This is an optimization exercise on Yosys and OpenROAD, whose aim is small area, a short achievable clock period and few clock cycles, not a production implementation. Where RTL was checked, it was by simulation tests only, not by an equivalence proof against the original. Not every run is shown, and edits may drop behaviour that the tests do not exercise. Function not checked in runs 5 and 6: the RTL went through the layout flow alone.

### config.mk
export PLATFORM = sky130hd
export DESIGN_NAME = LBP
export DESIGN_NICKNAME = LBP
export VERILOG_FILES = /design/flow/design.v
export SDC_FILE = /design/flow/constraint.sdc
export NUM_CORES = 4
export LEC_CHECK = 0
export CAP_MARGIN = 20
export CORE_MARGIN = 2
export CORE_UTILIZATION = 40
export SLEW_MARGIN = 20
### constraint.sdc
create_clock -name core_clock -period 4.0 [get_ports {clk}]
set_input_delay 0.8000 -clock core_clock [delete_from_list [all_inputs] [get_ports {clk}]]
set_output_delay 0.8000 -clock core_clock [all_outputs]
set_load 0.01 [all_outputs]
### design.v
`timescale 1ns/10ps
module LBP ( clk, reset, gray_addr, gray_req, gray_ready, gray_data, lbp_addr, lbp_valid, lbp_data, finish);
input clk;
input reset;
output reg [13:0] gray_addr;
output reg gray_req;
input gray_ready;
input [7:0] gray_data;
output reg [13:0] lbp_addr;
output reg lbp_valid;
output reg [7:0] lbp_data;
output reg finish;
reg [2:0] state, next_state;
reg [6:0] x, y;
reg [3:0] counter;
wire [6:0] x_b, x_f, y_b, y_f;
assign x_b = x - 7'd1;
assign x_f = x + 7'd1;
assign y_b = y - 7'd1;
assign y_f = y + 7'd1;
wire [13:0] g0_addr, g1_addr, g2_addr, g3_addr, g4_addr, g5_addr, g6_addr, g7_addr;
reg [13:0] gc_addr;
assign g0_addr = {y_b, x_b};  
assign g1_addr = {y_b, x};    
assign g2_addr = {y_b, x_f};  
assign g3_addr = {y, x_b};    
assign g4_addr = {y, x_f};    
assign g5_addr = {y_f, x_b};  
assign g6_addr = {y_f, x};    
assign g7_addr = {y_f, x_f};  
reg [7:0] gc_data;
wire [3:0] counter_minus_one;
assign counter_minus_one = counter - 4'd1;
parameter IDLE = 3'd0;
parameter READ_CENTER = 3'd1;
parameter READ_NEIGHBORS = 3'd2;
parameter RESULT = 3'd3;
parameter FINISH = 3'd4;
always@(posedge clk or posedge reset) begin
    if(reset) state <= IDLE;
    else state <= next_state;
end
always@(*) begin
    case(state)
        IDLE: begin
            if(gray_ready) next_state = READ_CENTER;
            else next_state = IDLE;
        end
        READ_CENTER: next_state = READ_NEIGHBORS;
        READ_NEIGHBORS: begin
            if(counter == 4'd8) next_state = RESULT;
            else next_state = READ_NEIGHBORS;
        end
        RESULT: begin
            if(gc_addr == 14'd16254) next_state = FINISH;  
            else next_state = READ_CENTER;
        end
        FINISH: next_state = FINISH;
        default: next_state = IDLE;
    endcase
end
always@(posedge clk or posedge reset) begin
    if(reset) begin
        x <= 7'd1;
        y <= 7'd1;
    end
    else if(next_state == RESULT && x == 7'd126) begin
        x <= 7'd1;
        y <= y + 7'd1;
    end
    else if(next_state == RESULT) begin
        x <= x + 7'd1;
    end
end
always@(posedge clk or posedge reset) begin
    if(reset) counter <= 4'd0;
    else if(next_state == READ_NEIGHBORS) counter <= counter + 4'd1;
    else if(state == RESULT) counter <= 4'd0;
end
always@(posedge clk or posedge reset) begin
    if(reset) gc_addr <= 14'd129;  
    else if(next_state == READ_CENTER) gc_addr <= {y, x};
end
always@(posedge clk or posedge reset) begin
    if(reset) gray_req <= 1'b0;
    else if(next_state == READ_CENTER || next_state == READ_NEIGHBORS) gray_req <= 1'b1;
    else gray_req <= 1'b0;
end
always@(posedge clk or posedge reset) begin
    if(reset) lbp_valid <= 1'b0;
    else if(next_state == RESULT) lbp_valid <= 1'b1;
    else lbp_valid <= 1'b0;
end
always@(posedge clk or posedge reset) begin
    if(reset) finish <= 1'b0;
    else if(state == FINISH) finish <= 1'b1;
end
always@(posedge clk or posedge reset) begin
    if(reset) gray_addr <= 14'd0;
    else if(next_state == READ_CENTER) gray_addr <= {y, x};
    else if(next_state == READ_NEIGHBORS) begin
        case(counter)
            4'd0: gray_addr <= g0_addr;
            4'd1: gray_addr <= g1_addr;
            4'd2: gray_addr <= g2_addr;
            4'd3: gray_addr <= g3_addr;
            4'd4: gray_addr <= g4_addr;
            4'd5: gray_addr <= g5_addr;
            4'd6: gray_addr <= g6_addr;
            4'd7: gray_addr <= g7_addr;
            default: gray_addr <= 14'd0;
        endcase
    end
end
always@(posedge clk or posedge reset) begin
    if(reset) lbp_addr <= 14'd0;
    else if(next_state == RESULT) lbp_addr <= gc_addr;
end
always@(posedge clk or posedge reset) begin
    if(reset) begin
        lbp_data <= 8'd0;
        gc_data <= 8'd0;
    end
    else if(state == READ_CENTER) begin
        gc_data <= gray_data;  
        lbp_data <= 8'd0;     
    end
    else if(state == READ_NEIGHBORS) begin
        if(counter > 4'd0 && gray_data >= gc_data) begin
            lbp_data <= lbp_data | (8'd1 << counter_minus_one);
        end
    end
end
endmodule
### run.sh
#!/bin/bash
# synth_recipe.tcl (not shown) runs the flow's synth.tcl, then flattens the netlist and writes it again
# the make line also repeats each setting of config.mk as NAME=value (left out here)
make -C /OpenROAD-flow-scripts/flow DESIGN_CONFIG=/design/flow/config.mk WORK_HOME=/design/flow/orfs CLKGATE_MAP_FILE= SYNTH_SCRIPT=/design/flow/synth_recipe.tcl finish
==> results.sh, run 1 <==
export IMPL_outcome="no timing/DRC/antenna violations"
export IMPL_layout_setup_ws_ns=1.37
export IMPL_drtPass1Iterations=4
export IMPL_crit_path_end_kind="flip-flop"
export IMPL_tightest_slew_ns=0.995
export IMPL_synth_nets=491
export IMPL_worstSetupStartpointType="flip-flop"
export IMPL_post_dp_cell_area_um2=4960
export IMPL_final_common_cell="nand2_1"
export IMPL_mostFrequentLayoutCells="nand2_1, dfrtp_1, clkdlybuf4s50_1"
export IMPL_critPathKind="reg2reg"
export IMPL_cts_tree="built"
export IMPL_die_height_um=109
export IMPL_synth_area_um2=4450
export IMPL_avgSynthCellArea_um2=9.65
export IMPL_regToRegSetupSlack_ns=1.37
export IMPL_finalNonFillerCells=637
export IMPL_endpoint="gray_addr[0]"
export IMPL_grt_pass1_wl_um=16600
export IMPL_path_clk_slew_ns=0.08
export IMPL_fmax_ghz=0.380
export IMPL_fp_dieW_um=109
export IMPL_synth_top_family_by_area="simple AND/OR/NAND/NOR gates"
export IMPL_drv_cap=0
export IMPL_hold_class="reg2reg"
export IMPL_fin_area_um2=5210
export IMPL_antenna_found_initial=0
export IMPL_fin_crit_sh_pct=65.8
export IMPL_nets=522
export IMPL_crit_fanout=24
export IMPL_wl_per_cell_um=15.3
export IMPL_rsz0062_at_grt="false"
export IMPL_regToRegEndpoint="gray_addr[0]"
export IMPL_worstPathRequired_ns=4.21
export IMPL_cts_setup_buffers=0
export IMPL_synth_warning_count=1
export IMPL_ctsResizeCount=0
export IMPL_cp_data_arrival_time_ns=2.84
export IMPL_synthAdderAreaFrac_pct=5.35
export IMPL_grt_max_degree=39
export IMPL_routed_wl_um=9750
export IMPL_initial_utilization_pct=41.0
export IMPL_clock_path_buffers=2
export IMPL_first_global_vias=3306
export IMPL_holdWs_ns=0.468
export IMPL_layout_drive_gt1_share_pct=10.7
export IMPL_tns_ns=0
export IMPL_antenna_cells=0
export IMPL_synth_area_mux_share_pct=4.45
export IMPL_syn2layout_area_growth_pct=17.2
export IMPL_slew_viol_final=0
export IMPL_portBuffers=49
export IMPL_ios=50
export IMPL_ys_seq_area_share_pct=46.3
export IMPL_setup_viol=0
export IMPL_async_flop_share_pct=100
export IMPL_dp_hpwl_um=6600
export IMPL_synth_edf_count=0
export IMPL_gp_congestion=0.878
export IMPL_fin_crit_ns=2.63
export IMPL_via_count=3471
export IMPL_maxSlewHeadroom_pct=33.7
export IMPL_synthCells=461
export IMPL_synth_seq_cells=82
export IMPL_place_inst=621
export IMPL_drc=0
export IMPL_route_antenna_remaining_nets=0
export IMPL_synth_xor_area_share_pct=1.58
export IMPL_die_area_um2=12000
export IMPL_hp_start="finish"
export IMPL_viasPerCell=5.45
export IMPL_grt_overflow=0
export IMPL_post_route_util_pct=48.1
export IMPL_skew_ns=0.0163
export IMPL_r2r_start="counter[0]"
export IMPL_synth_cell_types=58
export IMPL_hold_buffers=0
export IMPL_synth_compound_area_share_pct=17.5
export IMPL_track_usage_pct=17.8
export IMPL_synth_flop_cell="dfrtp_1"
export IMPL_synth_simple_area_share_pct=18.8
export IMPL_drtIter0Drc=157
export IMPL_core_area_um2=10800
export IMPL_fp_row_count=38
export IMPL_finalHoldViolCount=0
export IMPL_reg2regPathDepth=7
export IMPL_critPathLaunch="counter[0]"
export IMPL_pre_cts_ws_ns=1.30
export IMPL_clock_latency_ns=0.37
Testbench counts for the RTL of run 1, summed over its fixed seeds: cycles 1,270,096.
==> run 1: synth_stat cells (3+ instances only) <==
| cell type | count | area [um2] |
|---|---|---|
| nand4_1 | 3 | 18.8 |
| nand3_1 | 9 | 45.0 |
| mux2_2 | 14 | 158 |
| mux2i_1 | 4 | 40.0 |
| a21oi_1 | 7 | 35.0 |
| and3_1 | 6 | 37.5 |
| clkbuf_1 | 9 | 33.8 |
| a221oi_2 | 3 | 45.0 |
| a311oi_1 | 3 | 26.3 |
| dfrtp_1 | 78 | 1950 |
| nand2b_1 | 7 | 43.8 |
| o21ai_1 | 14 | 70.1 |
| a221o_1 | 3 | 30.0 |
| a32o_1 | 3 | 30.0 |
| o211ai_1 | 3 | 22.5 |
| nand2_1 | 83 | 312 |
| xnor2_1 | 8 | 70.1 |
| or3_1 | 4 | 25.0 |
| ha_1 | 19 | 238 |
| nor2b_1 | 3 | 18.8 |
| inv_1 | 23 | 86.3 |
| o31ai_1 | 9 | 67.6 |
| nor2_1 | 25 | 93.8 |
| a21o_1 | 3 | 22.5 |
| buf_6 | 3 | 33.8 |
| buf_2 | 13 | 65.1 |
| dfstp_2 | 4 | 105 |
| buf_4 | 6 | 45.0 |
| o21ai_0 | 29 | 145 |
| nor3_1 | 11 | 55.1 |
| a22oi_1 | 12 | 90.1 |
| a221oi_1 | 9 | 78.8 |
==> run 1: worst max-delay path: stages, from the launching register on <==
cell      delay (ns)
dfrtp_1         0.48
inv_1           0.14
ha_1            0.34
and3b_2         0.30
o31a_1          0.80
nor2_1          0.11
o21ai_0         0.20
o211ai_1        0.11
==> run 1: sequential cells by signal, summed over array words and instances (netlist names) <==
name	cells
gc_data	8
lbp_addr	14
lbp_data	8
gc_addr	14
gray_req	1
lbp_valid	1
x	7
state	3
counter	4
y	7
gray_addr	14
finish	1
==> run 1: cell families after synthesis <==
kind of cell	after synthesis
compound gates	110
fa+ha+maj	19
flops	82
mux	18
simple gates	168
buf+inv	56
xor+xnor	8
==> run 1: worst min path at each step <==
stage / end / slack, ns / cells past startpoint
floorplan: gc_data[0] / 0.45 / 2
global placement: finish / 0.45 / 1
detailed placement: finish / 0.46 / 1
CTS: finish / 0.47 / 1
global route: finish / 0.51 / 1
finish: finish / 0.47 / 1
==> run 1: layout make-up <==
type,count,area (um2)
well taps,140,175
flip-flops and latches,82,2060
clock buffers,10,138
repair buffers,52,513
fillers,1044,5630
clock inverters,6,111
multi-input cells,323,2130
inverters,24,91.3
==> run 1: routing by layer <==
layer / global-route usage, % / share of wire, % / up-vias
met5: 0 / 0 / -
li1: - / - / 1681
met2: 26.3 / 45 / 67
met3: 4.51 / 4.2 / 13
met4: 6.24 / 1.2 / 0
met1: 25.2 / 49 / 1710
Run 1, zoomed window:
Scale bar: 20 um. Region (57, 2) to (107, 52) um. Cells in grey, sequential cells in the stronger grey; small squares are vias.
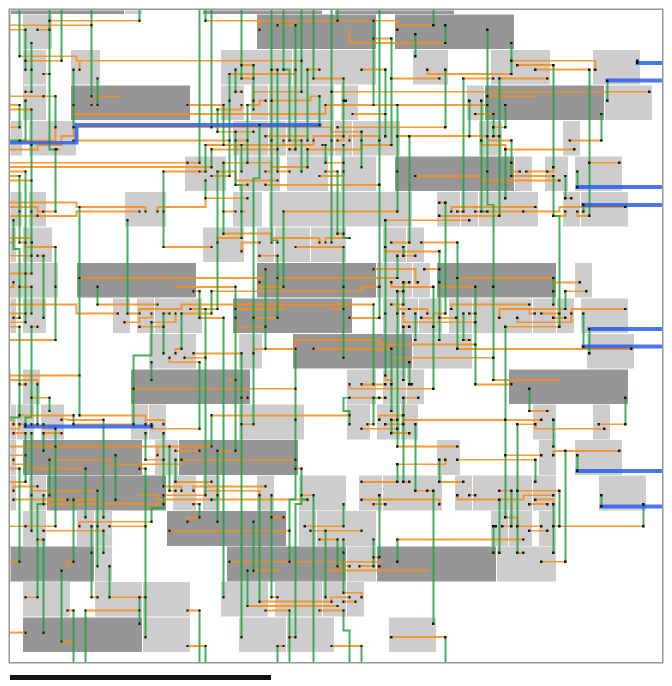
green -> M2
orange -> M1
blue -> M3
most frequent = nand2_1 (23), dfrtp_1 (20), clkdlybuf4s50_1 (18)
netlist names of flops here include = gc_data (8), lbp_data (8), state (3)
sequential cells in the window = 20
cells with their middle in the window = 139

Run 1, met3 routing:
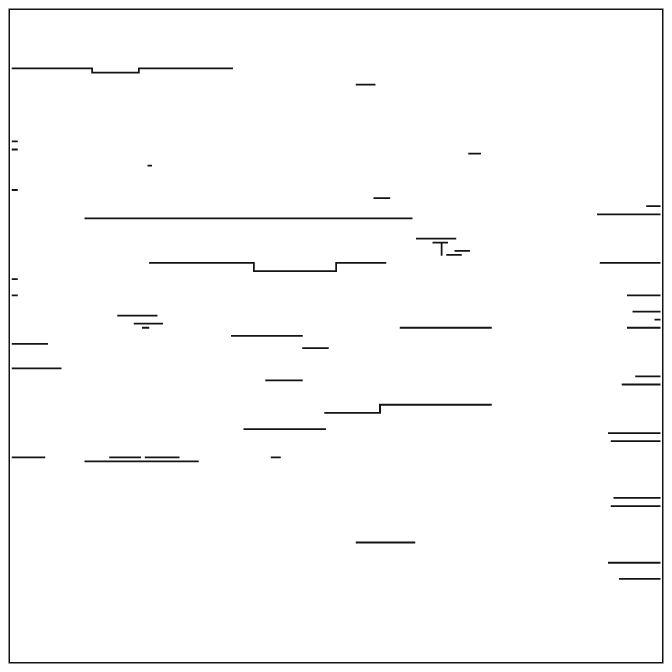
nets with wire on the layer = 40
main direction = horizontal
wire length on this layer = 408 um
longest straight run = 54.7 um
share of all routed wire = 4.2%

Run 1, CTS result over the die:
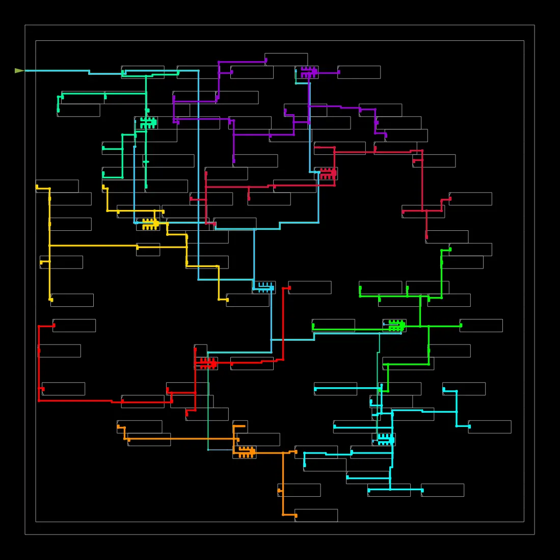
htree depth: 3
Num CTS Buffers: 9
Clock Sink Count: 82
Root Driver: clkbuf_8
num sequential: 82

--- run 2 (diff from run 1) ---
==> design.v (replaced) <==
`timescale 1ns/10ps
module LBP ( clk, reset, gray_addr, gray_req, gray_ready, gray_data, lbp_addr, lbp_valid, lbp_data, finish);
input clk;
input reset;
output reg [13:0] gray_addr;
output reg gray_req;
input gray_ready;
input [7:0] gray_data;
output reg [13:0] lbp_addr;
output reg lbp_valid;
output reg [7:0] lbp_data;
output reg finish;
reg [2:0] r;                        
wire [6:0] gx = gray_addr[6:0];
wire [6:0] gy = gray_addr[13:7];
wire col_end = &r;
wire strip_end = col_end & (&gx);
wire is_last = (&gx) & (&gy);
always @(posedge clk or posedge reset) begin
    if (reset) begin
        gray_addr <= 14'd0;
        r <= 3'd0;
        gray_req <= 1'b0;
        finish <= 1'b0;
        lbp_valid <= 1'b0;
    end else begin
        lbp_valid <= gray_req & (|r[2:1]) & (|gx[6:1]);
        if (gray_req) begin
            r <= r + 3'd1;
            if (col_end) begin
                gray_addr[6:0] <= gx + 7'd1;
                gray_addr[13:7] <= strip_end ? gy - 7'd1 : gy - 7'd7;
            end else begin
                gray_addr[13:7] <= gy + 7'd1;
            end
            if (is_last) begin
                gray_req <= 1'b0;
                finish <= 1'b1;
            end
        end else if (gray_ready & ~finish) begin
            gray_req <= 1'b1;
        end
    end
end
reg [7:0] c1, c2, c3, c4, c5, c6, c7, c8, c9;
wire ge0 = gray_data >= c9;
wire le0 = c9 >= gray_data;
wire ge1 = c1 >= c9;
wire le1 = c9 >= c1;
wire ge2 = c2 >= c9;
wire le2 = c9 >= c2;
wire ge8 = c8 >= c9;
wire le8 = c9 >= c8;
reg [8:0] d0;    
reg [7:0] d1;    
reg [6:0] d2;    
reg       d8;    
always @(posedge clk) begin
    c1 <= gray_data; c2 <= c1; c3 <= c2; c4 <= c3; c5 <= c4;
    c6 <= c5; c7 <= c6; c8 <= c7; c9 <= c8;
    d0 <= {d0[7:0], le0};
    d1 <= {d1[6:0], le1};
    d2 <= {d2[5:0], le2};
    d8 <= le8;
    lbp_data <= {ge0, ge8, d2[6], ge1, d1[7], ge2, d8, d0[8]};
    lbp_addr <= {gy - 7'd1, gx - 7'd1};
end
endmodule
--- a/config.mk
+++ b/config.mk
@@ -10,2 +10,3 @@
 export CORE_UTILIZATION = 40
+export SETUP_SLACK_MARGIN = 2.2
 export SLEW_MARGIN = 20
Run 2, zoomed window:
Scale bar: 20 um. Region (57, 2) to (107, 52) um. Cells in grey, sequential cells in the stronger grey; small squares are vias.
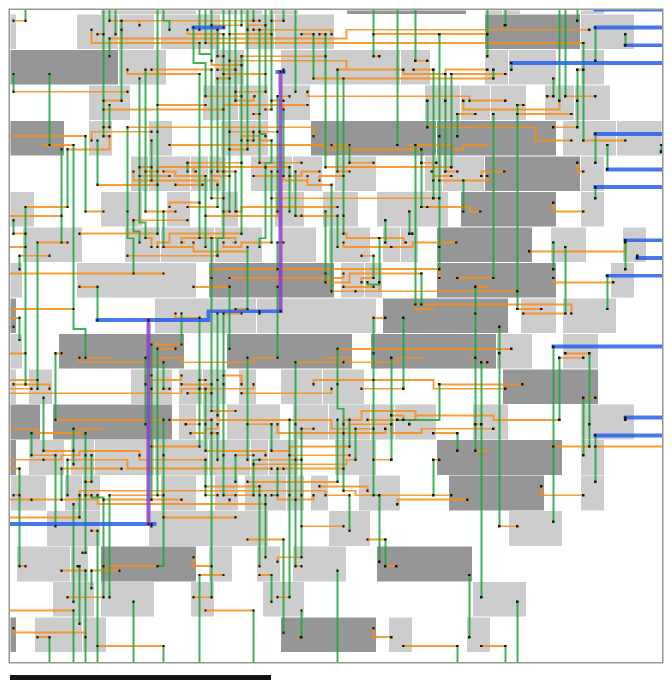
purple -> M4
blue -> M3
green -> M2
orange -> M1
cells with their middle in the window = 137
sequential cells in the window = 20
netlist names of flops here include = lbp_addr (9), gray_addr (8)
most frequent = buf_4 (13), buf_2 (12), buf_6 (11)

Run 2, signal wires by layer:
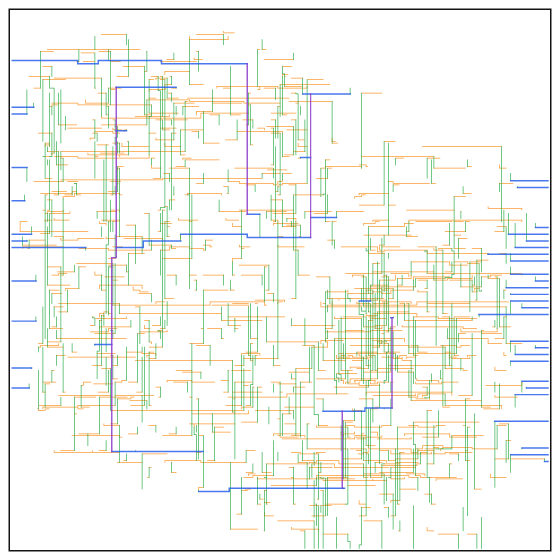
blue -> M3  # wire length 420 um
purple -> M4  # wire length 169 um
green -> M2  # wire length 3080 um
orange -> M1  # wire length 3210 um

Run 2, I/O pins on the die edge:
Scale bar: 20 um. Pins as bars across the die edge, other pins in grey.
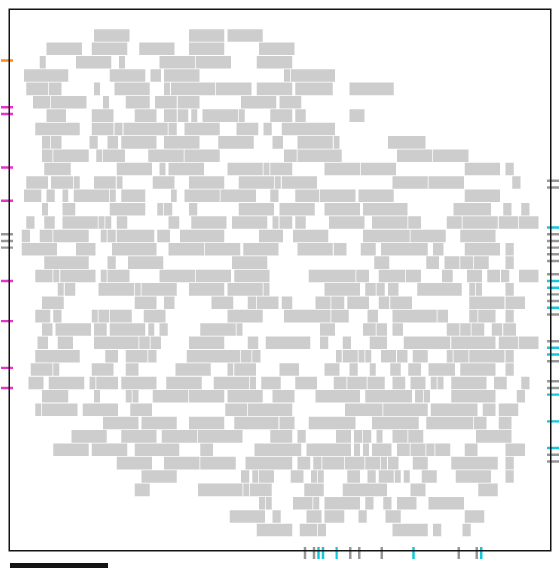
magenta -> gray_data  # pins 8, direction input, edge left
orange -> clk  # pins 1, direction input, edge left
cyan -> gray_addr  # pins 14, direction output, edge 9 right, 5 bottom
all pins by edge = 26 right, 12 left, 12 bottom

==> run 2 against run 1 <==
Still clean. Worst hold slack worse by 0.15 ns. Non-clock buffer count is 16 higher. Global-route usage down 4.6 points. Synthesized area rose by 0.87%. Fmax increased by 41%. Sequential cell count up 57. Cell count is 6.6% lower. Critical path depth shrank 6. Critical path type is now reg2out.
==> results.sh, run 2 <==
export IMPL_r2r_start="gray_addr[0]"
export IMPL_async_flop_share_pct=14.4
export IMPL_path_buf_inv=1
export IMPL_layout_drive_gt1_share_pct=28.4
export IMPL_tightest_slew_ns=0.769
export IMPL_cts_sink_count=139
export IMPL_met1_usage_pct=16.3
export IMPL_ys_seq_area_share_pct=64.3
export IMPL_crit_path_end_kind="output pin"
export IMPL_synth_area_um2=4490
export IMPL_viasPerCell=4.49
export IMPL_fp_dieW_um=110
export IMPL_drv_cap=0
export IMPL_antenna_found_initial=0
export IMPL_grt_max_degree=21
export IMPL_path_clk_slew_ns=0.06
export IMPL_portBuffers=49
export IMPL_cts_tree="built"
export IMPL_top_usage_layer="met2"
export IMPL_dp_hpwl_um=4640
export IMPL_drc=0
export IMPL_outcome="no timing/DRC/antenna violations"
export IMPL_reg2regPathDepth=7
export IMPL_synth_most_common_cell="dfxtp_1"
export IMPL_worstPathRequired_ns=3.20
export IMPL_fmax_ghz=0.534
export IMPL_ios=50
export IMPL_die_area_um2=12100
export IMPL_first_global_vias=2632
export IMPL_holdPathStages=0
export IMPL_clock_path_buffers=2
export IMPL_die_height_um=110
export IMPL_cts_htree_levels=4
export IMPL_whs_endpoint="c7[7]"
export IMPL_core_area_um2=10900
export IMPL_gp_congestion=0.720
export IMPL_cp_cell_sequence="buf_6"
export IMPL_critPathLaunch="gray_addr[10]"
export IMPL_critPathKind="reg2out"
export IMPL_synth_cell_types=44
export IMPL_tns_ns=0
export IMPL_synthCells=362
export IMPL_cp_data_arrival_time_ns=1.07
export IMPL_regToRegSetupSlack_ns=2.29
export IMPL_clockRootBuffer="clkbuf_8"
export IMPL_slowest_delay_ns=0.43
export IMPL_setup_viol=0
export IMPL_grt_pass1_wl_um=11800
export IMPL_fillCellCount=962
export IMPL_slew_viol_final=0
export IMPL_worstSetupStartpointType="flip-flop"
export IMPL_hold_class="reg2reg"
export IMPL_fin_crit_ns=1.87
export IMPL_fp_row_count=38
export IMPL_cts_buffers=17
export IMPL_use_met2_pct=19.7
export IMPL_mostFrequentLayoutCells="dfxtp_1, inv_1, ha_1"
export IMPL_crit_fanout=2
export IMPL_drtIter0Drc=61
export IMPL_synth_edf_count=0
export IMPL_grt_overflow=0
export IMPL_wl_per_cell_um=11.6
export IMPL_synth_nets=411
export IMPL_syn2layout_area_growth_pct=30.1
export IMPL_nets=491
export IMPL_synth_flop_cell="dfxtp_1"
export IMPL_netlist_top_cells_count="dfxtp_1, inv_1, ha_1"
export IMPL_maxSlewHeadroom_pct=48.6
export IMPL_route_antenna_remaining_nets=0
export IMPL_hp_start="c6[7]"
export IMPL_final_common_cell="dfxtp_1"
export IMPL_track_usage_pct=13.1
export IMPL_yosysTopAreaCell="dfxtp_1"
export IMPL_synth_seq_cells=139
export IMPL_antenna_cells=0
export IMPL_drtPass1Iterations=4
export IMPL_clock_latency_ns=0.52
export IMPL_avgSynthCellArea_um2=12.4
export IMPL_regToRegEndpoint="gray_addr[12]"
export IMPL_routed_wl_um=6880
export IMPL_synth_area_leaders="dfxtp_1, dfrtp_1, ha_1, inv_1, xor2_1"
export IMPL_via_count=2672
export IMPL_fin_crit_sh_pct=46.8
export IMPL_skew_ns=0.00808
export IMPL_synth_warning_count=1
export IMPL_crit_family="flip-flops"
export IMPL_rsz0062_at_grt="true"
Testbench counts for the RTL of run 2, summed over its fixed seeds: cycles 172,040.
run 2: cell types whose count changed in the layout (fill, tap and decap cells not counted), sizes merged, moves of 31 or more:
cell | before | now
dfxtp | 0 | 119
nand2 | 83 | 10
dfrtp | 78 | 20
buf | 3 | 58
clkdlybuf4s50 | 49 | 4
o21ai | 43 | 12
run 2: layer usage:
| metal | up-vias | wire length, um |
|---|---|---|
| met4 | 0 | 168 |
| met3 | 15 | 420 |
| met1 | 1237 | 3210 |
| li1 | 1362 | - |
| met5 | - | 0 |
| met2 | 58 | 3080 |
run 2: cell type report:
cell class	instances	area, um2	area share (%)
Tap cell	140	175	3.00
Clock inverter	11	134	2.29
Multi-Input combinational cell	174	1460	25.0
Clock buffer	21	459	7.87
Timing Repair Buffer	68	539	9.24
Sequential cell	139	2900	49.8
Inverter	42	165	2.83
run 2: per-stage QoR:
step / utilization [%] / hold WS, ns / setup slack (ns) / std cells / cell area (um2)
4_1_cts: 53.0 / 0.323 / 2.10 / 593 / 5770
3_3_place_gp: 47.3 / 0.311 / 1.44 / 545 / 5140
3_5_place_dp: 47.3 / 0.312 / 1.40 / 545 / 5140
2_1_floorplan: - / 0.310 / 2.10 / 362 / 4520
5_1_grt: 53.6 / 0.323 / 2.09 / 595 / 5840
6_report: 53.6 / 0.321 / 2.13 / 595 / 5840
run 2: how the worst max path moves through the flow:
stage                    endpoint  cells past startpoint
floorplan                   d0[0]                      7
global placement            d0[0]                      8
detailed placement          d0[0]                      8
CTS                  gray_addr[7]                      1
global route         gray_addr[7]                      1
finish              gray_addr[10]                      1
run 2: timing repair:
action                     4_1_cts  5_1_grt
setup endpoints to repair       41       25
pin swaps                        2        4
resized for setup              188       15
setup buffers                   16        2
run 2: cell families (layout without fill, tap and decap cells):
group,count (synthesis),after routing,synth area share [%]
DFF,139,139,64.3
and+or+nand+nor,72,72,9.96
buffers and inverters,49,142,4.55
adders and majority gates,38,38,10.6
AOI/OAI and AO/OA,38,38,5.44
xor gates and xnor gates,24,24,4.69
muxes,2,2,0.502
run 2: worst reg2reg max path: stages (launching register included):
cell	delay, ns
dfrtp_2	0.40
buf_4	0.16
ha_1	0.25
nand4_4	0.15
nor3_2	0.07
o21a_1	0.19
o31ai_2	0.25
xor2_1	0.16
--- run 3 (diff from run 2) ---
--- a/config.mk
+++ b/config.mk
@@ -10,3 +10,2 @@
 export CORE_UTILIZATION = 40
-export SETUP_SLACK_MARGIN = 2.2
 export SLEW_MARGIN = 20
Run 3, zoomed window:
Scale bar: 20 um. Region (57, 2) to (107, 52) um. Cells in grey, sequential cells in the stronger grey; small squares are vias.
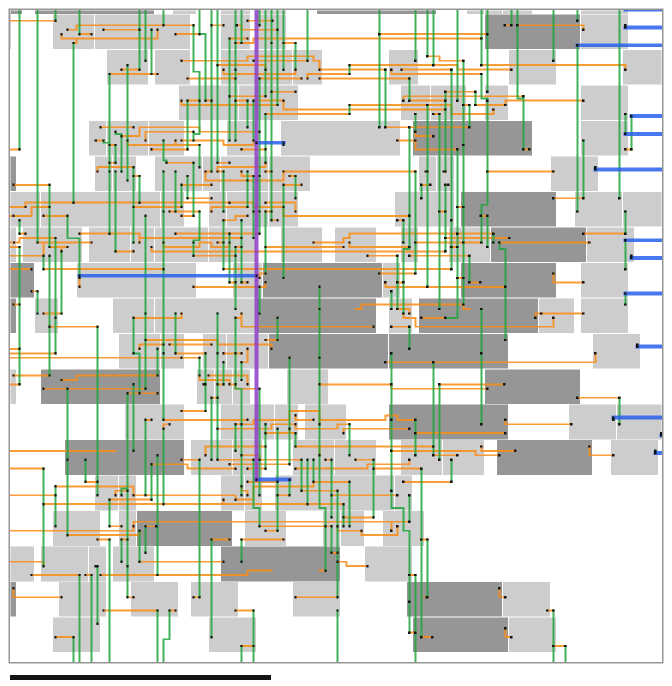
blue -> M3
orange -> M1
purple -> M4
green -> M2
netlist names of flops here include = lbp_addr (9), gray_addr (7)
most frequent = clkdlybuf4s50_1 (27), dfrtp_1 (10)
sequential cells in the window = 19
cells with their middle in the window = 128

Run 3, signal wires by layer:
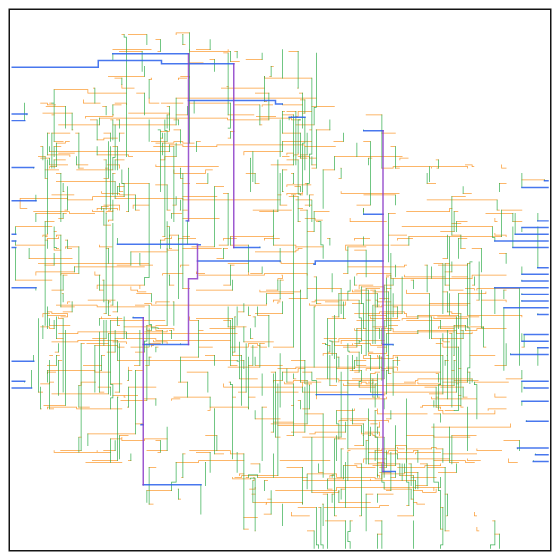
blue -> M3  # wire length 355 um
purple -> M4  # wire length 197 um
green -> M2  # wire length 2890 um
orange -> M1  # wire length 3090 um

Run 3, I/O pins on the die edge:
Scale bar: 20 um. Pins as bars across the die edge, other pins in grey.
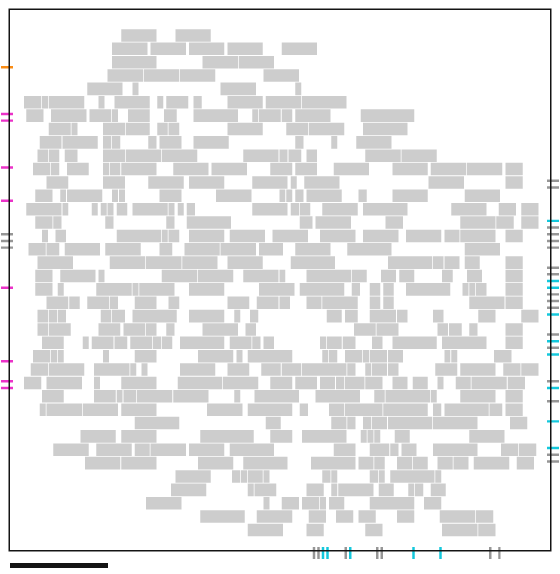
cyan -> gray_addr  # pins 14, direction output, edge 9 right, 5 bottom
magenta -> gray_data  # pins 8, direction input, edge left
orange -> clk  # pins 1, direction input, edge left
all pins by edge = 26 right, 12 left, 12 bottom

==> run 3 against run 2 <==
Still clean. Cell count shrank 3.0%. First-iteration DRC count decreased by 18%. Register-to-register slack hardly changed. Via count is 2.7% lower. Sequential share of layout area grew 0.81 points.
==> results.sh, run 3 <==
export IMPL_outcome="no timing/DRC/antenna violations"
export IMPL_ctsResizeCount=0
export IMPL_place_inst=545
export IMPL_track_usage_pct=12.4
export IMPL_synth_area_leaders="dfxtp_1, dfrtp_1, ha_1, inv_1, xor2_1"
export IMPL_hold_class="reg2reg"
export IMPL_first_global_vias=2466
export IMPL_antenna_cells=0
export IMPL_synth_compound_area_share_pct=5.44
export IMPL_via_count=2601
export IMPL_synth_top_area_share_pct=53.1
export IMPL_synth_flop_cell="dfxtp_1"
export IMPL_cp_data_arrival_time_ns=1.68
export IMPL_mostFrequentLayoutCells="dfxtp_1, clkdlybuf4s50_1, inv_1"
export IMPL_fp_dieW_um=110
export IMPL_drtPass1Iterations=4
export IMPL_post_route_util_pct=52.4
export IMPL_synth_simple_area_share_pct=9.96
export IMPL_clock_path_buffers=2
export IMPL_drc=0
export IMPL_hp_start="c6[0]"
export IMPL_nets=473
export IMPL_synth_area_um2=4490
export IMPL_cts_buffers=17
export IMPL_synth_xor_area_share_pct=4.69
export IMPL_netlist_top_cells_count="dfxtp_1, inv_1, ha_1"
export IMPL_tightest_slew_ns=0.773
export IMPL_yosysTopAreaCell="dfxtp_1"
export IMPL_portBuffers=49
export IMPL_avgSynthCellArea_um2=12.4
export IMPL_regToRegSetupSlack_ns=2.28
export IMPL_synth_edf_count=0
export IMPL_syn2layout_area_growth_pct=27.1
export IMPL_finalHoldViolCount=0
export IMPL_crit_family="buffers and inverters"
export IMPL_maxSlewHeadroom_pct=48.4
export IMPL_drtIter0Drc=50
export IMPL_critPathLaunch="gray_addr[2]"
export IMPL_r2r_start="r[0]"
export IMPL_synthAdderAreaFrac_pct=10.6
export IMPL_async_flop_share_pct=14.4
export IMPL_clockRootBuffer="clkbuf_8"
export IMPL_pre_cts_ws_ns=1.40
export IMPL_die_area_um2=12100
export IMPL_crit_fanout=9
export IMPL_ios=50
export IMPL_fmax_ghz=0.404
export IMPL_path_buf_inv=1
export IMPL_die_height_um=110
export IMPL_fin_crit_ns=2.48
export IMPL_viasPerCell=4.51
export IMPL_synth_top_family_by_area="adder cells"
export IMPL_wl_per_cell_um=11.3
export IMPL_path_clk_slew_ns=0.06
export IMPL_cts_sink_count=139
export IMPL_skew_ns=0.00628
export IMPL_slew_viol_final=0
export IMPL_hold_buffers=0
export IMPL_final_common_cell="dfxtp_1"
export IMPL_cts_tree="built"
export IMPL_cp_cell_sequence="clkdlybuf4s50_1"
export IMPL_crit_path_end_kind="output pin"
export IMPL_grt_pass1_wl_um=11000
export IMPL_setup_viol=0
export IMPL_layout_drive_gt1_share_pct=10.3
export IMPL_worstSetupStartpointType="flip-flop"
export IMPL_dp_hpwl_um=4710
export IMPL_finalNonFillerCells=577
export IMPL_critPathKind="reg2out"
export IMPL_synth_nets=411
export IMPL_cp_slowest_cell="clkdlybuf4s50_1"
export IMPL_cts_htree_levels=4
export IMPL_route_antenna_remaining_nets=0
export IMPL_layout_setup_ws_ns=1.52
export IMPL_top_regs="gray_addr (14), lbp_addr (14), d0 (9)"
export IMPL_clock_latency_ns=0.52
export IMPL_synth_most_common_cell="dfxtp_1"
export IMPL_fin_crit_sh_pct=61.9
export IMPL_fp_row_count=38
export IMPL_grt_overflow=0
export IMPL_rsz0062_at_grt="false"
export IMPL_synth_cell_types=44
export IMPL_cts_setup_buffers=0
export IMPL_antenna_found_initial=0
export IMPL_grt_max_degree=21
export IMPL_synth_area_mux_share_pct=0.502
export IMPL_tns_ns=0
export IMPL_core_area_um2=10900
export IMPL_synth_warning_count=1
export IMPL_initial_utilization_pct=41.2
export IMPL_slowest_delay_ns=0.61
export IMPL_synth_seq_cells=139
export IMPL_synthCells=362
export IMPL_routed_wl_um=6530
export IMPL_ys_seq_area_share_pct=64.3
export IMPL_worstPathRequired_ns=3.20
export IMPL_drv_cap=0
export IMPL_gp_congestion=0.719
==> run 3: cell counts after synthesis <==
No cell type changed its count.
==> run 3: cell type report <==
cell class / instances / area [um2]
Clock inverter: 13 / 136
Tap cell: 140 / 175
Fill cell: 984 / 5190
Multi-Input combinational cell: 174 / 1400
Clock buffer: 19 / 453
Sequential cell: 139 / 2880
Timing Repair Buffer: 50 / 498
Inverter: 42 / 158
==> run 3: worst paths after layout <==
path | cells after the start | to
worst max-delay path | 1 | gray_addr[2]
worst min-delay path | 0 | c7[0]
worst max register to register | 6 | gray_addr[13]
worst min register to register | 0 | c7[0]
max in group asynchronous | 2 | gray_addr[11]
min in group asynchronous | 2 | gray_addr[3]
==> run 3: cells by family (layout without fill, tap and decap cells) <==
| logic type | Yosys count | in the layout |
|---|---|---|
| AO/OA/AOI/OAI | 38 | 38 |
| buffers and inverters | 49 | 124 |
| AND/OR/NAND/NOR | 72 | 72 |
| adder cells (fa/ha/maj) | 38 | 38 |
| XOR/XNOR | 24 | 24 |
| multiplexers | 2 | 2 |
| flip-flops | 139 | 139 |
==> run 3: layer usage <==
metal  GRT usage (%)  routed length [um]
met5               0                   0
met4            8.14                 196
met3            4.80                 355
met2            18.8                2890
met1            14.6                3090
==> run 3: through the flow <==
stage          hold slack (ns)  cell area [um2]
5_1_grt                  0.327             5700
6_report                 0.323             5700
3_5_place_dp             0.312             5110
4_1_cts                  0.324             5700
2_1_floorplan            0.310             4490
3_3_place_gp             0.310             5110
--- run 4 (diff from run 3) ---
--- a/config.mk
+++ b/config.mk
@@ -10,2 +10,4 @@
 export CORE_UTILIZATION = 40
+export CTS_BUF_LIST = sky130_fd_sc_hd__clkbuf_4 sky130_fd_sc_hd__clkbuf_8
+export SETUP_SLACK_MARGIN = 2.6
 export SLEW_MARGIN = 20
Run 4, signal wires by layer:
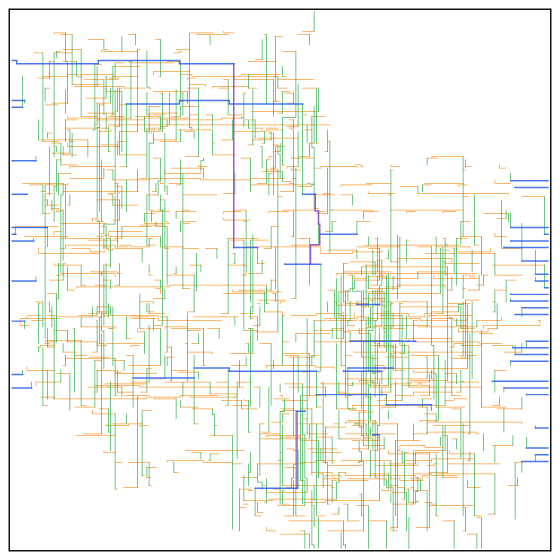
orange -> M1  # wire length 3360 um
purple -> M4  # wire length 70.1 um
green -> M2  # wire length 3720 um
blue -> M3  # wire length 395 um

Run 4, CTS result over the die:
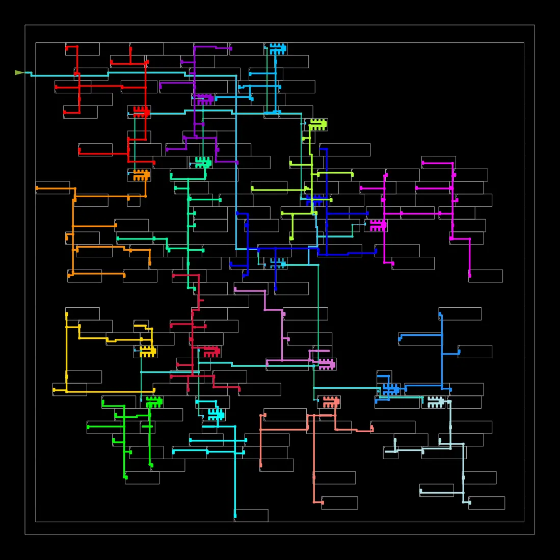
Num CTS Buffers: 17
Clock Sink Count: 139

Run 4, I/O pins on the die edge:
Scale bar: 20 um. Pins as bars across the die edge, other pins in grey.
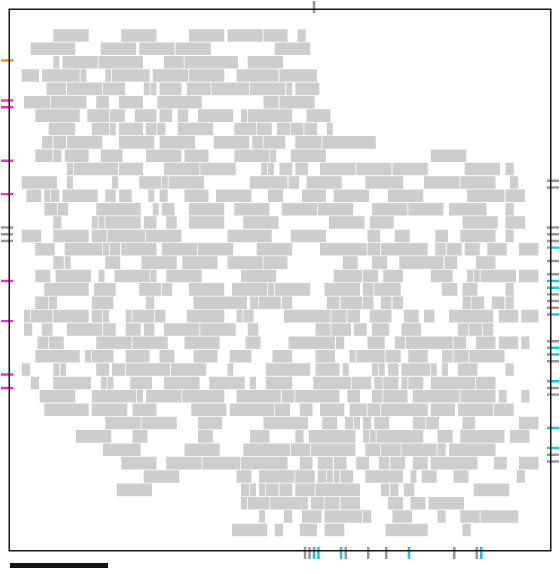
orange -> clk  # pins 1, direction input, edge left
cyan -> gray_addr  # pins 14, direction output, edge 9 right, 5 bottom
magenta -> gray_data  # pins 8, direction input, edge left

==> run 4 against run 3 <==
Critical endpoint is now gray_addr[11]. Wire length increased by 16%. Still clean. Register-to-register slack improved by 0.12 ns. Critical path depth unchanged. Core utilization is 4.5 points higher. Fmax rose by 40%. Setup slack improved by 0.70 ns. Sequential share of layout area is 3.3 points lower. Die area did not move. Sequential cell count unchanged.
==> results.sh, run 4 <==
export IMPL_synthAdderAreaFrac_pct=10.6
export IMPL_syn2layout_area_growth_pct=38.1
export IMPL_wl_per_cell_um=12.3
export IMPL_mostFrequentLayoutCells="dfxtp_1, inv_1, buf_6"
export IMPL_synth_top_area_share_pct=53.1
export IMPL_yosysTopAreaCell="dfxtp_1"
export IMPL_antenna_cells=0
export IMPL_initial_utilization_pct=41.2
export IMPL_synth_xor_area_share_pct=4.69
export IMPL_core_area_um2=10900
export IMPL_dp_hpwl_um=4730
export IMPL_nets=508
export IMPL_synth_simple_area_share_pct=9.96
export IMPL_ys_seq_area_share_pct=64.3
export IMPL_drv_cap=0
export IMPL_cp_data_arrival_time_ns=0.97
export IMPL_post_dp_cell_area_um2=5180
export IMPL_crit_path_end_kind="output pin"
export IMPL_regToRegEndpoint="d0[0]"
export IMPL_slowest_delay_ns=0.43
export IMPL_fmax_ghz=0.564
export IMPL_crit_family="flip-flops"
export IMPL_synth_most_common_cell="dfxtp_1"
export IMPL_skew_ns=0.0102
export IMPL_synth_warning_count=1
export IMPL_hold_buffers=0
export IMPL_slew_viol_final=0
export IMPL_synth_top_family_by_area="adder cells"
export IMPL_post_route_util_pct=56.9
export IMPL_path_clk_slew_ns=0.08
export IMPL_first_global_vias=2732
export IMPL_clockRootBuffer="clkbuf_8"
export IMPL_synth_area_mux_share_pct=0.502
export IMPL_rsz0062_at_grt="true"
export IMPL_worstPathRequired_ns=3.20
export IMPL_synth_area_um2=4490
export IMPL_antenna_found_initial=0
export IMPL_die_area_um2=12100
export IMPL_setup_viol=0
export IMPL_die_height_um=110
export IMPL_top_regs="gray_addr (14), lbp_addr (14), d0 (9)"
export IMPL_fin_crit_ns=1.77
export IMPL_crit_fanout=2
export IMPL_routed_wl_um=7550
export IMPL_track_usage_pct=13.5
export IMPL_place_inst=545
export IMPL_gp_congestion=0.709
export IMPL_cp_slowest_cell="dfrtp_2"
export IMPL_regToRegSetupSlack_ns=2.40
export IMPL_final_common_cell="dfxtp_1"
export IMPL_drtIter0Drc=72
export IMPL_netlist_top_cells_count="dfxtp_1, inv_1, ha_1"
export IMPL_path_buf_inv=1
export IMPL_synth_seq_cells=139
export IMPL_tns_ns=0
export IMPL_via_count=2745
export IMPL_r2r_start="c9[1]"
export IMPL_route_antenna_remaining_nets=0
export IMPL_grt_overflow=0
export IMPL_grt_pass1_wl_um=12100
export IMPL_layout_drive_gt1_share_pct=44.5
export IMPL_critPathKind="reg2out"
export IMPL_clock_path_buffers=2
export IMPL_async_flop_share_pct=14.4
export IMPL_drtPass1Iterations=5
export IMPL_synthCells=362
export IMPL_finalNonFillerCells=612
export IMPL_cts_htree_levels=4
export IMPL_avgSynthCellArea_um2=12.4
export IMPL_cp_cell_sequence="buf_6"
export IMPL_cts_tree="built"
export IMPL_reg2regPathDepth=7
export IMPL_fillCellCount=911
export IMPL_maxSlewHeadroom_pct=69.5
export IMPL_pre_cts_ws_ns=1.44
export IMPL_fp_dieW_um=110
export IMPL_synth_compound_area_share_pct=5.44
export IMPL_grt_max_degree=21
export IMPL_worstSetupStartpointType="flip-flop"
export IMPL_synth_cell_types=44
export IMPL_critPathLaunch="gray_addr[11]"
export IMPL_synth_area_leaders="dfxtp_1, dfrtp_1, ha_1, inv_1, xor2_1"
export IMPL_fin_area_um2=6190
export IMPL_layout_setup_ws_ns=2.23
export IMPL_synth_nets=411
export IMPL_synth_edf_count=0
export IMPL_finalHoldViolCount=0
export IMPL_outcome="no timing/DRC/antenna violations"
export IMPL_fp_row_count=38
export IMPL_hold_class="reg2reg"
export IMPL_fin_crit_sh_pct=44.3
export IMPL_viasPerCell=4.49
export IMPL_endpoint="gray_addr[11]"
export IMPL_tightest_slew_ns=0.456
export IMPL_portBuffers=49
export IMPL_clock_latency_ns=0.42
export IMPL_ios=50
export IMPL_cp_depth=1
export IMPL_synth_flop_cell="dfxtp_1"
export IMPL_drc=0
==> run 4: cells by family (layout without fill, tap and decap cells) <==
| group | after synthesis | in the layout |
|---|---|---|
| and+or+nand+nor | 72 | 72 |
| AOI/OAI and AO/OA | 38 | 38 |
| xor gates and xnor gates | 24 | 24 |
| adders and majority gates | 38 | 38 |
| DFF | 139 | 139 |
| muxes | 2 | 2 |
| buffers and inverters | 49 | 159 |
==> run 4: final cells by class <==
type                            instances  area, um2  share of cell area [%]
Timing Repair Buffer                   85        714                    11.5
Sequential cell                       139       2930                    47.3
Tap cell                              140        175                    2.83
Clock inverter                         13        178                    2.87
Inverter                               42        171                    2.77
Clock buffer                           19        262                    4.22
Multi-Input combinational cell        174       1770                    28.5
==> run 4: per-stage QoR <==
step	hold slack, ns
final	0.328
after global routing	0.332
after CTS	0.328
after detailed placement	0.312
after global placement	0.310
after floorplan	0.310
==> run 4: how the worst min path moves through the flow <==
stage           from     to  slack [ns]  cells past startpoint
2_1_floorplan  c3[0]  c4[0]        0.31                      0
3_3_place_gp   c5[2]  c6[2]        0.31                      0
3_5_place_dp   c5[3]  c6[3]        0.31                      0
4_1_cts        d2[4]  d2[5]        0.33                      0
5_1_grt        d0[5]  d0[6]        0.33                      0
6_report       c6[7]  c7[7]        0.33                      0
==> run 4: what timing repair did <==
| action | in CTS | in global routing |
|---|---|---|
| buffers inserted | 24 | 11 |
| resized for setup | 248 | 48 |
| setup endpoints to repair | 57 | 60 |
| pin swaps | 29 | 20 |
==> run 4: per-layer routing <==
layer / routed length [um] / share of wire, % / GRT usage, %
met5: 0 / 0 / 0
met4: 70 / 0.93 / 6.78
met3: 395 / 5.2 / 4.51
met2: 3720 / 49 / 22.0
met1: 3360 / 45 / 15.7
==> run 4: worst reg2reg max path: cells and delay by family (launching register included) <==
family          cells  cell delay, ns
flops               1            0.37
fa+ha+maj           1            0.23
buf+inv             1            0.13
simple gates        2            0.42
compound gates      3            0.35
--- run 5 (diff from run 4) ---
--- a/design.v
+++ b/design.v
@@ -20,4 +20,2 @@
     if (reset) begin
-        gray_addr <= 14'd0;
-        r <= 3'd0;
         gray_req <= 1'b0;
@@ -28,9 +26,2 @@
         if (gray_req) begin
-            r <= r + 3'd1;
-            if (col_end) begin
-                gray_addr[6:0] <= gx + 7'd1;
-                gray_addr[13:7] <= strip_end ? gy - 7'd1 : gy - 7'd7;
-            end else begin
-                gray_addr[13:7] <= gy + 7'd1;
-            end
             if (is_last) begin
@@ -41,2 +32,16 @@
             gray_req <= 1'b1;
+        end
+    end
+end
+always @(posedge clk) begin
+    if (!gray_req) begin
+        gray_addr <= 14'd0;
+        r <= 3'd0;
+    end else begin
+        r <= r + 3'd1;
+        if (col_end) begin
+            gray_addr[6:0] <= gx + 7'd1;
+            gray_addr[13:7] <= strip_end ? gy - 7'd1 : gy - 7'd7;
+        end else begin
+            gray_addr[13:7] <= gy + 7'd1;
         end
==> flow/run.sh (new file) <==
#!/bin/bash
# Layout flow: the standard synthesis, then the ORFS flow with port buffers, clock tree
# and timing repair chosen here (see params.sh). Each tool's output is logged in this folder.
set -euo pipefail
W=$PWD
source flow/params.sh
bash standard.sh synth > synth.log 2>&1
make -C "$FLOW_HOME" DESIGN_CONFIG="$FLOW_CONFIG" WORK_HOME="$W/orfs" CLKGATE_MAP_FILE= \
  SYNTH_SCRIPT="$W/synth_recipe.tcl" "${PARAMS[@]}" finish > layout.log 2>&1
R=$W/orfs/results/$FLOW_PLATFORM/LBP/base
: # left out here: write the final layout as DEF
==> flow/params.sh (new file) <==
PARAMS=(
  CORE_UTILIZATION=40 CORE_MARGIN=2 CAP_MARGIN=20 SLEW_MARGIN=20
  SETUP_SLACK_MARGIN=2.5
  "BUFFER_PORTS_ARGS=-buffer_cell sky130_fd_sc_hd__buf_2"
  "CTS_ARGS=-sink_clustering_enable -repair_clock_nets -sink_clustering_size 30 -sink_clustering_max_diameter 60 -buf_list sky130_fd_sc_hd__clkbuf_8 -root_buf sky130_fd_sc_hd__clkbuf_16"
)
==> standard.sh (new file) <==
#!/bin/bash
# synth_recipe.tcl (not shown) runs the flow's synth.tcl, then flattens the netlist and writes it again
# the make line also repeats each setting of config.mk as NAME=value (left out here)
make -C /OpenROAD-flow-scripts/flow DESIGN_CONFIG=/design/flow/config.mk WORK_HOME=/design/flow/orfs CLKGATE_MAP_FILE= SYNTH_SCRIPT=/design/flow/synth_recipe.tcl "${@:-finish}"
--- a/config.mk
+++ b/config.mk
@@ -10,4 +10,2 @@
 export CORE_UTILIZATION = 40
-export CTS_BUF_LIST = sky130_fd_sc_hd__clkbuf_4 sky130_fd_sc_hd__clkbuf_8
-export SETUP_SLACK_MARGIN = 2.6
 export SLEW_MARGIN = 20
removed: run.sh
Run 5, CTS result over the die:
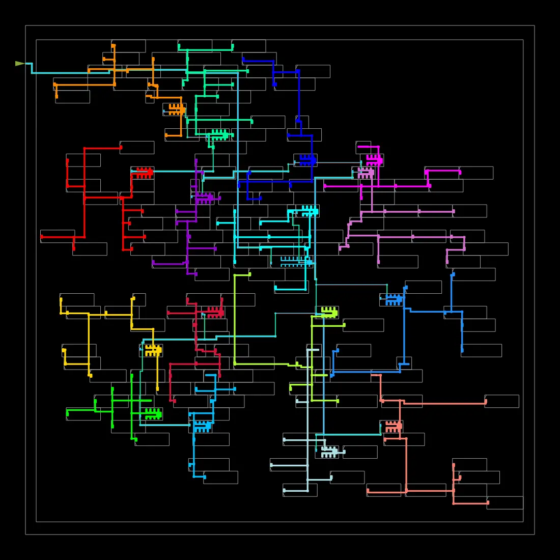
htree depth: 4
Root Driver: clkbuf_16

Run 5, met3 routing:
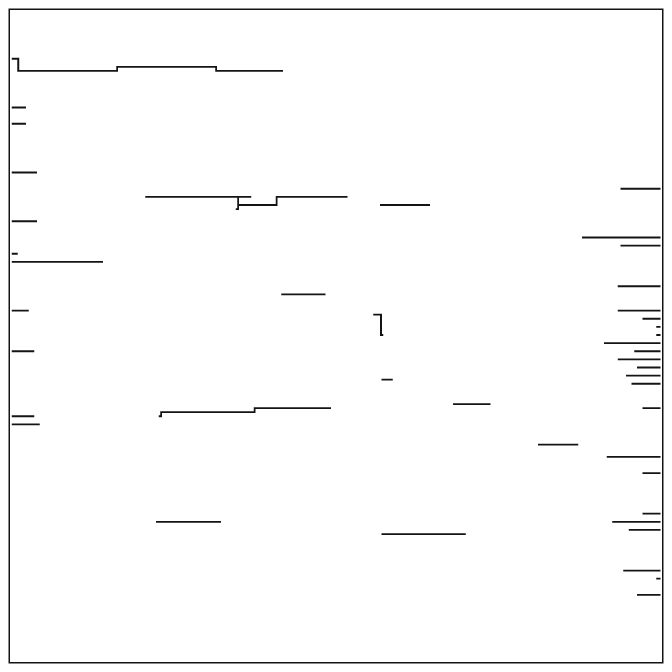
share of all routed wire = 4.5%
wire length on this layer = 334 um

Run 5, zoomed window:
Scale bar: 20 um. Region (57, 2) to (107, 52) um. Cells in grey, sequential cells in the stronger grey; small squares are vias.
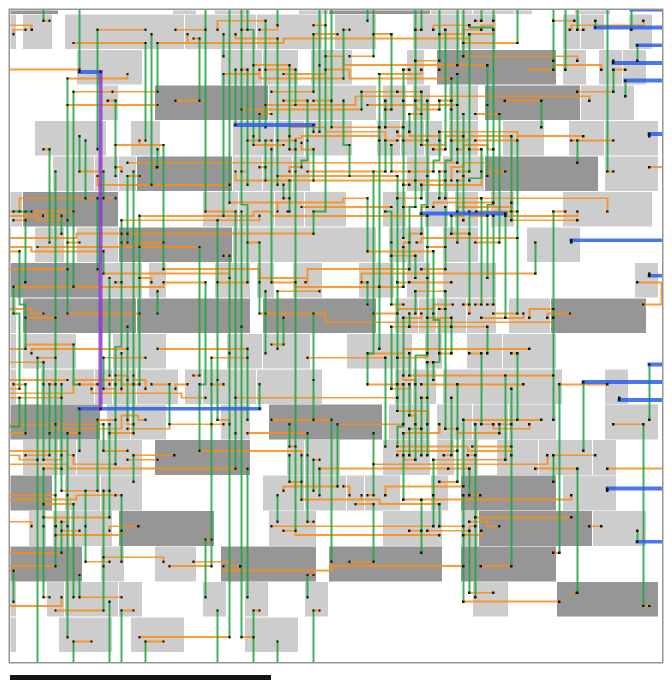
green -> M2
blue -> M3
purple -> M4
orange -> M1
cells with their middle in the window = 163
netlist names of flops here include = gray_addr (10), lbp_addr (9), r (3)
sequential cells in the window = 23
most frequent = buf_6 (16), buf_4 (16), buf_2 (12)

==> run 5 against run 4 <==
Still clean. Global-route usage rose by 0.15 points. Sequential cell count unchanged. Via count increased by 2.3%. Core utilization fell by 2.6 points. Setup slack better by 0.090 ns. Die area is 1.4% lower. Register-to-register slack got worse by 0.04 ns. Worst hold slack got worse by 0.036 ns. Cell area is 5.5% lower. Synthesized area is 1.4% lower.
==> results.sh, run 5 <==
export IMPL_path_clk_slew_ns=0.07
export IMPL_crit_path_end_kind="output pin"
export IMPL_synth_warning_count=1
export IMPL_cts_buffers=17
export IMPL_syn2layout_area_growth_pct=32.4
export IMPL_worstPathRequired_ns=3.20
export IMPL_skew_ns=0.00838
export IMPL_maxSlewHeadroom_pct=66.4
export IMPL_yosysTopAreaCell="dfxtp_1"
export IMPL_setup_viol=0
export IMPL_drtPass1Iterations=5
export IMPL_hold_class="in2async"
export IMPL_slowest_delay_ns=0.41
export IMPL_cp_slowest_cell="dfrtp_2"
export IMPL_fin_crit_ns=1.68
export IMPL_mostFrequentLayoutCells="dfxtp_1, inv_1, ha_1"
export IMPL_path_buf_inv=1
export IMPL_synth_area_um2=4420
export IMPL_drv_cap=0
export IMPL_outcome="no timing/DRC/antenna violations"
export IMPL_async_flop_share_pct=2.16
export IMPL_ios=50
export IMPL_first_global_vias=2733
export IMPL_synth_nets=432
export IMPL_clock_path_buffers=2
export IMPL_track_usage_pct=13.6
export IMPL_synth_edf_count=0
export IMPL_initial_utilization_pct=41.0
export IMPL_fp_dieW_um=109
export IMPL_tns_ns=0
export IMPL_pre_cts_ws_ns=1.86
export IMPL_viasPerCell=4.48
export IMPL_nets=523
export IMPL_cp_data_arrival_time_ns=0.88
export IMPL_die_height_um=109
export IMPL_rsz0062_at_grt="true"
export IMPL_tightest_slew_ns=0.504
export IMPL_clock_latency_ns=0.36
export IMPL_avgSynthCellArea_um2=11.5
export IMPL_core_area_um2=10800
export IMPL_final_common_cell="dfxtp_1"
export IMPL_via_count=2809
export IMPL_synth_top_area_share_pct=61.6
export IMPL_dp_hpwl_um=4710
export IMPL_finalHoldViolCount=0
export IMPL_synth_cell_types=39
export IMPL_synth_seq_cells=139
export IMPL_synth_most_common_cell="dfxtp_1"
export IMPL_netlist_top_cells_count="dfxtp_1, inv_1, ha_1"
export IMPL_grt_pass1_wl_um=12300
export IMPL_worstSetupStartpointType="flip-flop"
export IMPL_cts_sink_count=139
export IMPL_layout_setup_ws_ns=2.32
export IMPL_gp_congestion=0.782
export IMPL_ys_seq_area_share_pct=63.3
export IMPL_drtIter0Drc=112
export IMPL_routed_wl_um=7430
export IMPL_slew_viol_final=0
export IMPL_cts_tree="built"
export IMPL_portBuffers=49
export IMPL_fmax_ghz=0.595
export IMPL_grt_overflow=0
export IMPL_drc=0
export IMPL_fp_row_count=38
export IMPL_layout_drive_gt1_share_pct=35.3
export IMPL_top_regs="gray_addr (14), lbp_addr (14), d0 (9)"
export IMPL_die_area_um2=11900
export IMPL_critPathKind="reg2out"
export IMPL_fin_crit_sh_pct=42.0
export IMPL_synthCells=383
export IMPL_grt_max_degree=17
export IMPL_synth_flop_cell="dfxtp_1"
export IMPL_crit_fanout=2
export IMPL_antenna_found_initial=0
export IMPL_wl_per_cell_um=11.8
export IMPL_cp_cell_sequence="buf_6"
export IMPL_crit_family="flip-flops"
export IMPL_route_antenna_remaining_nets=0
export IMPL_antenna_cells=0
export IMPL_synth_area_leaders="dfxtp_1, ha_1, inv_1, xor2_1, nor2_1"
run 5: changes by cell type after synthesis, moves of 3 or more:
cell      delta
buf_1        +3
buf_2        -3
clkbuf_1     +5
dfrtp_1     -17
dfxtp_1     +17
mux2i_1      +6
nand2_1      +5
nor2_1       +9
nor3_1       +3
o21ai_0      +8
o21ai_1      -7
xnor2_1      -6
run 5: area by class of cell:
class	instances	area, um2
clock buffers	19	273
clock inverters	13	118
fillers	914	4940
inverters	41	161
multi-input cells	193	1610
flip-flops and latches	139	2870
well taps	140	175
repair buffers	82	649
run 5: cell families (layout without fill, tap and decap cells):
logic type	after synthesis	in the layout	synth area share, %
fa+ha+maj	38	38	10.8
xor+xnor	17	17	3.37
buf+inv	51	155	4.61
mux	6	6	1.36
flops	139	139	63.3
simple gates	85	85	9.88
compound gates	47	47	6.76
run 5: worst paths after layout:
| check | to | cells after the start | start | slack (ns) |
|---|---|---|---|---|
| max in group asynchronous | gray_req | 2 | reset | 3.57 |
| worst max register to register | d8 | 6 | c9[1] | 2.36 |
| worst min-delay path | finish | 2 | reset | 0.29 |
| worst max-delay path | gray_req | 1 | gray_req | 2.32 |
| worst min register to register | c8[3] | 0 | c7[3] | 0.32 |
| min in group core_clock | c8[3] | 0 | c7[3] | 0.32 |
run 5: routing by layer:
layer,track usage [%],share of wire (%)
met1,16.1,45
met2,21.8,49
met3,5.08,4.5
met4,6.41,1.1
met5,0,0
run 5: what timing repair did:
item,4_1_cts,5_1_grt
endpoints found under the hold margin,0,0
setup endpoints to repair,60,54
gates cloned,0,0
pin swaps,9,16
resized for setup,65,34
hold buffers,0,0
buffers inserted,25,8
run 5: stage by stage:
stage	util (%)	area [um2]	hold slack, ns	std cells
2_1_floorplan	-	4480	0.310	383
3_3_place_gp	44.9	4840	0.310	562
3_5_place_dp	44.9	4840	0.312	562
4_1_cts	52.3	5650	0.281	619
5_1_grt	54.3	5860	0.281	627
6_report	54.3	5860	0.292	627
--- run 6 (diff from run 5) ---
--- a/flow/params.sh
+++ b/flow/params.sh
@@ -2,3 +2,3 @@
   CORE_UTILIZATION=40 CORE_MARGIN=2 CAP_MARGIN=20 SLEW_MARGIN=20
-  SETUP_SLACK_MARGIN=2.5
+  SETUP_SLACK_MARGIN=2.0
   "BUFFER_PORTS_ARGS=-buffer_cell sky130_fd_sc_hd__buf_2"
Run 6, CTS result over the die:
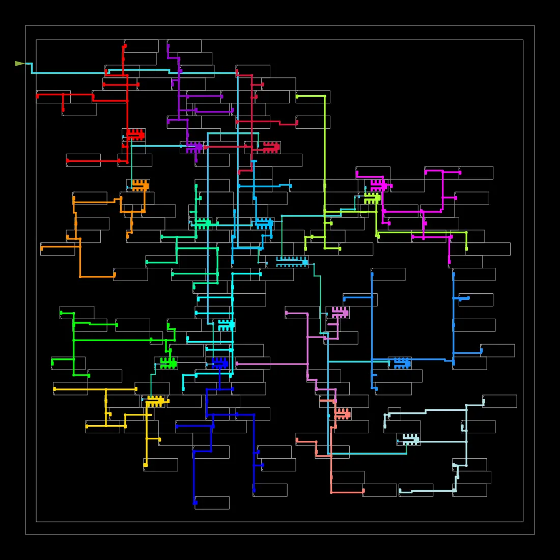
num sequential: 139

Run 6, zoomed window:
Scale bar: 20 um. Region (57, 2) to (107, 52) um. Cells in grey, sequential cells in the stronger grey; small squares are vias.
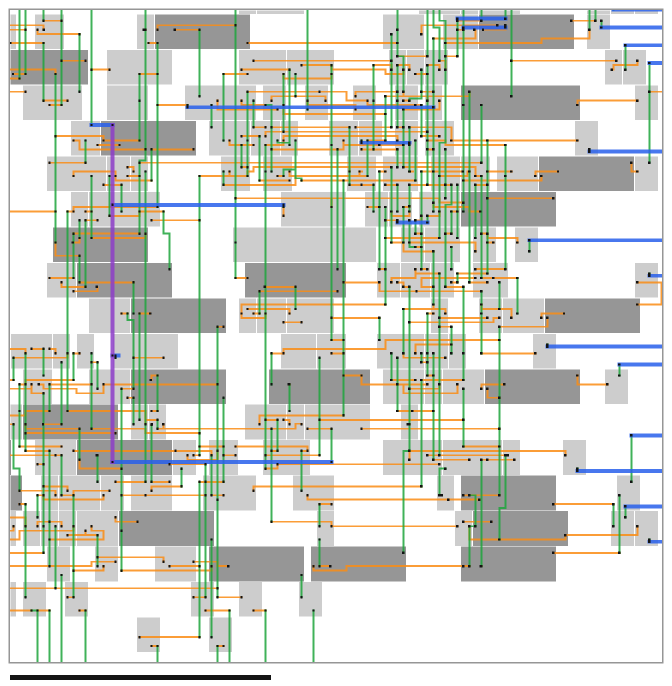
orange -> M1
purple -> M4
green -> M2
blue -> M3
sequential cells in the window = 23
cells with their middle in the window = 145
most frequent = buf_2 (21), dfxtp_1 (20), nor2_1 (12)
netlist names of flops here include = gray_addr (9), lbp_addr (9), r (3)

Run 6, I/O pins on the die edge:
Scale bar: 20 um. Pins as bars across the die edge, other pins in grey.
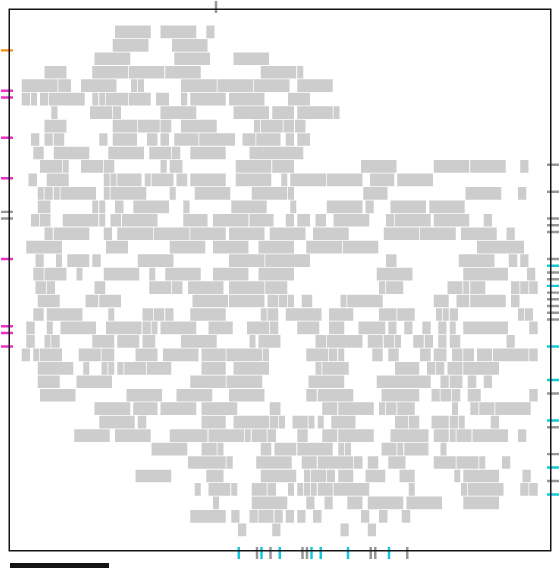
cyan -> gray_addr  # pins 14, direction output, edge 7 bottom, 7 right
magenta -> gray_data  # pins 8, direction input, edge left
orange -> clk  # pins 1, direction input, edge left
all pins by edge = 24 right, 14 bottom, 11 left, 1 top

==> run 6 against run 5 <==
Count of clock-buffer cells in the layout grew 1. Core utilization shrank 6.0 points. Via count shrank 6.9%. Critical path type unchanged. Largest cell class unchanged. Highest routed layer unchanged.
==> results.sh, run 6 <==
export IMPL_outcome="no timing/DRC/antenna violations"
export IMPL_grt_overflow=0
export IMPL_initial_utilization_pct=41.0
export IMPL_reg2regPathDepth=7
export IMPL_clock_latency_ns=0.35
export IMPL_fmax_ghz=0.520
export IMPL_synth_top_family_by_area="adder cells"
export IMPL_worstSetupStartpointType="flip-flop"
export IMPL_first_global_vias=2439
export IMPL_multi_input_comb_area_um2=1420
export IMPL_drtPass1Iterations=4
export IMPL_routed_wl_um=6420
export IMPL_synth_compound_area_share_pct=6.76
export IMPL_portBuffers=49
export IMPL_antenna_cells=0
export IMPL_synth_area_mux_share_pct=1.36
export IMPL_drc=0
export IMPL_synth_cell_types=39
export IMPL_nets=490
export IMPL_synth_edf_count=0
export IMPL_crit_path_end_kind="output pin"
export IMPL_crit_family="flip-flops"
export IMPL_async_flop_share_pct=2.16
export IMPL_fp_row_count=38
export IMPL_cts_buffers=17
export IMPL_drtIter0Drc=91
export IMPL_die_area_um2=11900
export IMPL_netlist_top_cells_count="dfxtp_1, inv_1, ha_1"
export IMPL_fin_crit_ns=1.92
export IMPL_viasPerCell=4.40
export IMPL_die_height_um=109
export IMPL_slew_viol_final=0
export IMPL_synth_area_um2=4420
export IMPL_synth_flop_cell="dfxtp_1"
export IMPL_fillCellCount=994
export IMPL_yosysTopAreaCell="dfxtp_1"
export IMPL_synthAdderAreaFrac_pct=10.8
export IMPL_grt_pass1_wl_um=10900
export IMPL_cts_tree="built"
export IMPL_cp_cell_sequence="buf_2"
export IMPL_wl_per_cell_um=10.8
export IMPL_tightest_slew_ns=0.474
export IMPL_slowest_delay_ns=0.56
export IMPL_cts_setup_buffers=0
export IMPL_holdWs_ns=0.299
export IMPL_worstPathRequired_ns=3.20
export IMPL_regToRegEndpoint="gray_addr[11]"
export IMPL_critPathKind="reg2out"
export IMPL_gp_congestion=0.801
export IMPL_cp_depth=1
export IMPL_path_buf_inv=1
export IMPL_hold_class="in2async"
export IMPL_ys_seq_area_share_pct=63.3
export IMPL_synth_xor_area_share_pct=3.37
export IMPL_antenna_found_initial=0
export IMPL_ios=50
export IMPL_setup_viol=0
export IMPL_via_count=2615
export IMPL_rsz0062_at_grt="false"
export IMPL_fp_dieW_um=109
export IMPL_drv_cap=0
export IMPL_clockRootBuffer="clkbuf_16"
export IMPL_maxSlewHeadroom_pct=68.4
export IMPL_avgSynthCellArea_um2=11.5
export IMPL_syn2layout_area_growth_pct=17.8
export IMPL_mostFrequentLayoutCells="dfxtp_1, buf_2, inv_1"
export IMPL_crit_fanout=11
export IMPL_synth_top_area_share_pct=61.6
export IMPL_synth_warning_count=1
export IMPL_core_area_um2=10800
export IMPL_synth_nets=432
export IMPL_clock_path_buffers=2
export IMPL_path_clk_slew_ns=0.07
export IMPL_tns_ns=0
export IMPL_regToRegSetupSlack_ns=2.17
export IMPL_synth_seq_cells=139
export IMPL_seq_area_um2=2800
export IMPL_cts_sink_count=139
export IMPL_cp_slowest_cell="dfxtp_1"
export IMPL_cp_data_arrival_time_ns=1.12
export IMPL_top_regs="gray_addr (14), lbp_addr (14), d0 (9)"
export IMPL_layout_drive_gt1_share_pct=19.4
export IMPL_grt_max_degree=21
export IMPL_cts_htree_levels=4
export IMPL_synth_simple_area_share_pct=9.88
export IMPL_synth_most_common_cell="dfxtp_1"
export IMPL_synth_area_leaders="dfxtp_1, ha_1, inv_1, xor2_1, nor2_1"
export IMPL_r2r_start="gray_addr[7]"
export IMPL_fin_crit_sh_pct=48.0
export IMPL_skew_ns=0.00753
export IMPL_route_antenna_remaining_nets=0
export IMPL_final_common_cell="dfxtp_1"
export IMPL_dp_hpwl_um=4530
export IMPL_track_usage_pct=12.2
export IMPL_synthCells=383
export IMPL_finalHoldViolCount=0
==> run 6: cell counts after synthesis <==
No cell type changed its count.
==> run 6: how the worst max path moves through the flow <==
stage                        from            end  slack [ns]
floorplan            gray_data[1]          d0[0]        2.00
global placement     gray_data[1]          d0[0]        1.85
detailed placement   gray_data[1]          d0[0]        1.79
CTS                  gray_addr[9]   gray_addr[9]        2.03
global route         gray_addr[7]  gray_addr[11]        2.01
finish              gray_addr[11]  gray_addr[11]        2.08
==> run 6: logic make-up after synthesis <==
group                      count (synthesis)
AOI/OAI and AO/OA                         47
xor gates and xnor gates                  17
adders and majority gates                 38
buffers and inverters                     51
DFF                                      139
muxes                                      6
and+or+nand+nor                           85
==> run 6: stage by stage <==
stage	setup slack, ns	std cells	cell area (um2)	utilization [%]
after detailed placement	1.79	562	4790	44.4
after floorplan	2.00	383	4420	-
after CTS	2.03	594	5200	48.2
after global placement	1.85	562	4790	44.4
after global routing	2.01	594	5210	48.3
final	2.08	594	5210	48.3
==> run 6: layout make-up <==
type	count	area share, %
Inverter	41	2.95
Tap cell	140	3.36
Multi-Input combinational cell	193	27.3
Sequential cell	139	53.8
Clock buffer	20	5.50
Timing Repair Buffer	49	4.71
Clock inverter	12	2.35
==> run 6: routing by layer <==
layer  part of all wire, %  global-route usage (%)  vias up
met1                    49                    14.7     1164
li1                      -                       -     1384
met2                    45                    18.7       57
met4                   1.6                    6.23        0
met5                     0                       0        -
met3                   5.1                    4.78       10
==> run 6: repair_timing <==
| item | CTS | global route |
|---|---|---|
| cloned | 0 | 0 |
| pin swaps | 0 | 0 |
| hold buffers | 0 | 0 |
| resized for setup | 1 | 5 |
| endpoints found under the setup margin | 1 | 7 |
--- run 7 (diff from run 6) ---
--- a/design.v
+++ b/design.v
@@ -12,8 +12,9 @@
 output reg finish;
-reg [2:0] r;                        
+reg [2:0] r;         
+reg col_end;         
+reg x_last;          
 wire [6:0] gx = gray_addr[6:0];
 wire [6:0] gy = gray_addr[13:7];
-wire col_end = &r;
-wire strip_end = col_end & (&gx);
-wire is_last = (&gx) & (&gy);
+wire strip_end = col_end & x_last;
+wire is_last = strip_end & (&gy);
 always @(posedge clk or posedge reset) begin
@@ -35,3 +36,5 @@
 end
+wire [6:0] y_step = {{4{col_end}}, {2{strip_end}}, 1'b1};
 always @(posedge clk) begin
+    x_last <= &gx;
     if (!gray_req) begin
@@ -39,21 +42,35 @@
         r <= 3'd0;
+        col_end <= 1'b0;
     end else begin
         r <= r + 3'd1;
-        if (col_end) begin
-            gray_addr[6:0] <= gx + 7'd1;
-            gray_addr[13:7] <= strip_end ? gy - 7'd1 : gy - 7'd7;
-        end else begin
-            gray_addr[13:7] <= gy + 7'd1;
-        end
+        col_end <= (r == 3'd6);
+        gray_addr[13:7] <= gy + y_step;
+        if (col_end) gray_addr[6:0] <= gx + 7'd1;
     end
 end
+function [1:0] cmp_merge;
+    input [1:0] hi, lo;
+    cmp_merge = {hi[1] | (~hi[0] & lo[1]), hi[0] | (~hi[1] & lo[0])};
+endfunction
+function [1:0] cmp;
+    input [7:0] a, b;
+    reg [1:0] p0, p1, p2, p3, p4, p5, p6, p7;
+    begin
+        p0 = {a[0] & ~b[0], ~a[0] & b[0]};
+        p1 = {a[1] & ~b[1], ~a[1] & b[1]};
+        p2 = {a[2] & ~b[2], ~a[2] & b[2]};
+        p3 = {a[3] & ~b[3], ~a[3] & b[3]};
+        p4 = {a[4] & ~b[4], ~a[4] & b[4]};
+        p5 = {a[5] & ~b[5], ~a[5] & b[5]};
+        p6 = {a[6] & ~b[6], ~a[6] & b[6]};
+        p7 = {a[7] & ~b[7], ~a[7] & b[7]};
+        cmp = cmp_merge(cmp_merge(cmp_merge(p7, p6), cmp_merge(p5, p4)),
+                        cmp_merge(cmp_merge(p3, p2), cmp_merge(p1, p0)));
+    end
+endfunction
 reg [7:0] c1, c2, c3, c4, c5, c6, c7, c8, c9;
-wire ge0 = gray_data >= c9;
-wire le0 = c9 >= gray_data;
-wire ge1 = c1 >= c9;
-wire le1 = c9 >= c1;
-wire ge2 = c2 >= c9;
-wire le2 = c9 >= c2;
-wire ge8 = c8 >= c9;
-wire le8 = c9 >= c8;
+wire [1:0] k0 = cmp(gray_data, c9);
+wire [1:0] k1 = cmp(c1, c9);
+wire [1:0] k2 = cmp(c2, c9);
+wire [1:0] k8 = cmp(c8, c9);
 reg [8:0] d0;    
@@ -65,7 +82,7 @@
     c6 <= c5; c7 <= c6; c8 <= c7; c9 <= c8;
-    d0 <= {d0[7:0], le0};
-    d1 <= {d1[6:0], le1};
-    d2 <= {d2[5:0], le2};
-    d8 <= le8;
-    lbp_data <= {ge0, ge8, d2[6], ge1, d1[7], ge2, d8, d0[8]};
+    d0 <= {d0[7:0], ~k0[1]};
+    d1 <= {d1[6:0], ~k1[1]};
+    d2 <= {d2[5:0], ~k2[1]};
+    d8 <= ~k8[1];
+    lbp_data <= {~k0[0], ~k8[0], d2[6], ~k1[0], d1[7], ~k2[0], d8, d0[8]};
     lbp_addr <= {gy - 7'd1, gx - 7'd1};
--- a/flow/params.sh
+++ b/flow/params.sh
@@ -2,3 +2,3 @@
   CORE_UTILIZATION=40 CORE_MARGIN=2 CAP_MARGIN=20 SLEW_MARGIN=20
-  SETUP_SLACK_MARGIN=2.0
+  SETUP_SLACK_MARGIN=2.5
   "BUFFER_PORTS_ARGS=-buffer_cell sky130_fd_sc_hd__buf_2"
Run 7, zoomed window:
Scale bar: 20 um. Region (56, 2) to (106, 52) um. Cells in grey, sequential cells in the stronger grey; small squares are vias.
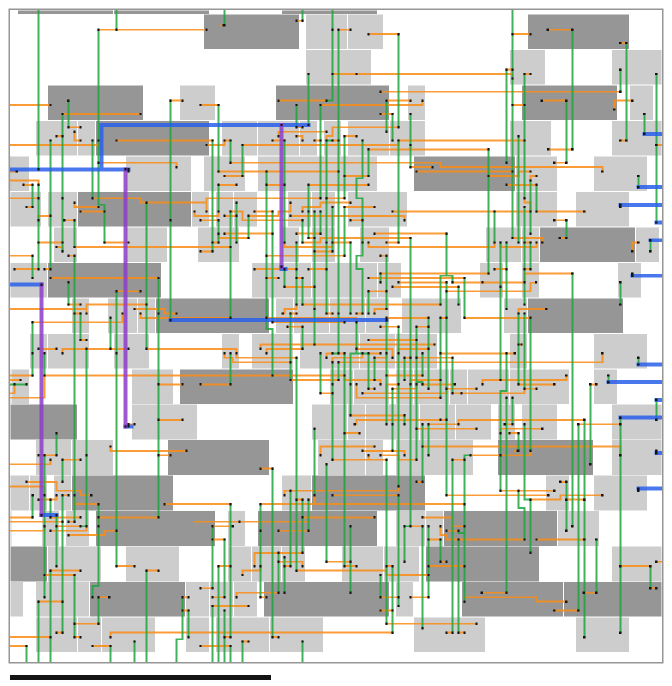
green -> M2
orange -> M1
purple -> M4
blue -> M3
netlist names of flops here include = lbp_addr (10), gray_addr (9)
cells with their middle in the window = 152
most frequent = buf_6 (16), nor2_1 (13), buf_4 (13)
sequential cells in the window = 26

Run 7, I/O pins on the die edge:
Scale bar: 20 um. Pins as bars across the die edge, other pins in grey.
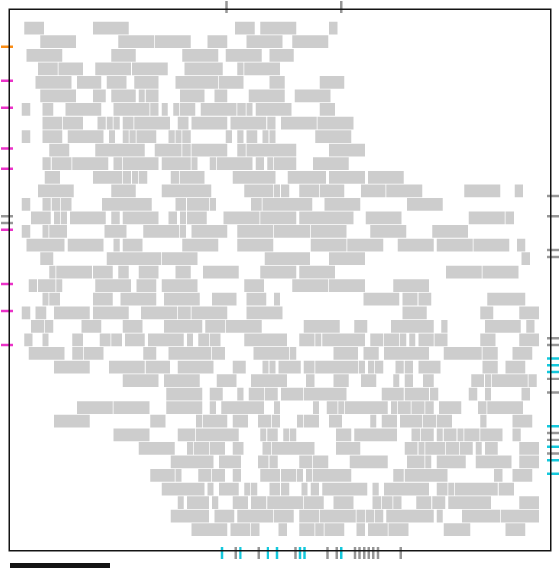
cyan -> gray_addr  # pins 14, direction output, edge 7 bottom, 7 right
magenta -> gray_data  # pins 8, direction input, edge left
orange -> clk  # pins 1, direction input, edge left
all pins by edge = 19 bottom, 18 right, 11 left, 2 top

Run 7, metal 4:
Scale bar: 20 um.
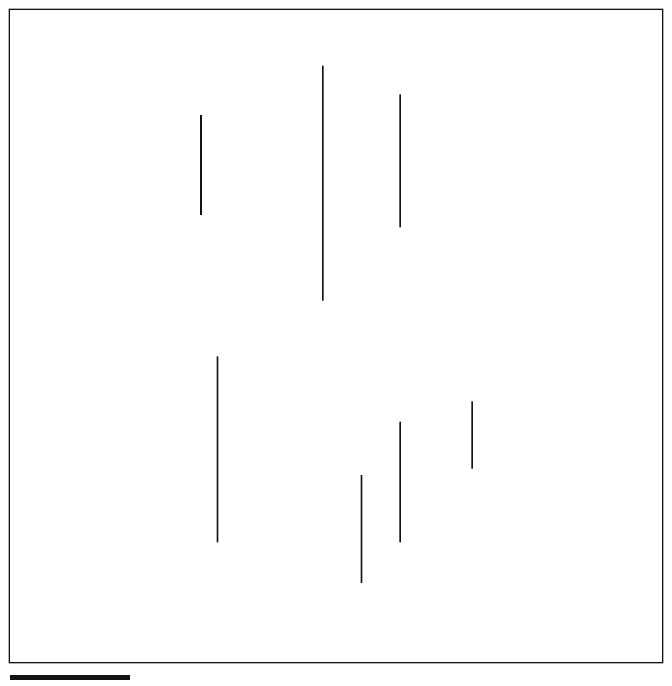
wire length on this layer = 156 um
share of all routed wire = 2.1%

==> run 7 against run 6 <==
Critical path depth rose by 5. Core utilization is 5.2 points higher. Worst hold slack lost 0.020 ns. Die area down 1.4%. Wire length is 14% higher. Register-to-register slack better by 0.08 ns. Clock skew increased by 0.0012 ns. Sequential cell count grew 2. Highest routed layer unchanged.
==> results.sh, run 7 <==
export IMPL_ios=50
export IMPL_fin_crit_sh_pct=45.1
export IMPL_synth_seq_cells=141
export IMPL_grt_max_degree=18
export IMPL_cts_tree="built"
export IMPL_grt_pass1_wl_um=12400
export IMPL_post_route_util_pct=53.5
export IMPL_maxSlewHeadroom_pct=68.3
export IMPL_async_flop_share_pct=2.13
export IMPL_crit_family="adder cells"
export IMPL_viasPerCell=4.56
export IMPL_synth_edf_count=0
export IMPL_antenna_cells=0
export IMPL_slew_viol_final=0
export IMPL_pre_cts_ws_ns=1.78
export IMPL_synth_warning_count=1
export IMPL_netlist_top_cells_count="dfxtp_1, nor2_1, inv_1"
export IMPL_regToRegSetupSlack_ns=2.25
export IMPL_drtPass1Iterations=4
export IMPL_gp_congestion=0.764
export IMPL_routed_wl_um=7290
export IMPL_cts_buffers=17
export IMPL_die_height_um=108
export IMPL_finalHoldViolCount=0
export IMPL_cts_htree_levels=4
export IMPL_route_antenna_remaining_nets=0
export IMPL_initial_utilization_pct=40.5
export IMPL_synth_area_leaders="dfxtp_1, maj3_2, ha_1, nor2_1, xnor2_1"
export IMPL_fmax_ghz=0.554
export IMPL_synth_top_area_share_pct=63.4
export IMPL_synth_area_um2=4360
export IMPL_cp_slowest_cell="maj3_2"
export IMPL_crit_path_end_kind="flip-flop"
export IMPL_yosysTopAreaCell="dfxtp_1"
export IMPL_tightest_slew_ns=0.473
export IMPL_r2r_start="col_end"
export IMPL_hold_class="in2async"
export IMPL_fp_row_count=38
export IMPL_synthCells=377
export IMPL_antenna_found_initial=0
export IMPL_dp_hpwl_um=4680
export IMPL_final_common_cell="dfxtp_1"
export IMPL_holdWs_ns=0.280
export IMPL_clock_latency_ns=0.37
export IMPL_fin_crit_ns=1.80
export IMPL_cp_data_arrival_time_ns=2.07
export IMPL_synth_most_common_cell="dfxtp_1"
export IMPL_drtIter0Drc=110
export IMPL_die_area_um2=11700
export IMPL_clockRootBuffer="clkbuf_16"
export IMPL_portBuffers=49
export IMPL_rsz0062_at_grt="true"
export IMPL_layout_drive_gt1_share_pct=38.1
export IMPL_worstPathRequired_ns=4.27
export IMPL_first_global_vias=2819
export IMPL_avgSynthCellArea_um2=11.6
export IMPL_top_regs="gray_addr (14), lbp_addr (14), d0 (9)"
export IMPL_path_buf_inv=1
export IMPL_cp_cell_sequence="buf_6 -> nand2b_4 -> maj3_2 -> maj3_2 -> maj3_2 -> o22a_1"
export IMPL_critPathKind="in2reg"
export IMPL_tns_ns=0
export IMPL_ys_seq_area_share_pct=65.1
export IMPL_post_dp_cell_area_um2=4810
export IMPL_crit_fanout=3
export IMPL_mostFrequentLayoutCells="dfxtp_1, nor2_1, buf_2"
export IMPL_clock_path_buffers=2
export IMPL_cts_sink_count=141
export IMPL_drc=0
export IMPL_syn2layout_area_growth_pct=31.9
export IMPL_core_area_um2=10700
export IMPL_wl_per_cell_um=12.0
export IMPL_synth_nets=398
export IMPL_fp_dieW_um=108
export IMPL_reg2regPathDepth=8
export IMPL_synth_cell_types=40
export IMPL_regToRegEndpoint="gray_addr[13]"
export IMPL_skew_ns=0.00869
export IMPL_setup_viol=0
export IMPL_slowest_delay_ns=0.30
export IMPL_path_clk_slew_ns=0.08
export IMPL_outcome="no timing/DRC/antenna violations"
export IMPL_fin_area_um2=5750
export IMPL_critPathMostFrequentCell="maj3_2"
export IMPL_drv_cap=0
export IMPL_via_count=2782
export IMPL_synth_flop_cell="dfxtp_1"
export IMPL_worstSetupStartpointType="primary input"
export IMPL_layout_setup_ws_ns=2.20
export IMPL_track_usage_pct=14.1
export IMPL_grt_overflow=0
export IMPL_nets=478
Testbench counts for the RTL of run 7, summed over its fixed seeds: cycles 172,040.
==> run 7: worst max-delay path by stage <==
stage | from | end | cells after the start
floorplan | gray_data[0] | lbp_data[7] | 5
global placement | gray_data[0] | lbp_data[7] | 6
detailed placement | gray_data[0] | lbp_data[7] | 6
CTS | gray_data[0] | lbp_data[7] | 6
global route | x_last | gray_addr[13] | 8
finish | gray_data[0] | lbp_data[7] | 6
==> run 7: area by class of cell <==
class,count,area [um2]
Clock inverter,14,160
Timing Repair Buffer,68,538
Fill cell,969,5000
Sequential cell,141,2920
Inverter,28,105
Tap cell,140,175
Multi-Input combinational cell,201,1590
Clock buffer,18,259
==> run 7: kinds of logic after synthesis <==
kind of cell	synth area share, %
AO/OA/AOI/OAI	7.81
XOR/XNOR	4.42
adder cells (fa/ha/maj)	9.45
buffers and inverters	3.04
flip-flops	65.1
multiplexers	0.460
AND/OR/NAND/NOR	9.68
==> run 7: through the flow <==
| step | instances |
|---|---|
| 2_1_floorplan | 377 |
| 3_3_place_gp | 559 |
| 3_5_place_dp | 559 |
| 4_1_cts | 608 |
| 5_1_grt | 610 |
| 6_report | 610 |
==> run 7: timing repair <==
item                       in CTS  in global routing
resized for setup              68                 22
pin swaps                      14                  7
setup buffers                  17                  2
cloned                          0                  0
setup endpoints to repair      51                 50
hold buffers                    0                  0
==> run 7: per-layer routing <==
layer / share of wire [%] / vias up / global-route usage (%)
li1: - / 1427 / -
met1: 46 / 1286 / 16.3
met2: 48 / 53 / 22.7
met3: 4.4 / 16 / 4.94
met4: 2.1 / 0 / 8.24
met5: 0 / - / 0
--- run 8 (diff from run 7) ---
==> flow/params.sh (replaced) <==
PARAMS=(
  CORE_UTILIZATION=40 CORE_MARGIN=2 CAP_MARGIN=20 SLEW_MARGIN=20
  SETUP_SLACK_MARGIN=2.5
  "BUFFER_PORTS_ARGS=-buffer_cell sky130_fd_sc_hd__buf_2"
  "CTS_ARGS=-repair_clock_nets -buf_list sky130_fd_sc_hd__clkbuf_16 -root_buf sky130_fd_sc_hd__clkbuf_16"
)
Run 8, met3 routing:
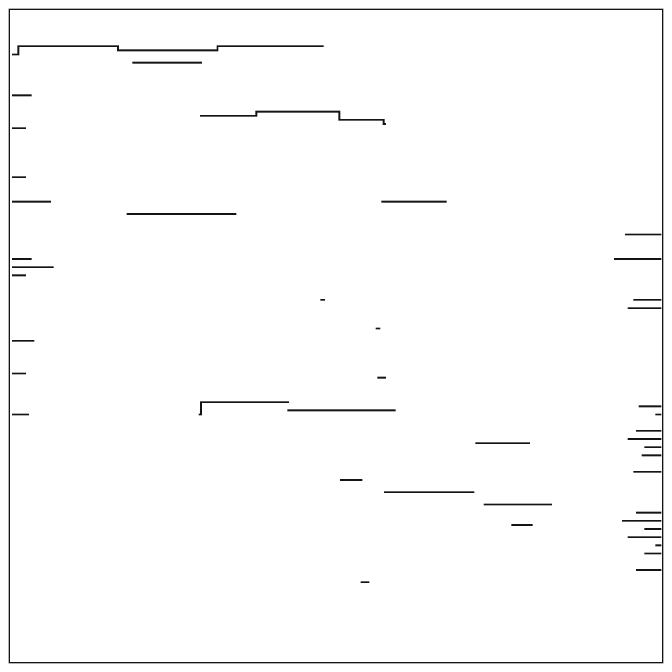
longest straight run = 17.9 um
wire length on this layer = 310 um

Run 8, zoomed window:
Scale bar: 20 um. Region (56, 2) to (106, 52) um. Cells in grey, sequential cells in the stronger grey; small squares are vias.
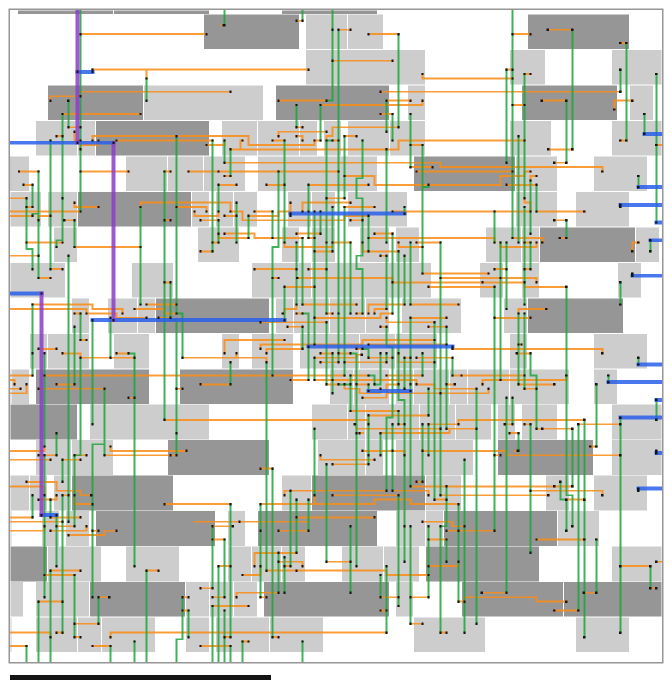
orange -> M1
green -> M2
blue -> M3
purple -> M4
sequential cells in the window = 26
netlist names of flops here include = lbp_addr (10), gray_addr (9)
most frequent = buf_6 (16), buf_4 (14), nor2_1 (13)
cells with their middle in the window = 153

Run 8, signal wires by layer:
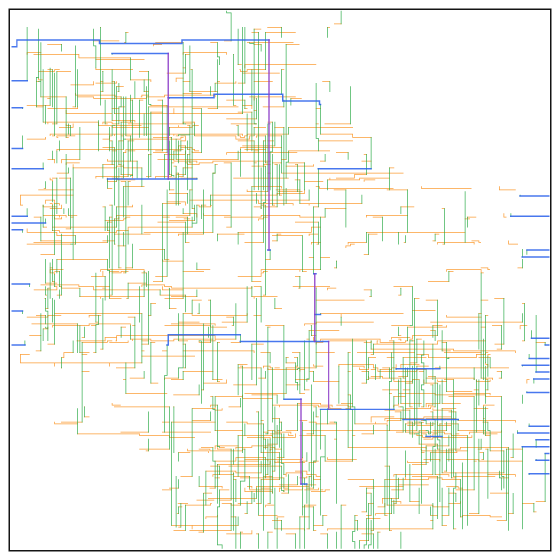
orange -> M1  # wire length 3380 um
purple -> M4  # wire length 112 um
green -> M2  # wire length 3520 um
blue -> M3  # wire length 310 um

==> run 8 against run 7 <==
Clock skew hardly changed. Worst hold slack lost 0.034 ns. Core utilization increased by 1.5 points. Synthesized cell count unchanged. First-iteration DRC count rose by 32%. Sequential share of layout area is 1.4 points lower. Fmax is 2.1% higher. Cell count up 0.16%. Global-route usage is 0.23 points lower. Count of clock-buffer cells in the layout is 1 lower.
==> results.sh, run 8 <==
export IMPL_initial_utilization_pct=40.5
export IMPL_antenna_cells=0
export IMPL_synth_edf_count=0
export IMPL_maxSlewHeadroom_pct=68.3
export IMPL_skew_ns=0.00875
export IMPL_cts_sink_count=141
export IMPL_ys_seq_area_share_pct=65.1
export IMPL_fp_dieW_um=108
export IMPL_via_count=2777
export IMPL_finalHoldViolCount=0
export IMPL_avgSynthCellArea_um2=11.6
export IMPL_fp_row_count=38
export IMPL_first_global_vias=2783
export IMPL_top_regs="gray_addr (14), lbp_addr (14), d0 (9)"
export IMPL_track_usage_pct=13.9
export IMPL_cts_htree_levels=4
export IMPL_synth_xor_area_share_pct=4.42
export IMPL_die_height_um=108
export IMPL_outcome="no timing/DRC/antenna violations"
export IMPL_synth_top_area_share_pct=63.4
export IMPL_route_antenna_remaining_nets=0
export IMPL_synth_warning_count=1
export IMPL_critPathKind="in2reg"
export IMPL_post_route_util_pct=55.0
export IMPL_synth_simple_area_share_pct=9.68
export IMPL_mostFrequentLayoutCells="dfxtp_1, nor2_1, buf_2"
export IMPL_portBuffers=49
export IMPL_fin_crit_ns=1.77
export IMPL_viasPerCell=4.55
export IMPL_hold_class="in2async"
export IMPL_core_area_um2=10700
export IMPL_fin_crit_sh_pct=44.2
export IMPL_die_area_um2=11700
export IMPL_grt_max_degree=18
export IMPL_synth_area_leaders="dfxtp_1, maj3_2, ha_1, nor2_1, xnor2_1"
export IMPL_synth_nets=398
export IMPL_clock_latency_ns=0.41
export IMPL_gp_congestion=0.764
export IMPL_antenna_found_initial=0
export IMPL_dp_hpwl_um=4680
export IMPL_slew_viol_final=0
export IMPL_synthAdderAreaFrac_pct=9.45
export IMPL_crit_path_end_kind="flip-flop"
export IMPL_synth_area_um2=4360
export IMPL_synth_cell_types=40
export IMPL_drtPass1Iterations=4
export IMPL_cp_data_arrival_time_ns=2.08
export IMPL_wl_per_cell_um=12.0
export IMPL_ios=50
export IMPL_synth_most_common_cell="dfxtp_1"
export IMPL_syn2layout_area_growth_pct=35.7
export IMPL_drtIter0Drc=145
export IMPL_routed_wl_um=7320
export IMPL_synthCells=377
export IMPL_synth_flop_cell="dfxtp_1"
export IMPL_yosysTopAreaCell="dfxtp_1"
export IMPL_grt_pass1_wl_um=12300
export IMPL_synth_compound_area_share_pct=7.81
export IMPL_async_flop_share_pct=2.13
export IMPL_setup_viol=0
## run 8: worst paths after layout
kind	start	to	cells past startpoint	slack [ns]
setup / recovery	gray_data[0]	lbp_data[7]	6	2.23
hold / removal	reset	finish	2	0.25
setup reg to reg	x_last	gray_addr[13]	8	2.24
hold reg to reg	d2[2]	d2[3]	0	0.32
max in group asynchronous	reset	gray_req	2	3.62
min in group core_clock	d2[2]	d2[3]	0	0.32
## run 8: what timing repair did
| item | CTS | global route |
|---|---|---|
| pin swaps | 13 | 7 |
| setup buffers | 17 | 3 |
| gates resized for setup | 69 | 20 |
| hold buffers | 0 | 0 |
| setup endpoints to repair | 50 | 51 |
## run 8: cells by family after synthesis
kind of cell,count (synthesis)
XOR/XNOR,22
adder cells (fa/ha/maj),36
flip-flops,141
AO/OA/AOI/OAI,53
buffers and inverters,35
AND/OR/NAND/NOR,88
multiplexers,2
## run 8: layout make-up
cell class | count | area [um2]
tap | 140 | 175
sequential | 141 | 2920
multi-input combinational | 201 | 1580
timing repair buffer | 69 | 546
fill | 950 | 4830
inverter | 28 | 105
clock buffer | 17 | 425
clock inverter | 15 | 164
## run 8: per-layer routing
metal | wire, um | GRT usage [%] | up-vias | share of wire [%]
met3 | 310 | 5.12 | 12 | 4.2
met2 | 3520 | 22.6 | 52 | 48
li1 | - | - | 1427 | -
met4 | 111 | 6.87 | 0 | 1.5
met5 | 0 | 0 | - | 0
met1 | 3380 | 16.2 | 1286 | 46
## run 8: critical path, cell delays in order
cell	delay, ns
buf_6	0.09
nand2b_4	0.13
maj3_2	0.29
maj3_2	0.30
maj3_2	0.29
o22a_1	0.18
## run 8: stage by stage
| step | cells | cell area, um2 | hold WS (ns) | setup WS (ns) |
|---|---|---|---|---|
| after floorplan | 377 | 4410 | 0.310 | 1.93 |
| after global placement | 559 | 4810 | 0.309 | 1.78 |
| after detailed placement | 559 | 4810 | 0.312 | 1.78 |
| after global routing | 611 | 5910 | 0.238 | 2.14 |
| final | 611 | 5910 | 0.246 | 2.23 |
| after CTS | 608 | 5800 | 0.233 | 2.24 |
--- run 9 (diff from run 8) ---
==> flow/params.sh (replaced) <==
PARAMS=(
  CORE_UTILIZATION=40 CORE_MARGIN=2 CAP_MARGIN=20 SLEW_MARGIN=20
  SETUP_SLACK_MARGIN=2.6
  "BUFFER_PORTS_ARGS=-buffer_cell sky130_fd_sc_hd__buf_2"
  "CTS_ARGS=-sink_clustering_enable -repair_clock_nets -sink_clustering_size 40 -sink_clustering_max_diameter 150 -buf_list sky130_fd_sc_hd__clkbuf_16 -root_buf sky130_fd_sc_hd__clkbuf_16"
)
Run 9, signal wires by layer:
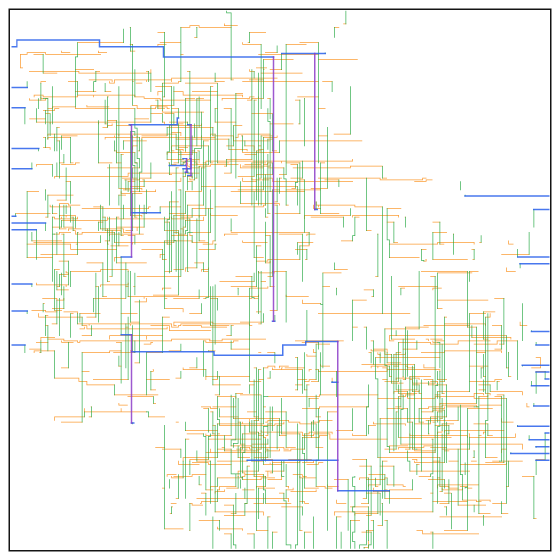
orange -> M1  # wire length 3390 um
green -> M2  # wire length 3550 um
blue -> M3  # wire length 284 um
purple -> M4  # wire length 171 um

Run 9, CTS result over the die:
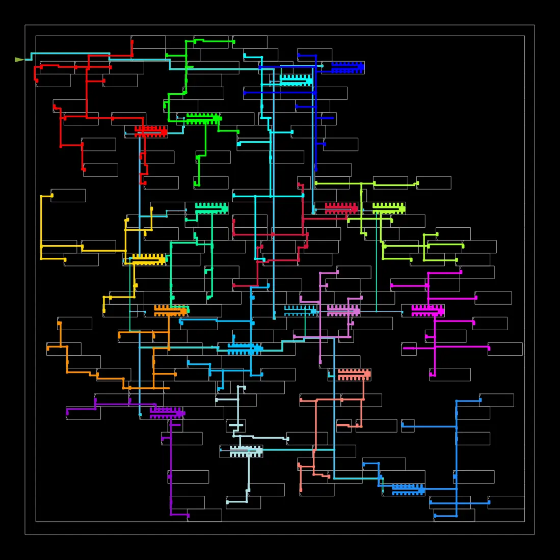
num sequential: 141
Clock Sink Count: 141

Run 9, I/O pins on the die edge:
Scale bar: 20 um. Pins as bars across the die edge, other pins in grey.
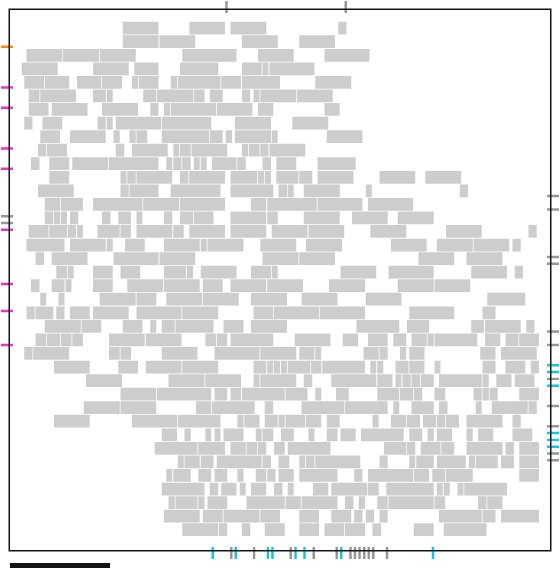
cyan -> gray_addr  # pins 14, direction output, edge 8 bottom, 6 right
magenta -> gray_data  # pins 8, direction input, edge left
orange -> clk  # pins 1, direction input, edge left
all pins by edge = 20 bottom, 17 right, 11 left, 2 top

==> run 9 against run 8 <==
First-iteration DRC count rose by 13%. Setup slack improved by 0.0045 ns. Worst hold slack improved by 0.0046 ns. Wire length rose by 1.0%.
==> results.sh, run 9 <==
export IMPL_worstSetupStartpointType="flip-flop"
export IMPL_rsz0062_at_grt="true"
export IMPL_initial_utilization_pct=40.5
export IMPL_synth_area_leaders="dfxtp_1, maj3_2, ha_1, nor2_1, xnor2_1"
export IMPL_fin_crit_sh_pct=44.1
export IMPL_grt_pass1_wl_um=12200
export IMPL_synth_nets=398
export IMPL_portBuffers=49
export IMPL_critPathKind="reg2reg"
export IMPL_fmax_ghz=0.567
export IMPL_fp_dieW_um=108
export IMPL_drc=0
export IMPL_mostFrequentLayoutCells="dfxtp_1, nor2_1, buf_2"
export IMPL_regToRegSetupSlack_ns=2.24
export IMPL_gp_congestion=0.760
export IMPL_tns_ns=0
export IMPL_fin_crit_ns=1.76
export IMPL_cts_htree_levels=4
export IMPL_fin_area_um2=5950
export IMPL_maxSlewHeadroom_pct=71.8
export IMPL_antenna_cells=0
export IMPL_dp_hpwl_um=4590
export IMPL_post_dp_cell_area_um2=4810
export IMPL_synth_edf_count=0
export IMPL_cp_data_arrival_time_ns=2.06
export IMPL_antenna_found_initial=0
export IMPL_route_antenna_remaining_nets=0
export IMPL_die_height_um=108
export IMPL_drv_cap=0
export IMPL_die_area_um2=11700
export IMPL_finalHoldViolCount=0
export IMPL_setup_viol=0
export IMPL_slowest_delay_ns=0.37
export IMPL_clock_latency_ns=0.41
export IMPL_crit_fanout=4
export IMPL_syn2layout_area_growth_pct=36.5
export IMPL_path_clk_slew_ns=0.06
export IMPL_synthCells=377
export IMPL_synth_warning_count=1
export IMPL_avgSynthCellArea_um2=11.6
export IMPL_cts_tree="built"
export IMPL_grt_max_degree=18
export IMPL_reg2regPathDepth=8
export IMPL_clock_path_buffers=2
export IMPL_cp_slowest_cell="dfxtp_4"
export IMPL_cp_cell_sequence="nand2_4 -> xnor2_2 -> ha_2 -> o211ai_1 -> a211oi_2 -> o211ai_1 -> a21oi_1 -> a31o_2"
export IMPL_skew_ns=0.00613
export IMPL_fp_row_count=38
export IMPL_viasPerCell=4.57
export IMPL_yosysTopAreaCell="dfxtp_1"
export IMPL_nets=480
export IMPL_synth_most_common_cell="dfxtp_1"
export IMPL_drtPass1Iterations=5
export IMPL_hold_class="in2async"
export IMPL_async_flop_share_pct=2.13
export IMPL_synth_top_area_share_pct=63.4
export IMPL_cts_buffers=17
export IMPL_synth_cell_types=40
export IMPL_clockRootBuffer="clkbuf_16"
export IMPL_wl_per_cell_um=12.1
export IMPL_hold_buffers=0
export IMPL_first_global_vias=2671
export IMPL_worstPathRequired_ns=4.30
export IMPL_ys_seq_area_share_pct=65.1
export IMPL_final_common_cell="dfxtp_1"
export IMPL_synth_seq_cells=141
export IMPL_outcome="no timing/DRC/antenna violations"
export IMPL_synth_area_um2=4360
export IMPL_critPathMostFrequentCell="o211ai_1"
export IMPL_synth_flop_cell="dfxtp_1"
export IMPL_routed_wl_um=7390
export IMPL_slew_viol_final=0
export IMPL_drtIter0Drc=164
export IMPL_ios=50
export IMPL_netlist_top_cells_count="dfxtp_1, nor2_1, inv_1"
export IMPL_layout_drive_gt1_share_pct=39.2
export IMPL_fillCellCount=936
export IMPL_grt_overflow=0
export IMPL_r2r_start="col_end"
export IMPL_crit_path_end_kind="flip-flop"
export IMPL_core_area_um2=10700
export IMPL_regToRegEndpoint="gray_addr[13]"
export IMPL_track_usage_pct=13.9
export IMPL_top_regs="gray_addr (14), lbp_addr (14), d0 (9)"
export IMPL_tightest_slew_ns=0.423
export IMPL_via_count=2795
-- run 9: cell counts after synthesis --
No cell type changed its count.
-- run 9: how the worst max path moves through the flow --
stage | from | end | slack [ns] | cells after the start
after floorplan | gray_data[0] | lbp_data[7] | 1.93 | 5
after global placement | gray_data[0] | lbp_data[7] | 1.79 | 6
after detailed placement | gray_data[0] | lbp_data[7] | 1.77 | 6
after CTS | gray_req | gray_req | 2.23 | 1
after global routing | col_end | gray_addr[13] | 2.16 | 8
final | col_end | gray_addr[13] | 2.24 | 8
-- run 9: worst max-delay path: cells and delay by family (launching register included) --
| kind | cells | cell delay (ns) |
|---|---|---|
| adder cells (fa/ha/maj) | 1 | 0.21 |
| AND/OR/NAND/NOR | 1 | 0.07 |
| XOR/XNOR | 1 | 0.12 |
| flip-flops | 1 | 0.37 |
| AO/OA/AOI/OAI | 5 | 0.88 |
-- run 9: area by class of cell --
cell class                 count  area, um2  share of cell area [%]
multi-input combinational    201       1610                    27.0
sequential                   141       2920                    49.1
inverter                      28        109                    1.83
timing repair buffer          70        544                    9.15
tap                          140        175                    2.94
clock inverter                15        165                    2.78
clock buffer                  17        425                    7.15
-- run 9: logic make-up (layout without fill, tap and decap cells) --
group,after synthesis,after routing,synth area share (%)
AND/OR/NAND/NOR,88,88,9.68
XOR/XNOR,22,22,4.42
adder cells (fa/ha/maj),36,36,9.45
AO/OA/AOI/OAI,53,53,7.81
flip-flops,141,141,65.1
multiplexers,2,2,0.460
buffers and inverters,35,130,3.04
-- run 9: what timing repair did --
| action | 4_1_cts | 5_1_grt |
|---|---|---|
| setup endpoints to repair | 51 | 55 |
| gates resized for setup | 68 | 27 |
| buffers inserted | 16 | 5 |
| pin swaps | 7 | 10 |
-- run 9: metal layers --
layer	vias to the layer above	global-route usage (%)	part of all wire, %	wire length [um]
li1	1432	-	-	-
met1	1294	15.8	46	3390
met2	51	22.4	48	3550
met3	18	4.94	3.8	283
met4	0	8.24	2.3	171
met5	-	0	0	0
-- run 9: stage by stage --
| step | std cells | worst slack, ns | hold WS [ns] | utilization [%] |
|---|---|---|---|---|
| 6_report | 612 | 2.24 | 0.251 | 55.4 |
| 5_1_grt | 612 | 2.16 | 0.238 | 55.4 |
| 4_1_cts | 607 | 2.23 | 0.229 | 54.0 |
| 3_5_place_dp | 559 | 1.77 | 0.312 | 44.7 |
| 3_3_place_gp | 559 | 1.79 | 0.309 | 44.7 |
| 2_1_floorplan | 377 | 1.93 | 0.310 | - |
--- run 10 (diff from run 9) ---
==> flow/params.sh (replaced) <==
PARAMS=(
  CORE_UTILIZATION=40 CORE_MARGIN=2 CAP_MARGIN=20 SLEW_MARGIN=20
  SETUP_SLACK_MARGIN=2.5
  "BUFFER_PORTS_ARGS=-buffer_cell sky130_fd_sc_hd__buf_2"
  "CTS_ARGS=-sink_clustering_enable -repair_clock_nets -sink_clustering_size 40 -sink_clustering_max_diameter 400 -sink_clustering_levels 1 -buf_list sky130_fd_sc_hd__clkbuf_16 -root_buf sky130_fd_sc_hd__clkbuf_16"
)
Run 10, CTS result over the die:
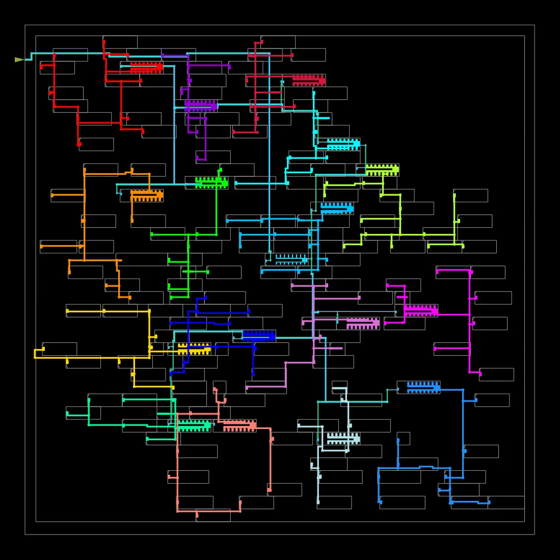

Run 10, I/O pins on the die edge:
Scale bar: 20 um. Pins as bars across the die edge, other pins in grey.
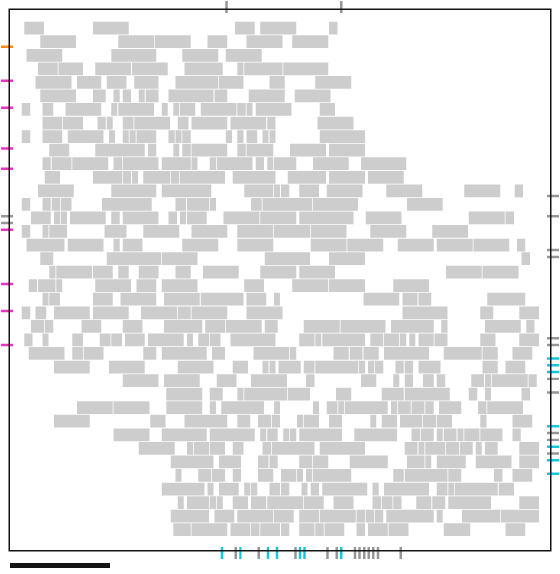
magenta -> gray_data  # pins 8, direction input, edge left
cyan -> gray_addr  # pins 14, direction output, edge 7 bottom, 7 right
orange -> clk  # pins 1, direction input, edge left
all pins by edge = 19 bottom, 18 right, 11 left, 2 top

==> run 10 against run 9 <==
Critical endpoint is now lbp_data[7]. Sequential share of layout area rose by 0.29 points. Highest routed layer unchanged. Cell count fell by 0.16%. Largest cell class unchanged. Critical path type is now in2reg. Critical path depth fell by 2.
==> results.sh, run 10 <==
export IMPL_fin_crit_sh_pct=44.2
export IMPL_clockRootBuffer="clkbuf_16"
export IMPL_netlist_top_cells_count="dfxtp_1, nor2_1, inv_1"
export IMPL_cts_tree="built"
export IMPL_pre_cts_ws_ns=1.78
export IMPL_ios=50
export IMPL_tightest_slew_ns=0.472
export IMPL_setup_viol=0
export IMPL_finalHoldViolCount=0
export IMPL_synthCells=377
export IMPL_layout_drive_gt1_share_pct=38.2
export IMPL_synth_edf_count=0
export IMPL_maxSlewHeadroom_pct=68.3
export IMPL_ys_seq_area_share_pct=65.1
export IMPL_synth_warning_count=1
export IMPL_via_count=2777
export IMPL_top_regs="gray_addr (14), lbp_addr (14), d0 (9)"
export IMPL_path_clk_slew_ns=0.06
export IMPL_dp_hpwl_um=4680
export IMPL_crit_path_end_kind="flip-flop"
export IMPL_final_common_cell="dfxtp_1"
export IMPL_rsz0062_at_grt="true"
export IMPL_place_inst=559
export IMPL_synth_area_leaders="dfxtp_1, maj3_2, ha_1, nor2_1, xnor2_1"
export IMPL_synth_cell_types=40
export IMPL_wl_per_cell_um=12.0
export IMPL_critPathMostFrequentCell="maj3_2"
export IMPL_synth_nets=398
export IMPL_drv_cap=0
export IMPL_mostFrequentLayoutCells="dfxtp_1, nor2_1, buf_2"
export IMPL_antenna_found_initial=0
export IMPL_nets=479
export IMPL_cp_slowest_cell="maj3_2"
export IMPL_tns_ns=0
export IMPL_antenna_cells=0
export IMPL_fmax_ghz=0.566
export IMPL_slowest_delay_ns=0.30
export IMPL_fin_crit_ns=1.77
export IMPL_cp_cell_sequence="buf_6 -> nand2b_4 -> maj3_2 -> maj3_2 -> maj3_2 -> o22a_1"
export IMPL_yosysTopAreaCell="dfxtp_1"
export IMPL_slew_viol_final=0
export IMPL_die_height_um=108
export IMPL_die_area_um2=11700
export IMPL_synth_flop_cell="dfxtp_1"
export IMPL_gp_congestion=0.764
export IMPL_synth_top_area_share_pct=63.4
export IMPL_portBuffers=49
export IMPL_drtPass1Iterations=4
export IMPL_route_antenna_remaining_nets=0
export IMPL_worstSetupStartpointType="primary input"
export IMPL_clock_latency_ns=0.41
export IMPL_reg2regPathDepth=8
export IMPL_cp_data_arrival_time_ns=2.08
export IMPL_drtIter0Drc=145
export IMPL_fillCellCount=950
export IMPL_layout_setup_ws_ns=2.23
export IMPL_outcome="no timing/DRC/antenna violations"
export IMPL_synth_most_common_cell="dfxtp_1"
export IMPL_cts_sink_count=141
export IMPL_skew_ns=0.00875
export IMPL_track_usage_pct=13.9
export IMPL_cts_htree_levels=4
export IMPL_drc=0
export IMPL_core_area_um2=10700
export IMPL_hold_class="in2async"
export IMPL_hold_buffers=0
export IMPL_regToRegEndpoint="gray_addr[13]"
export IMPL_first_global_vias=2783
export IMPL_critPathLaunch="gray_data[0]"
export IMPL_async_flop_share_pct=2.13
export IMPL_fp_dieW_um=108
export IMPL_synth_area_um2=4360
export IMPL_grt_pass1_wl_um=12300
export IMPL_cts_buffers=17
export IMPL_critPathKind="in2reg"
export IMPL_regToRegSetupSlack_ns=2.24
export IMPL_avgSynthCellArea_um2=11.6
export IMPL_finalNonFillerCells=611
export IMPL_routed_wl_um=7320
export IMPL_clock_path_buffers=2
export IMPL_grt_max_degree=18
export IMPL_r2r_start="x_last"
export IMPL_syn2layout_area_growth_pct=35.7
export IMPL_post_route_util_pct=55.0
export IMPL_fp_row_count=38
export IMPL_crit_fanout=3
export IMPL_worstPathRequired_ns=4.31
export IMPL_synth_seq_cells=141
export IMPL_initial_utilization_pct=40.5
export IMPL_grt_overflow=0
export IMPL_viasPerCell=4.55
## run 10: cell counts after synthesis
Identical to the previous run, type by type.
## run 10: timing repair
item,4_1_cts,5_1_grt
endpoints found under the setup margin,50,51
gates cloned,0,0
buffers inserted,17,3
pin swaps,13,7
gates resized for setup,69,20
## run 10: area by class of cell
cell class | count | area (um2) | share of cell area [%]
Clock inverter | 15 | 164 | 2.77
Clock buffer | 17 | 425 | 7.19
Sequential cell | 141 | 2920 | 49.4
Multi-Input combinational cell | 201 | 1580 | 26.7
Inverter | 28 | 105 | 1.78
Timing Repair Buffer | 69 | 546 | 9.23
Tap cell | 140 | 175 | 2.96
## run 10: routing by layer
metal | track usage, % | share of wire [%]
met1 | 16.2 | 46
met2 | 22.6 | 48
met3 | 5.12 | 4.2
met4 | 6.87 | 1.5
met5 | 0 | 0
## run 10: per-stage QoR
stage | hold slack (ns) | area [um2]
after floorplan | 0.310 | 4410
after global placement | 0.309 | 4810
after detailed placement | 0.312 | 4810
after CTS | 0.233 | 5800
after global routing | 0.238 | 5910
final | 0.246 | 5910
## run 10: worst max path at each step
stage	cells after the start	slack, ns	endpoint
floorplan	5	1.93	lbp_data[7]
finish	6	2.23	lbp_data[7]
detailed placement	6	1.78	lbp_data[7]
CTS	1	2.24	gray_req
global placement	6	1.78	lbp_data[7]
global route	8	2.14	gray_addr[13]
## run 10: worst max-delay path: cells and delay by family
family                     cells  cell delay, ns
adders and majority gates      3            0.88
buffers and inverters          1            0.09
and+or+nand+nor                1            0.13
AOI/OAI and AO/OA              1            0.18
## run 10: kinds of logic after synthesis
kind of cell | share of synthesized area (%)
flops | 65.1
simple gates | 9.68
compound gates | 7.81
fa+ha+maj | 9.45
buf+inv | 3.04
xor+xnor | 4.42
mux | 0.460

==> gallery <==
Signal wires by layer.
image #1
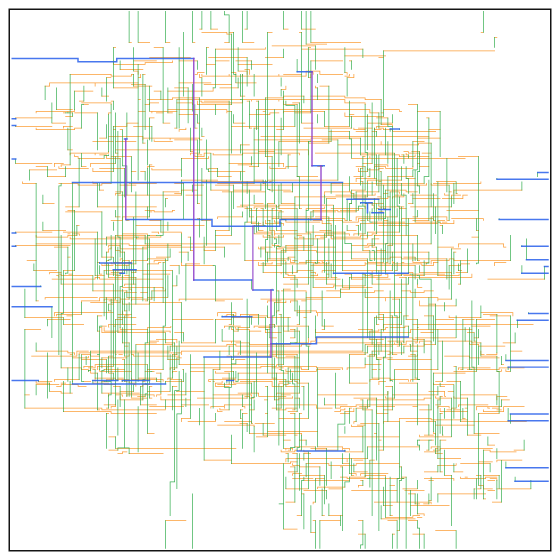
image #2
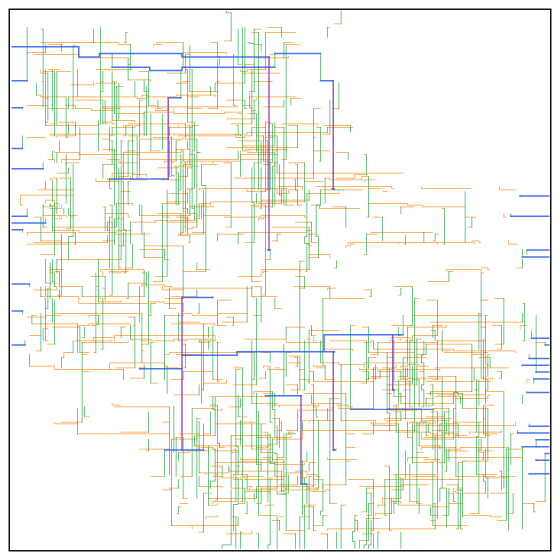
image #3
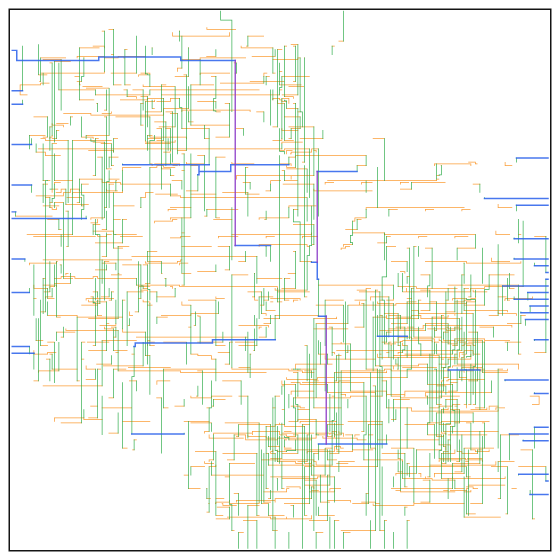
image #4
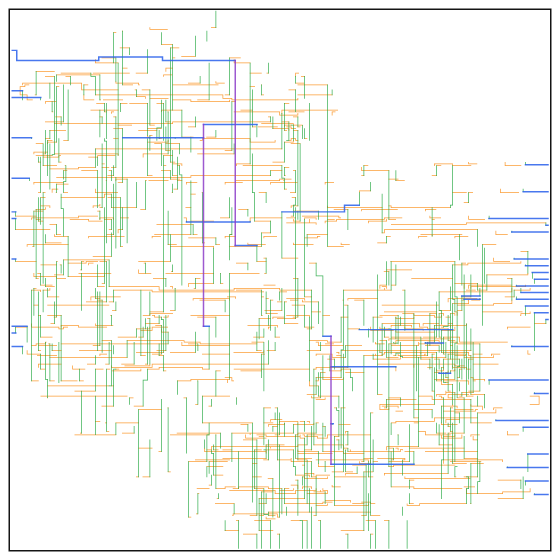
The one with the most wire is image #1.
run 1: image #1
run 7: image #2
run 5: image #3
run 6: image #4

Key to image #3:
purple -> M4  # wire length 81.6 um
orange -> M1  # wire length 3360 um
blue -> M3  # wire length 334 um
green -> M2  # wire length 3660 um

separate check: timing with driven ports:
No port has a modelled driver above. Below, the same layouts with a new extraction and two added sets of constraints. Step 1: set_driving_cell puts a clkbuf_16 on clk and a buf_2 on each other input, an assumption about the parent block. Step 2 times the ports against the registers' clock, not the clock port: input delays grow and output delays shrink by t, the midpoint of the rising clock arrivals with the driver on. a / b / c = no drivers / after step 1 / after step 2; a / b = the first two.
run | shift t [ns] | setup WS [ns] | worst setup path after step 2 | slew at the worst register clock pin (ns)
run 1 | 0.397 | 1.369 / 1.369 / 1.288 | input to register | 0.09 / 0.09
run 2 | 0.547 | 2.128 / 2.097 / 1.715 | input to register | 0.06 / 0.06
run 3 | 0.551 | 1.524 / 1.493 / 1.421 | input to register | 0.06 / 0.06
run 4 | 0.448 | 2.228 / 2.196 / 1.970 | input to register | 0.08 / 0.08
run 5 | 0.391 | 2.318 / 2.281 / 1.925 | input to register | 0.08 / 0.08
run 6 | 0.384 | 2.078 / 2.042 / 1.805 | input to register | 0.07 / 0.07
run 7 | 0.401 | 2.196 / 2.200 / 1.800 | input to register | 0.08 / 0.08
run 8 | 0.444 | 2.233 / 2.223 / 1.793 | input to register | 0.06 / 0.06
run 9 | 0.449 | 2.238 / 2.210 / 1.802 | input to register | 0.06 / 0.06
run 10 | 0.444 | 2.233 / 2.223 / 1.793 | input to register | 0.06 / 0.06
After both steps every run listed still meets setup and hold.
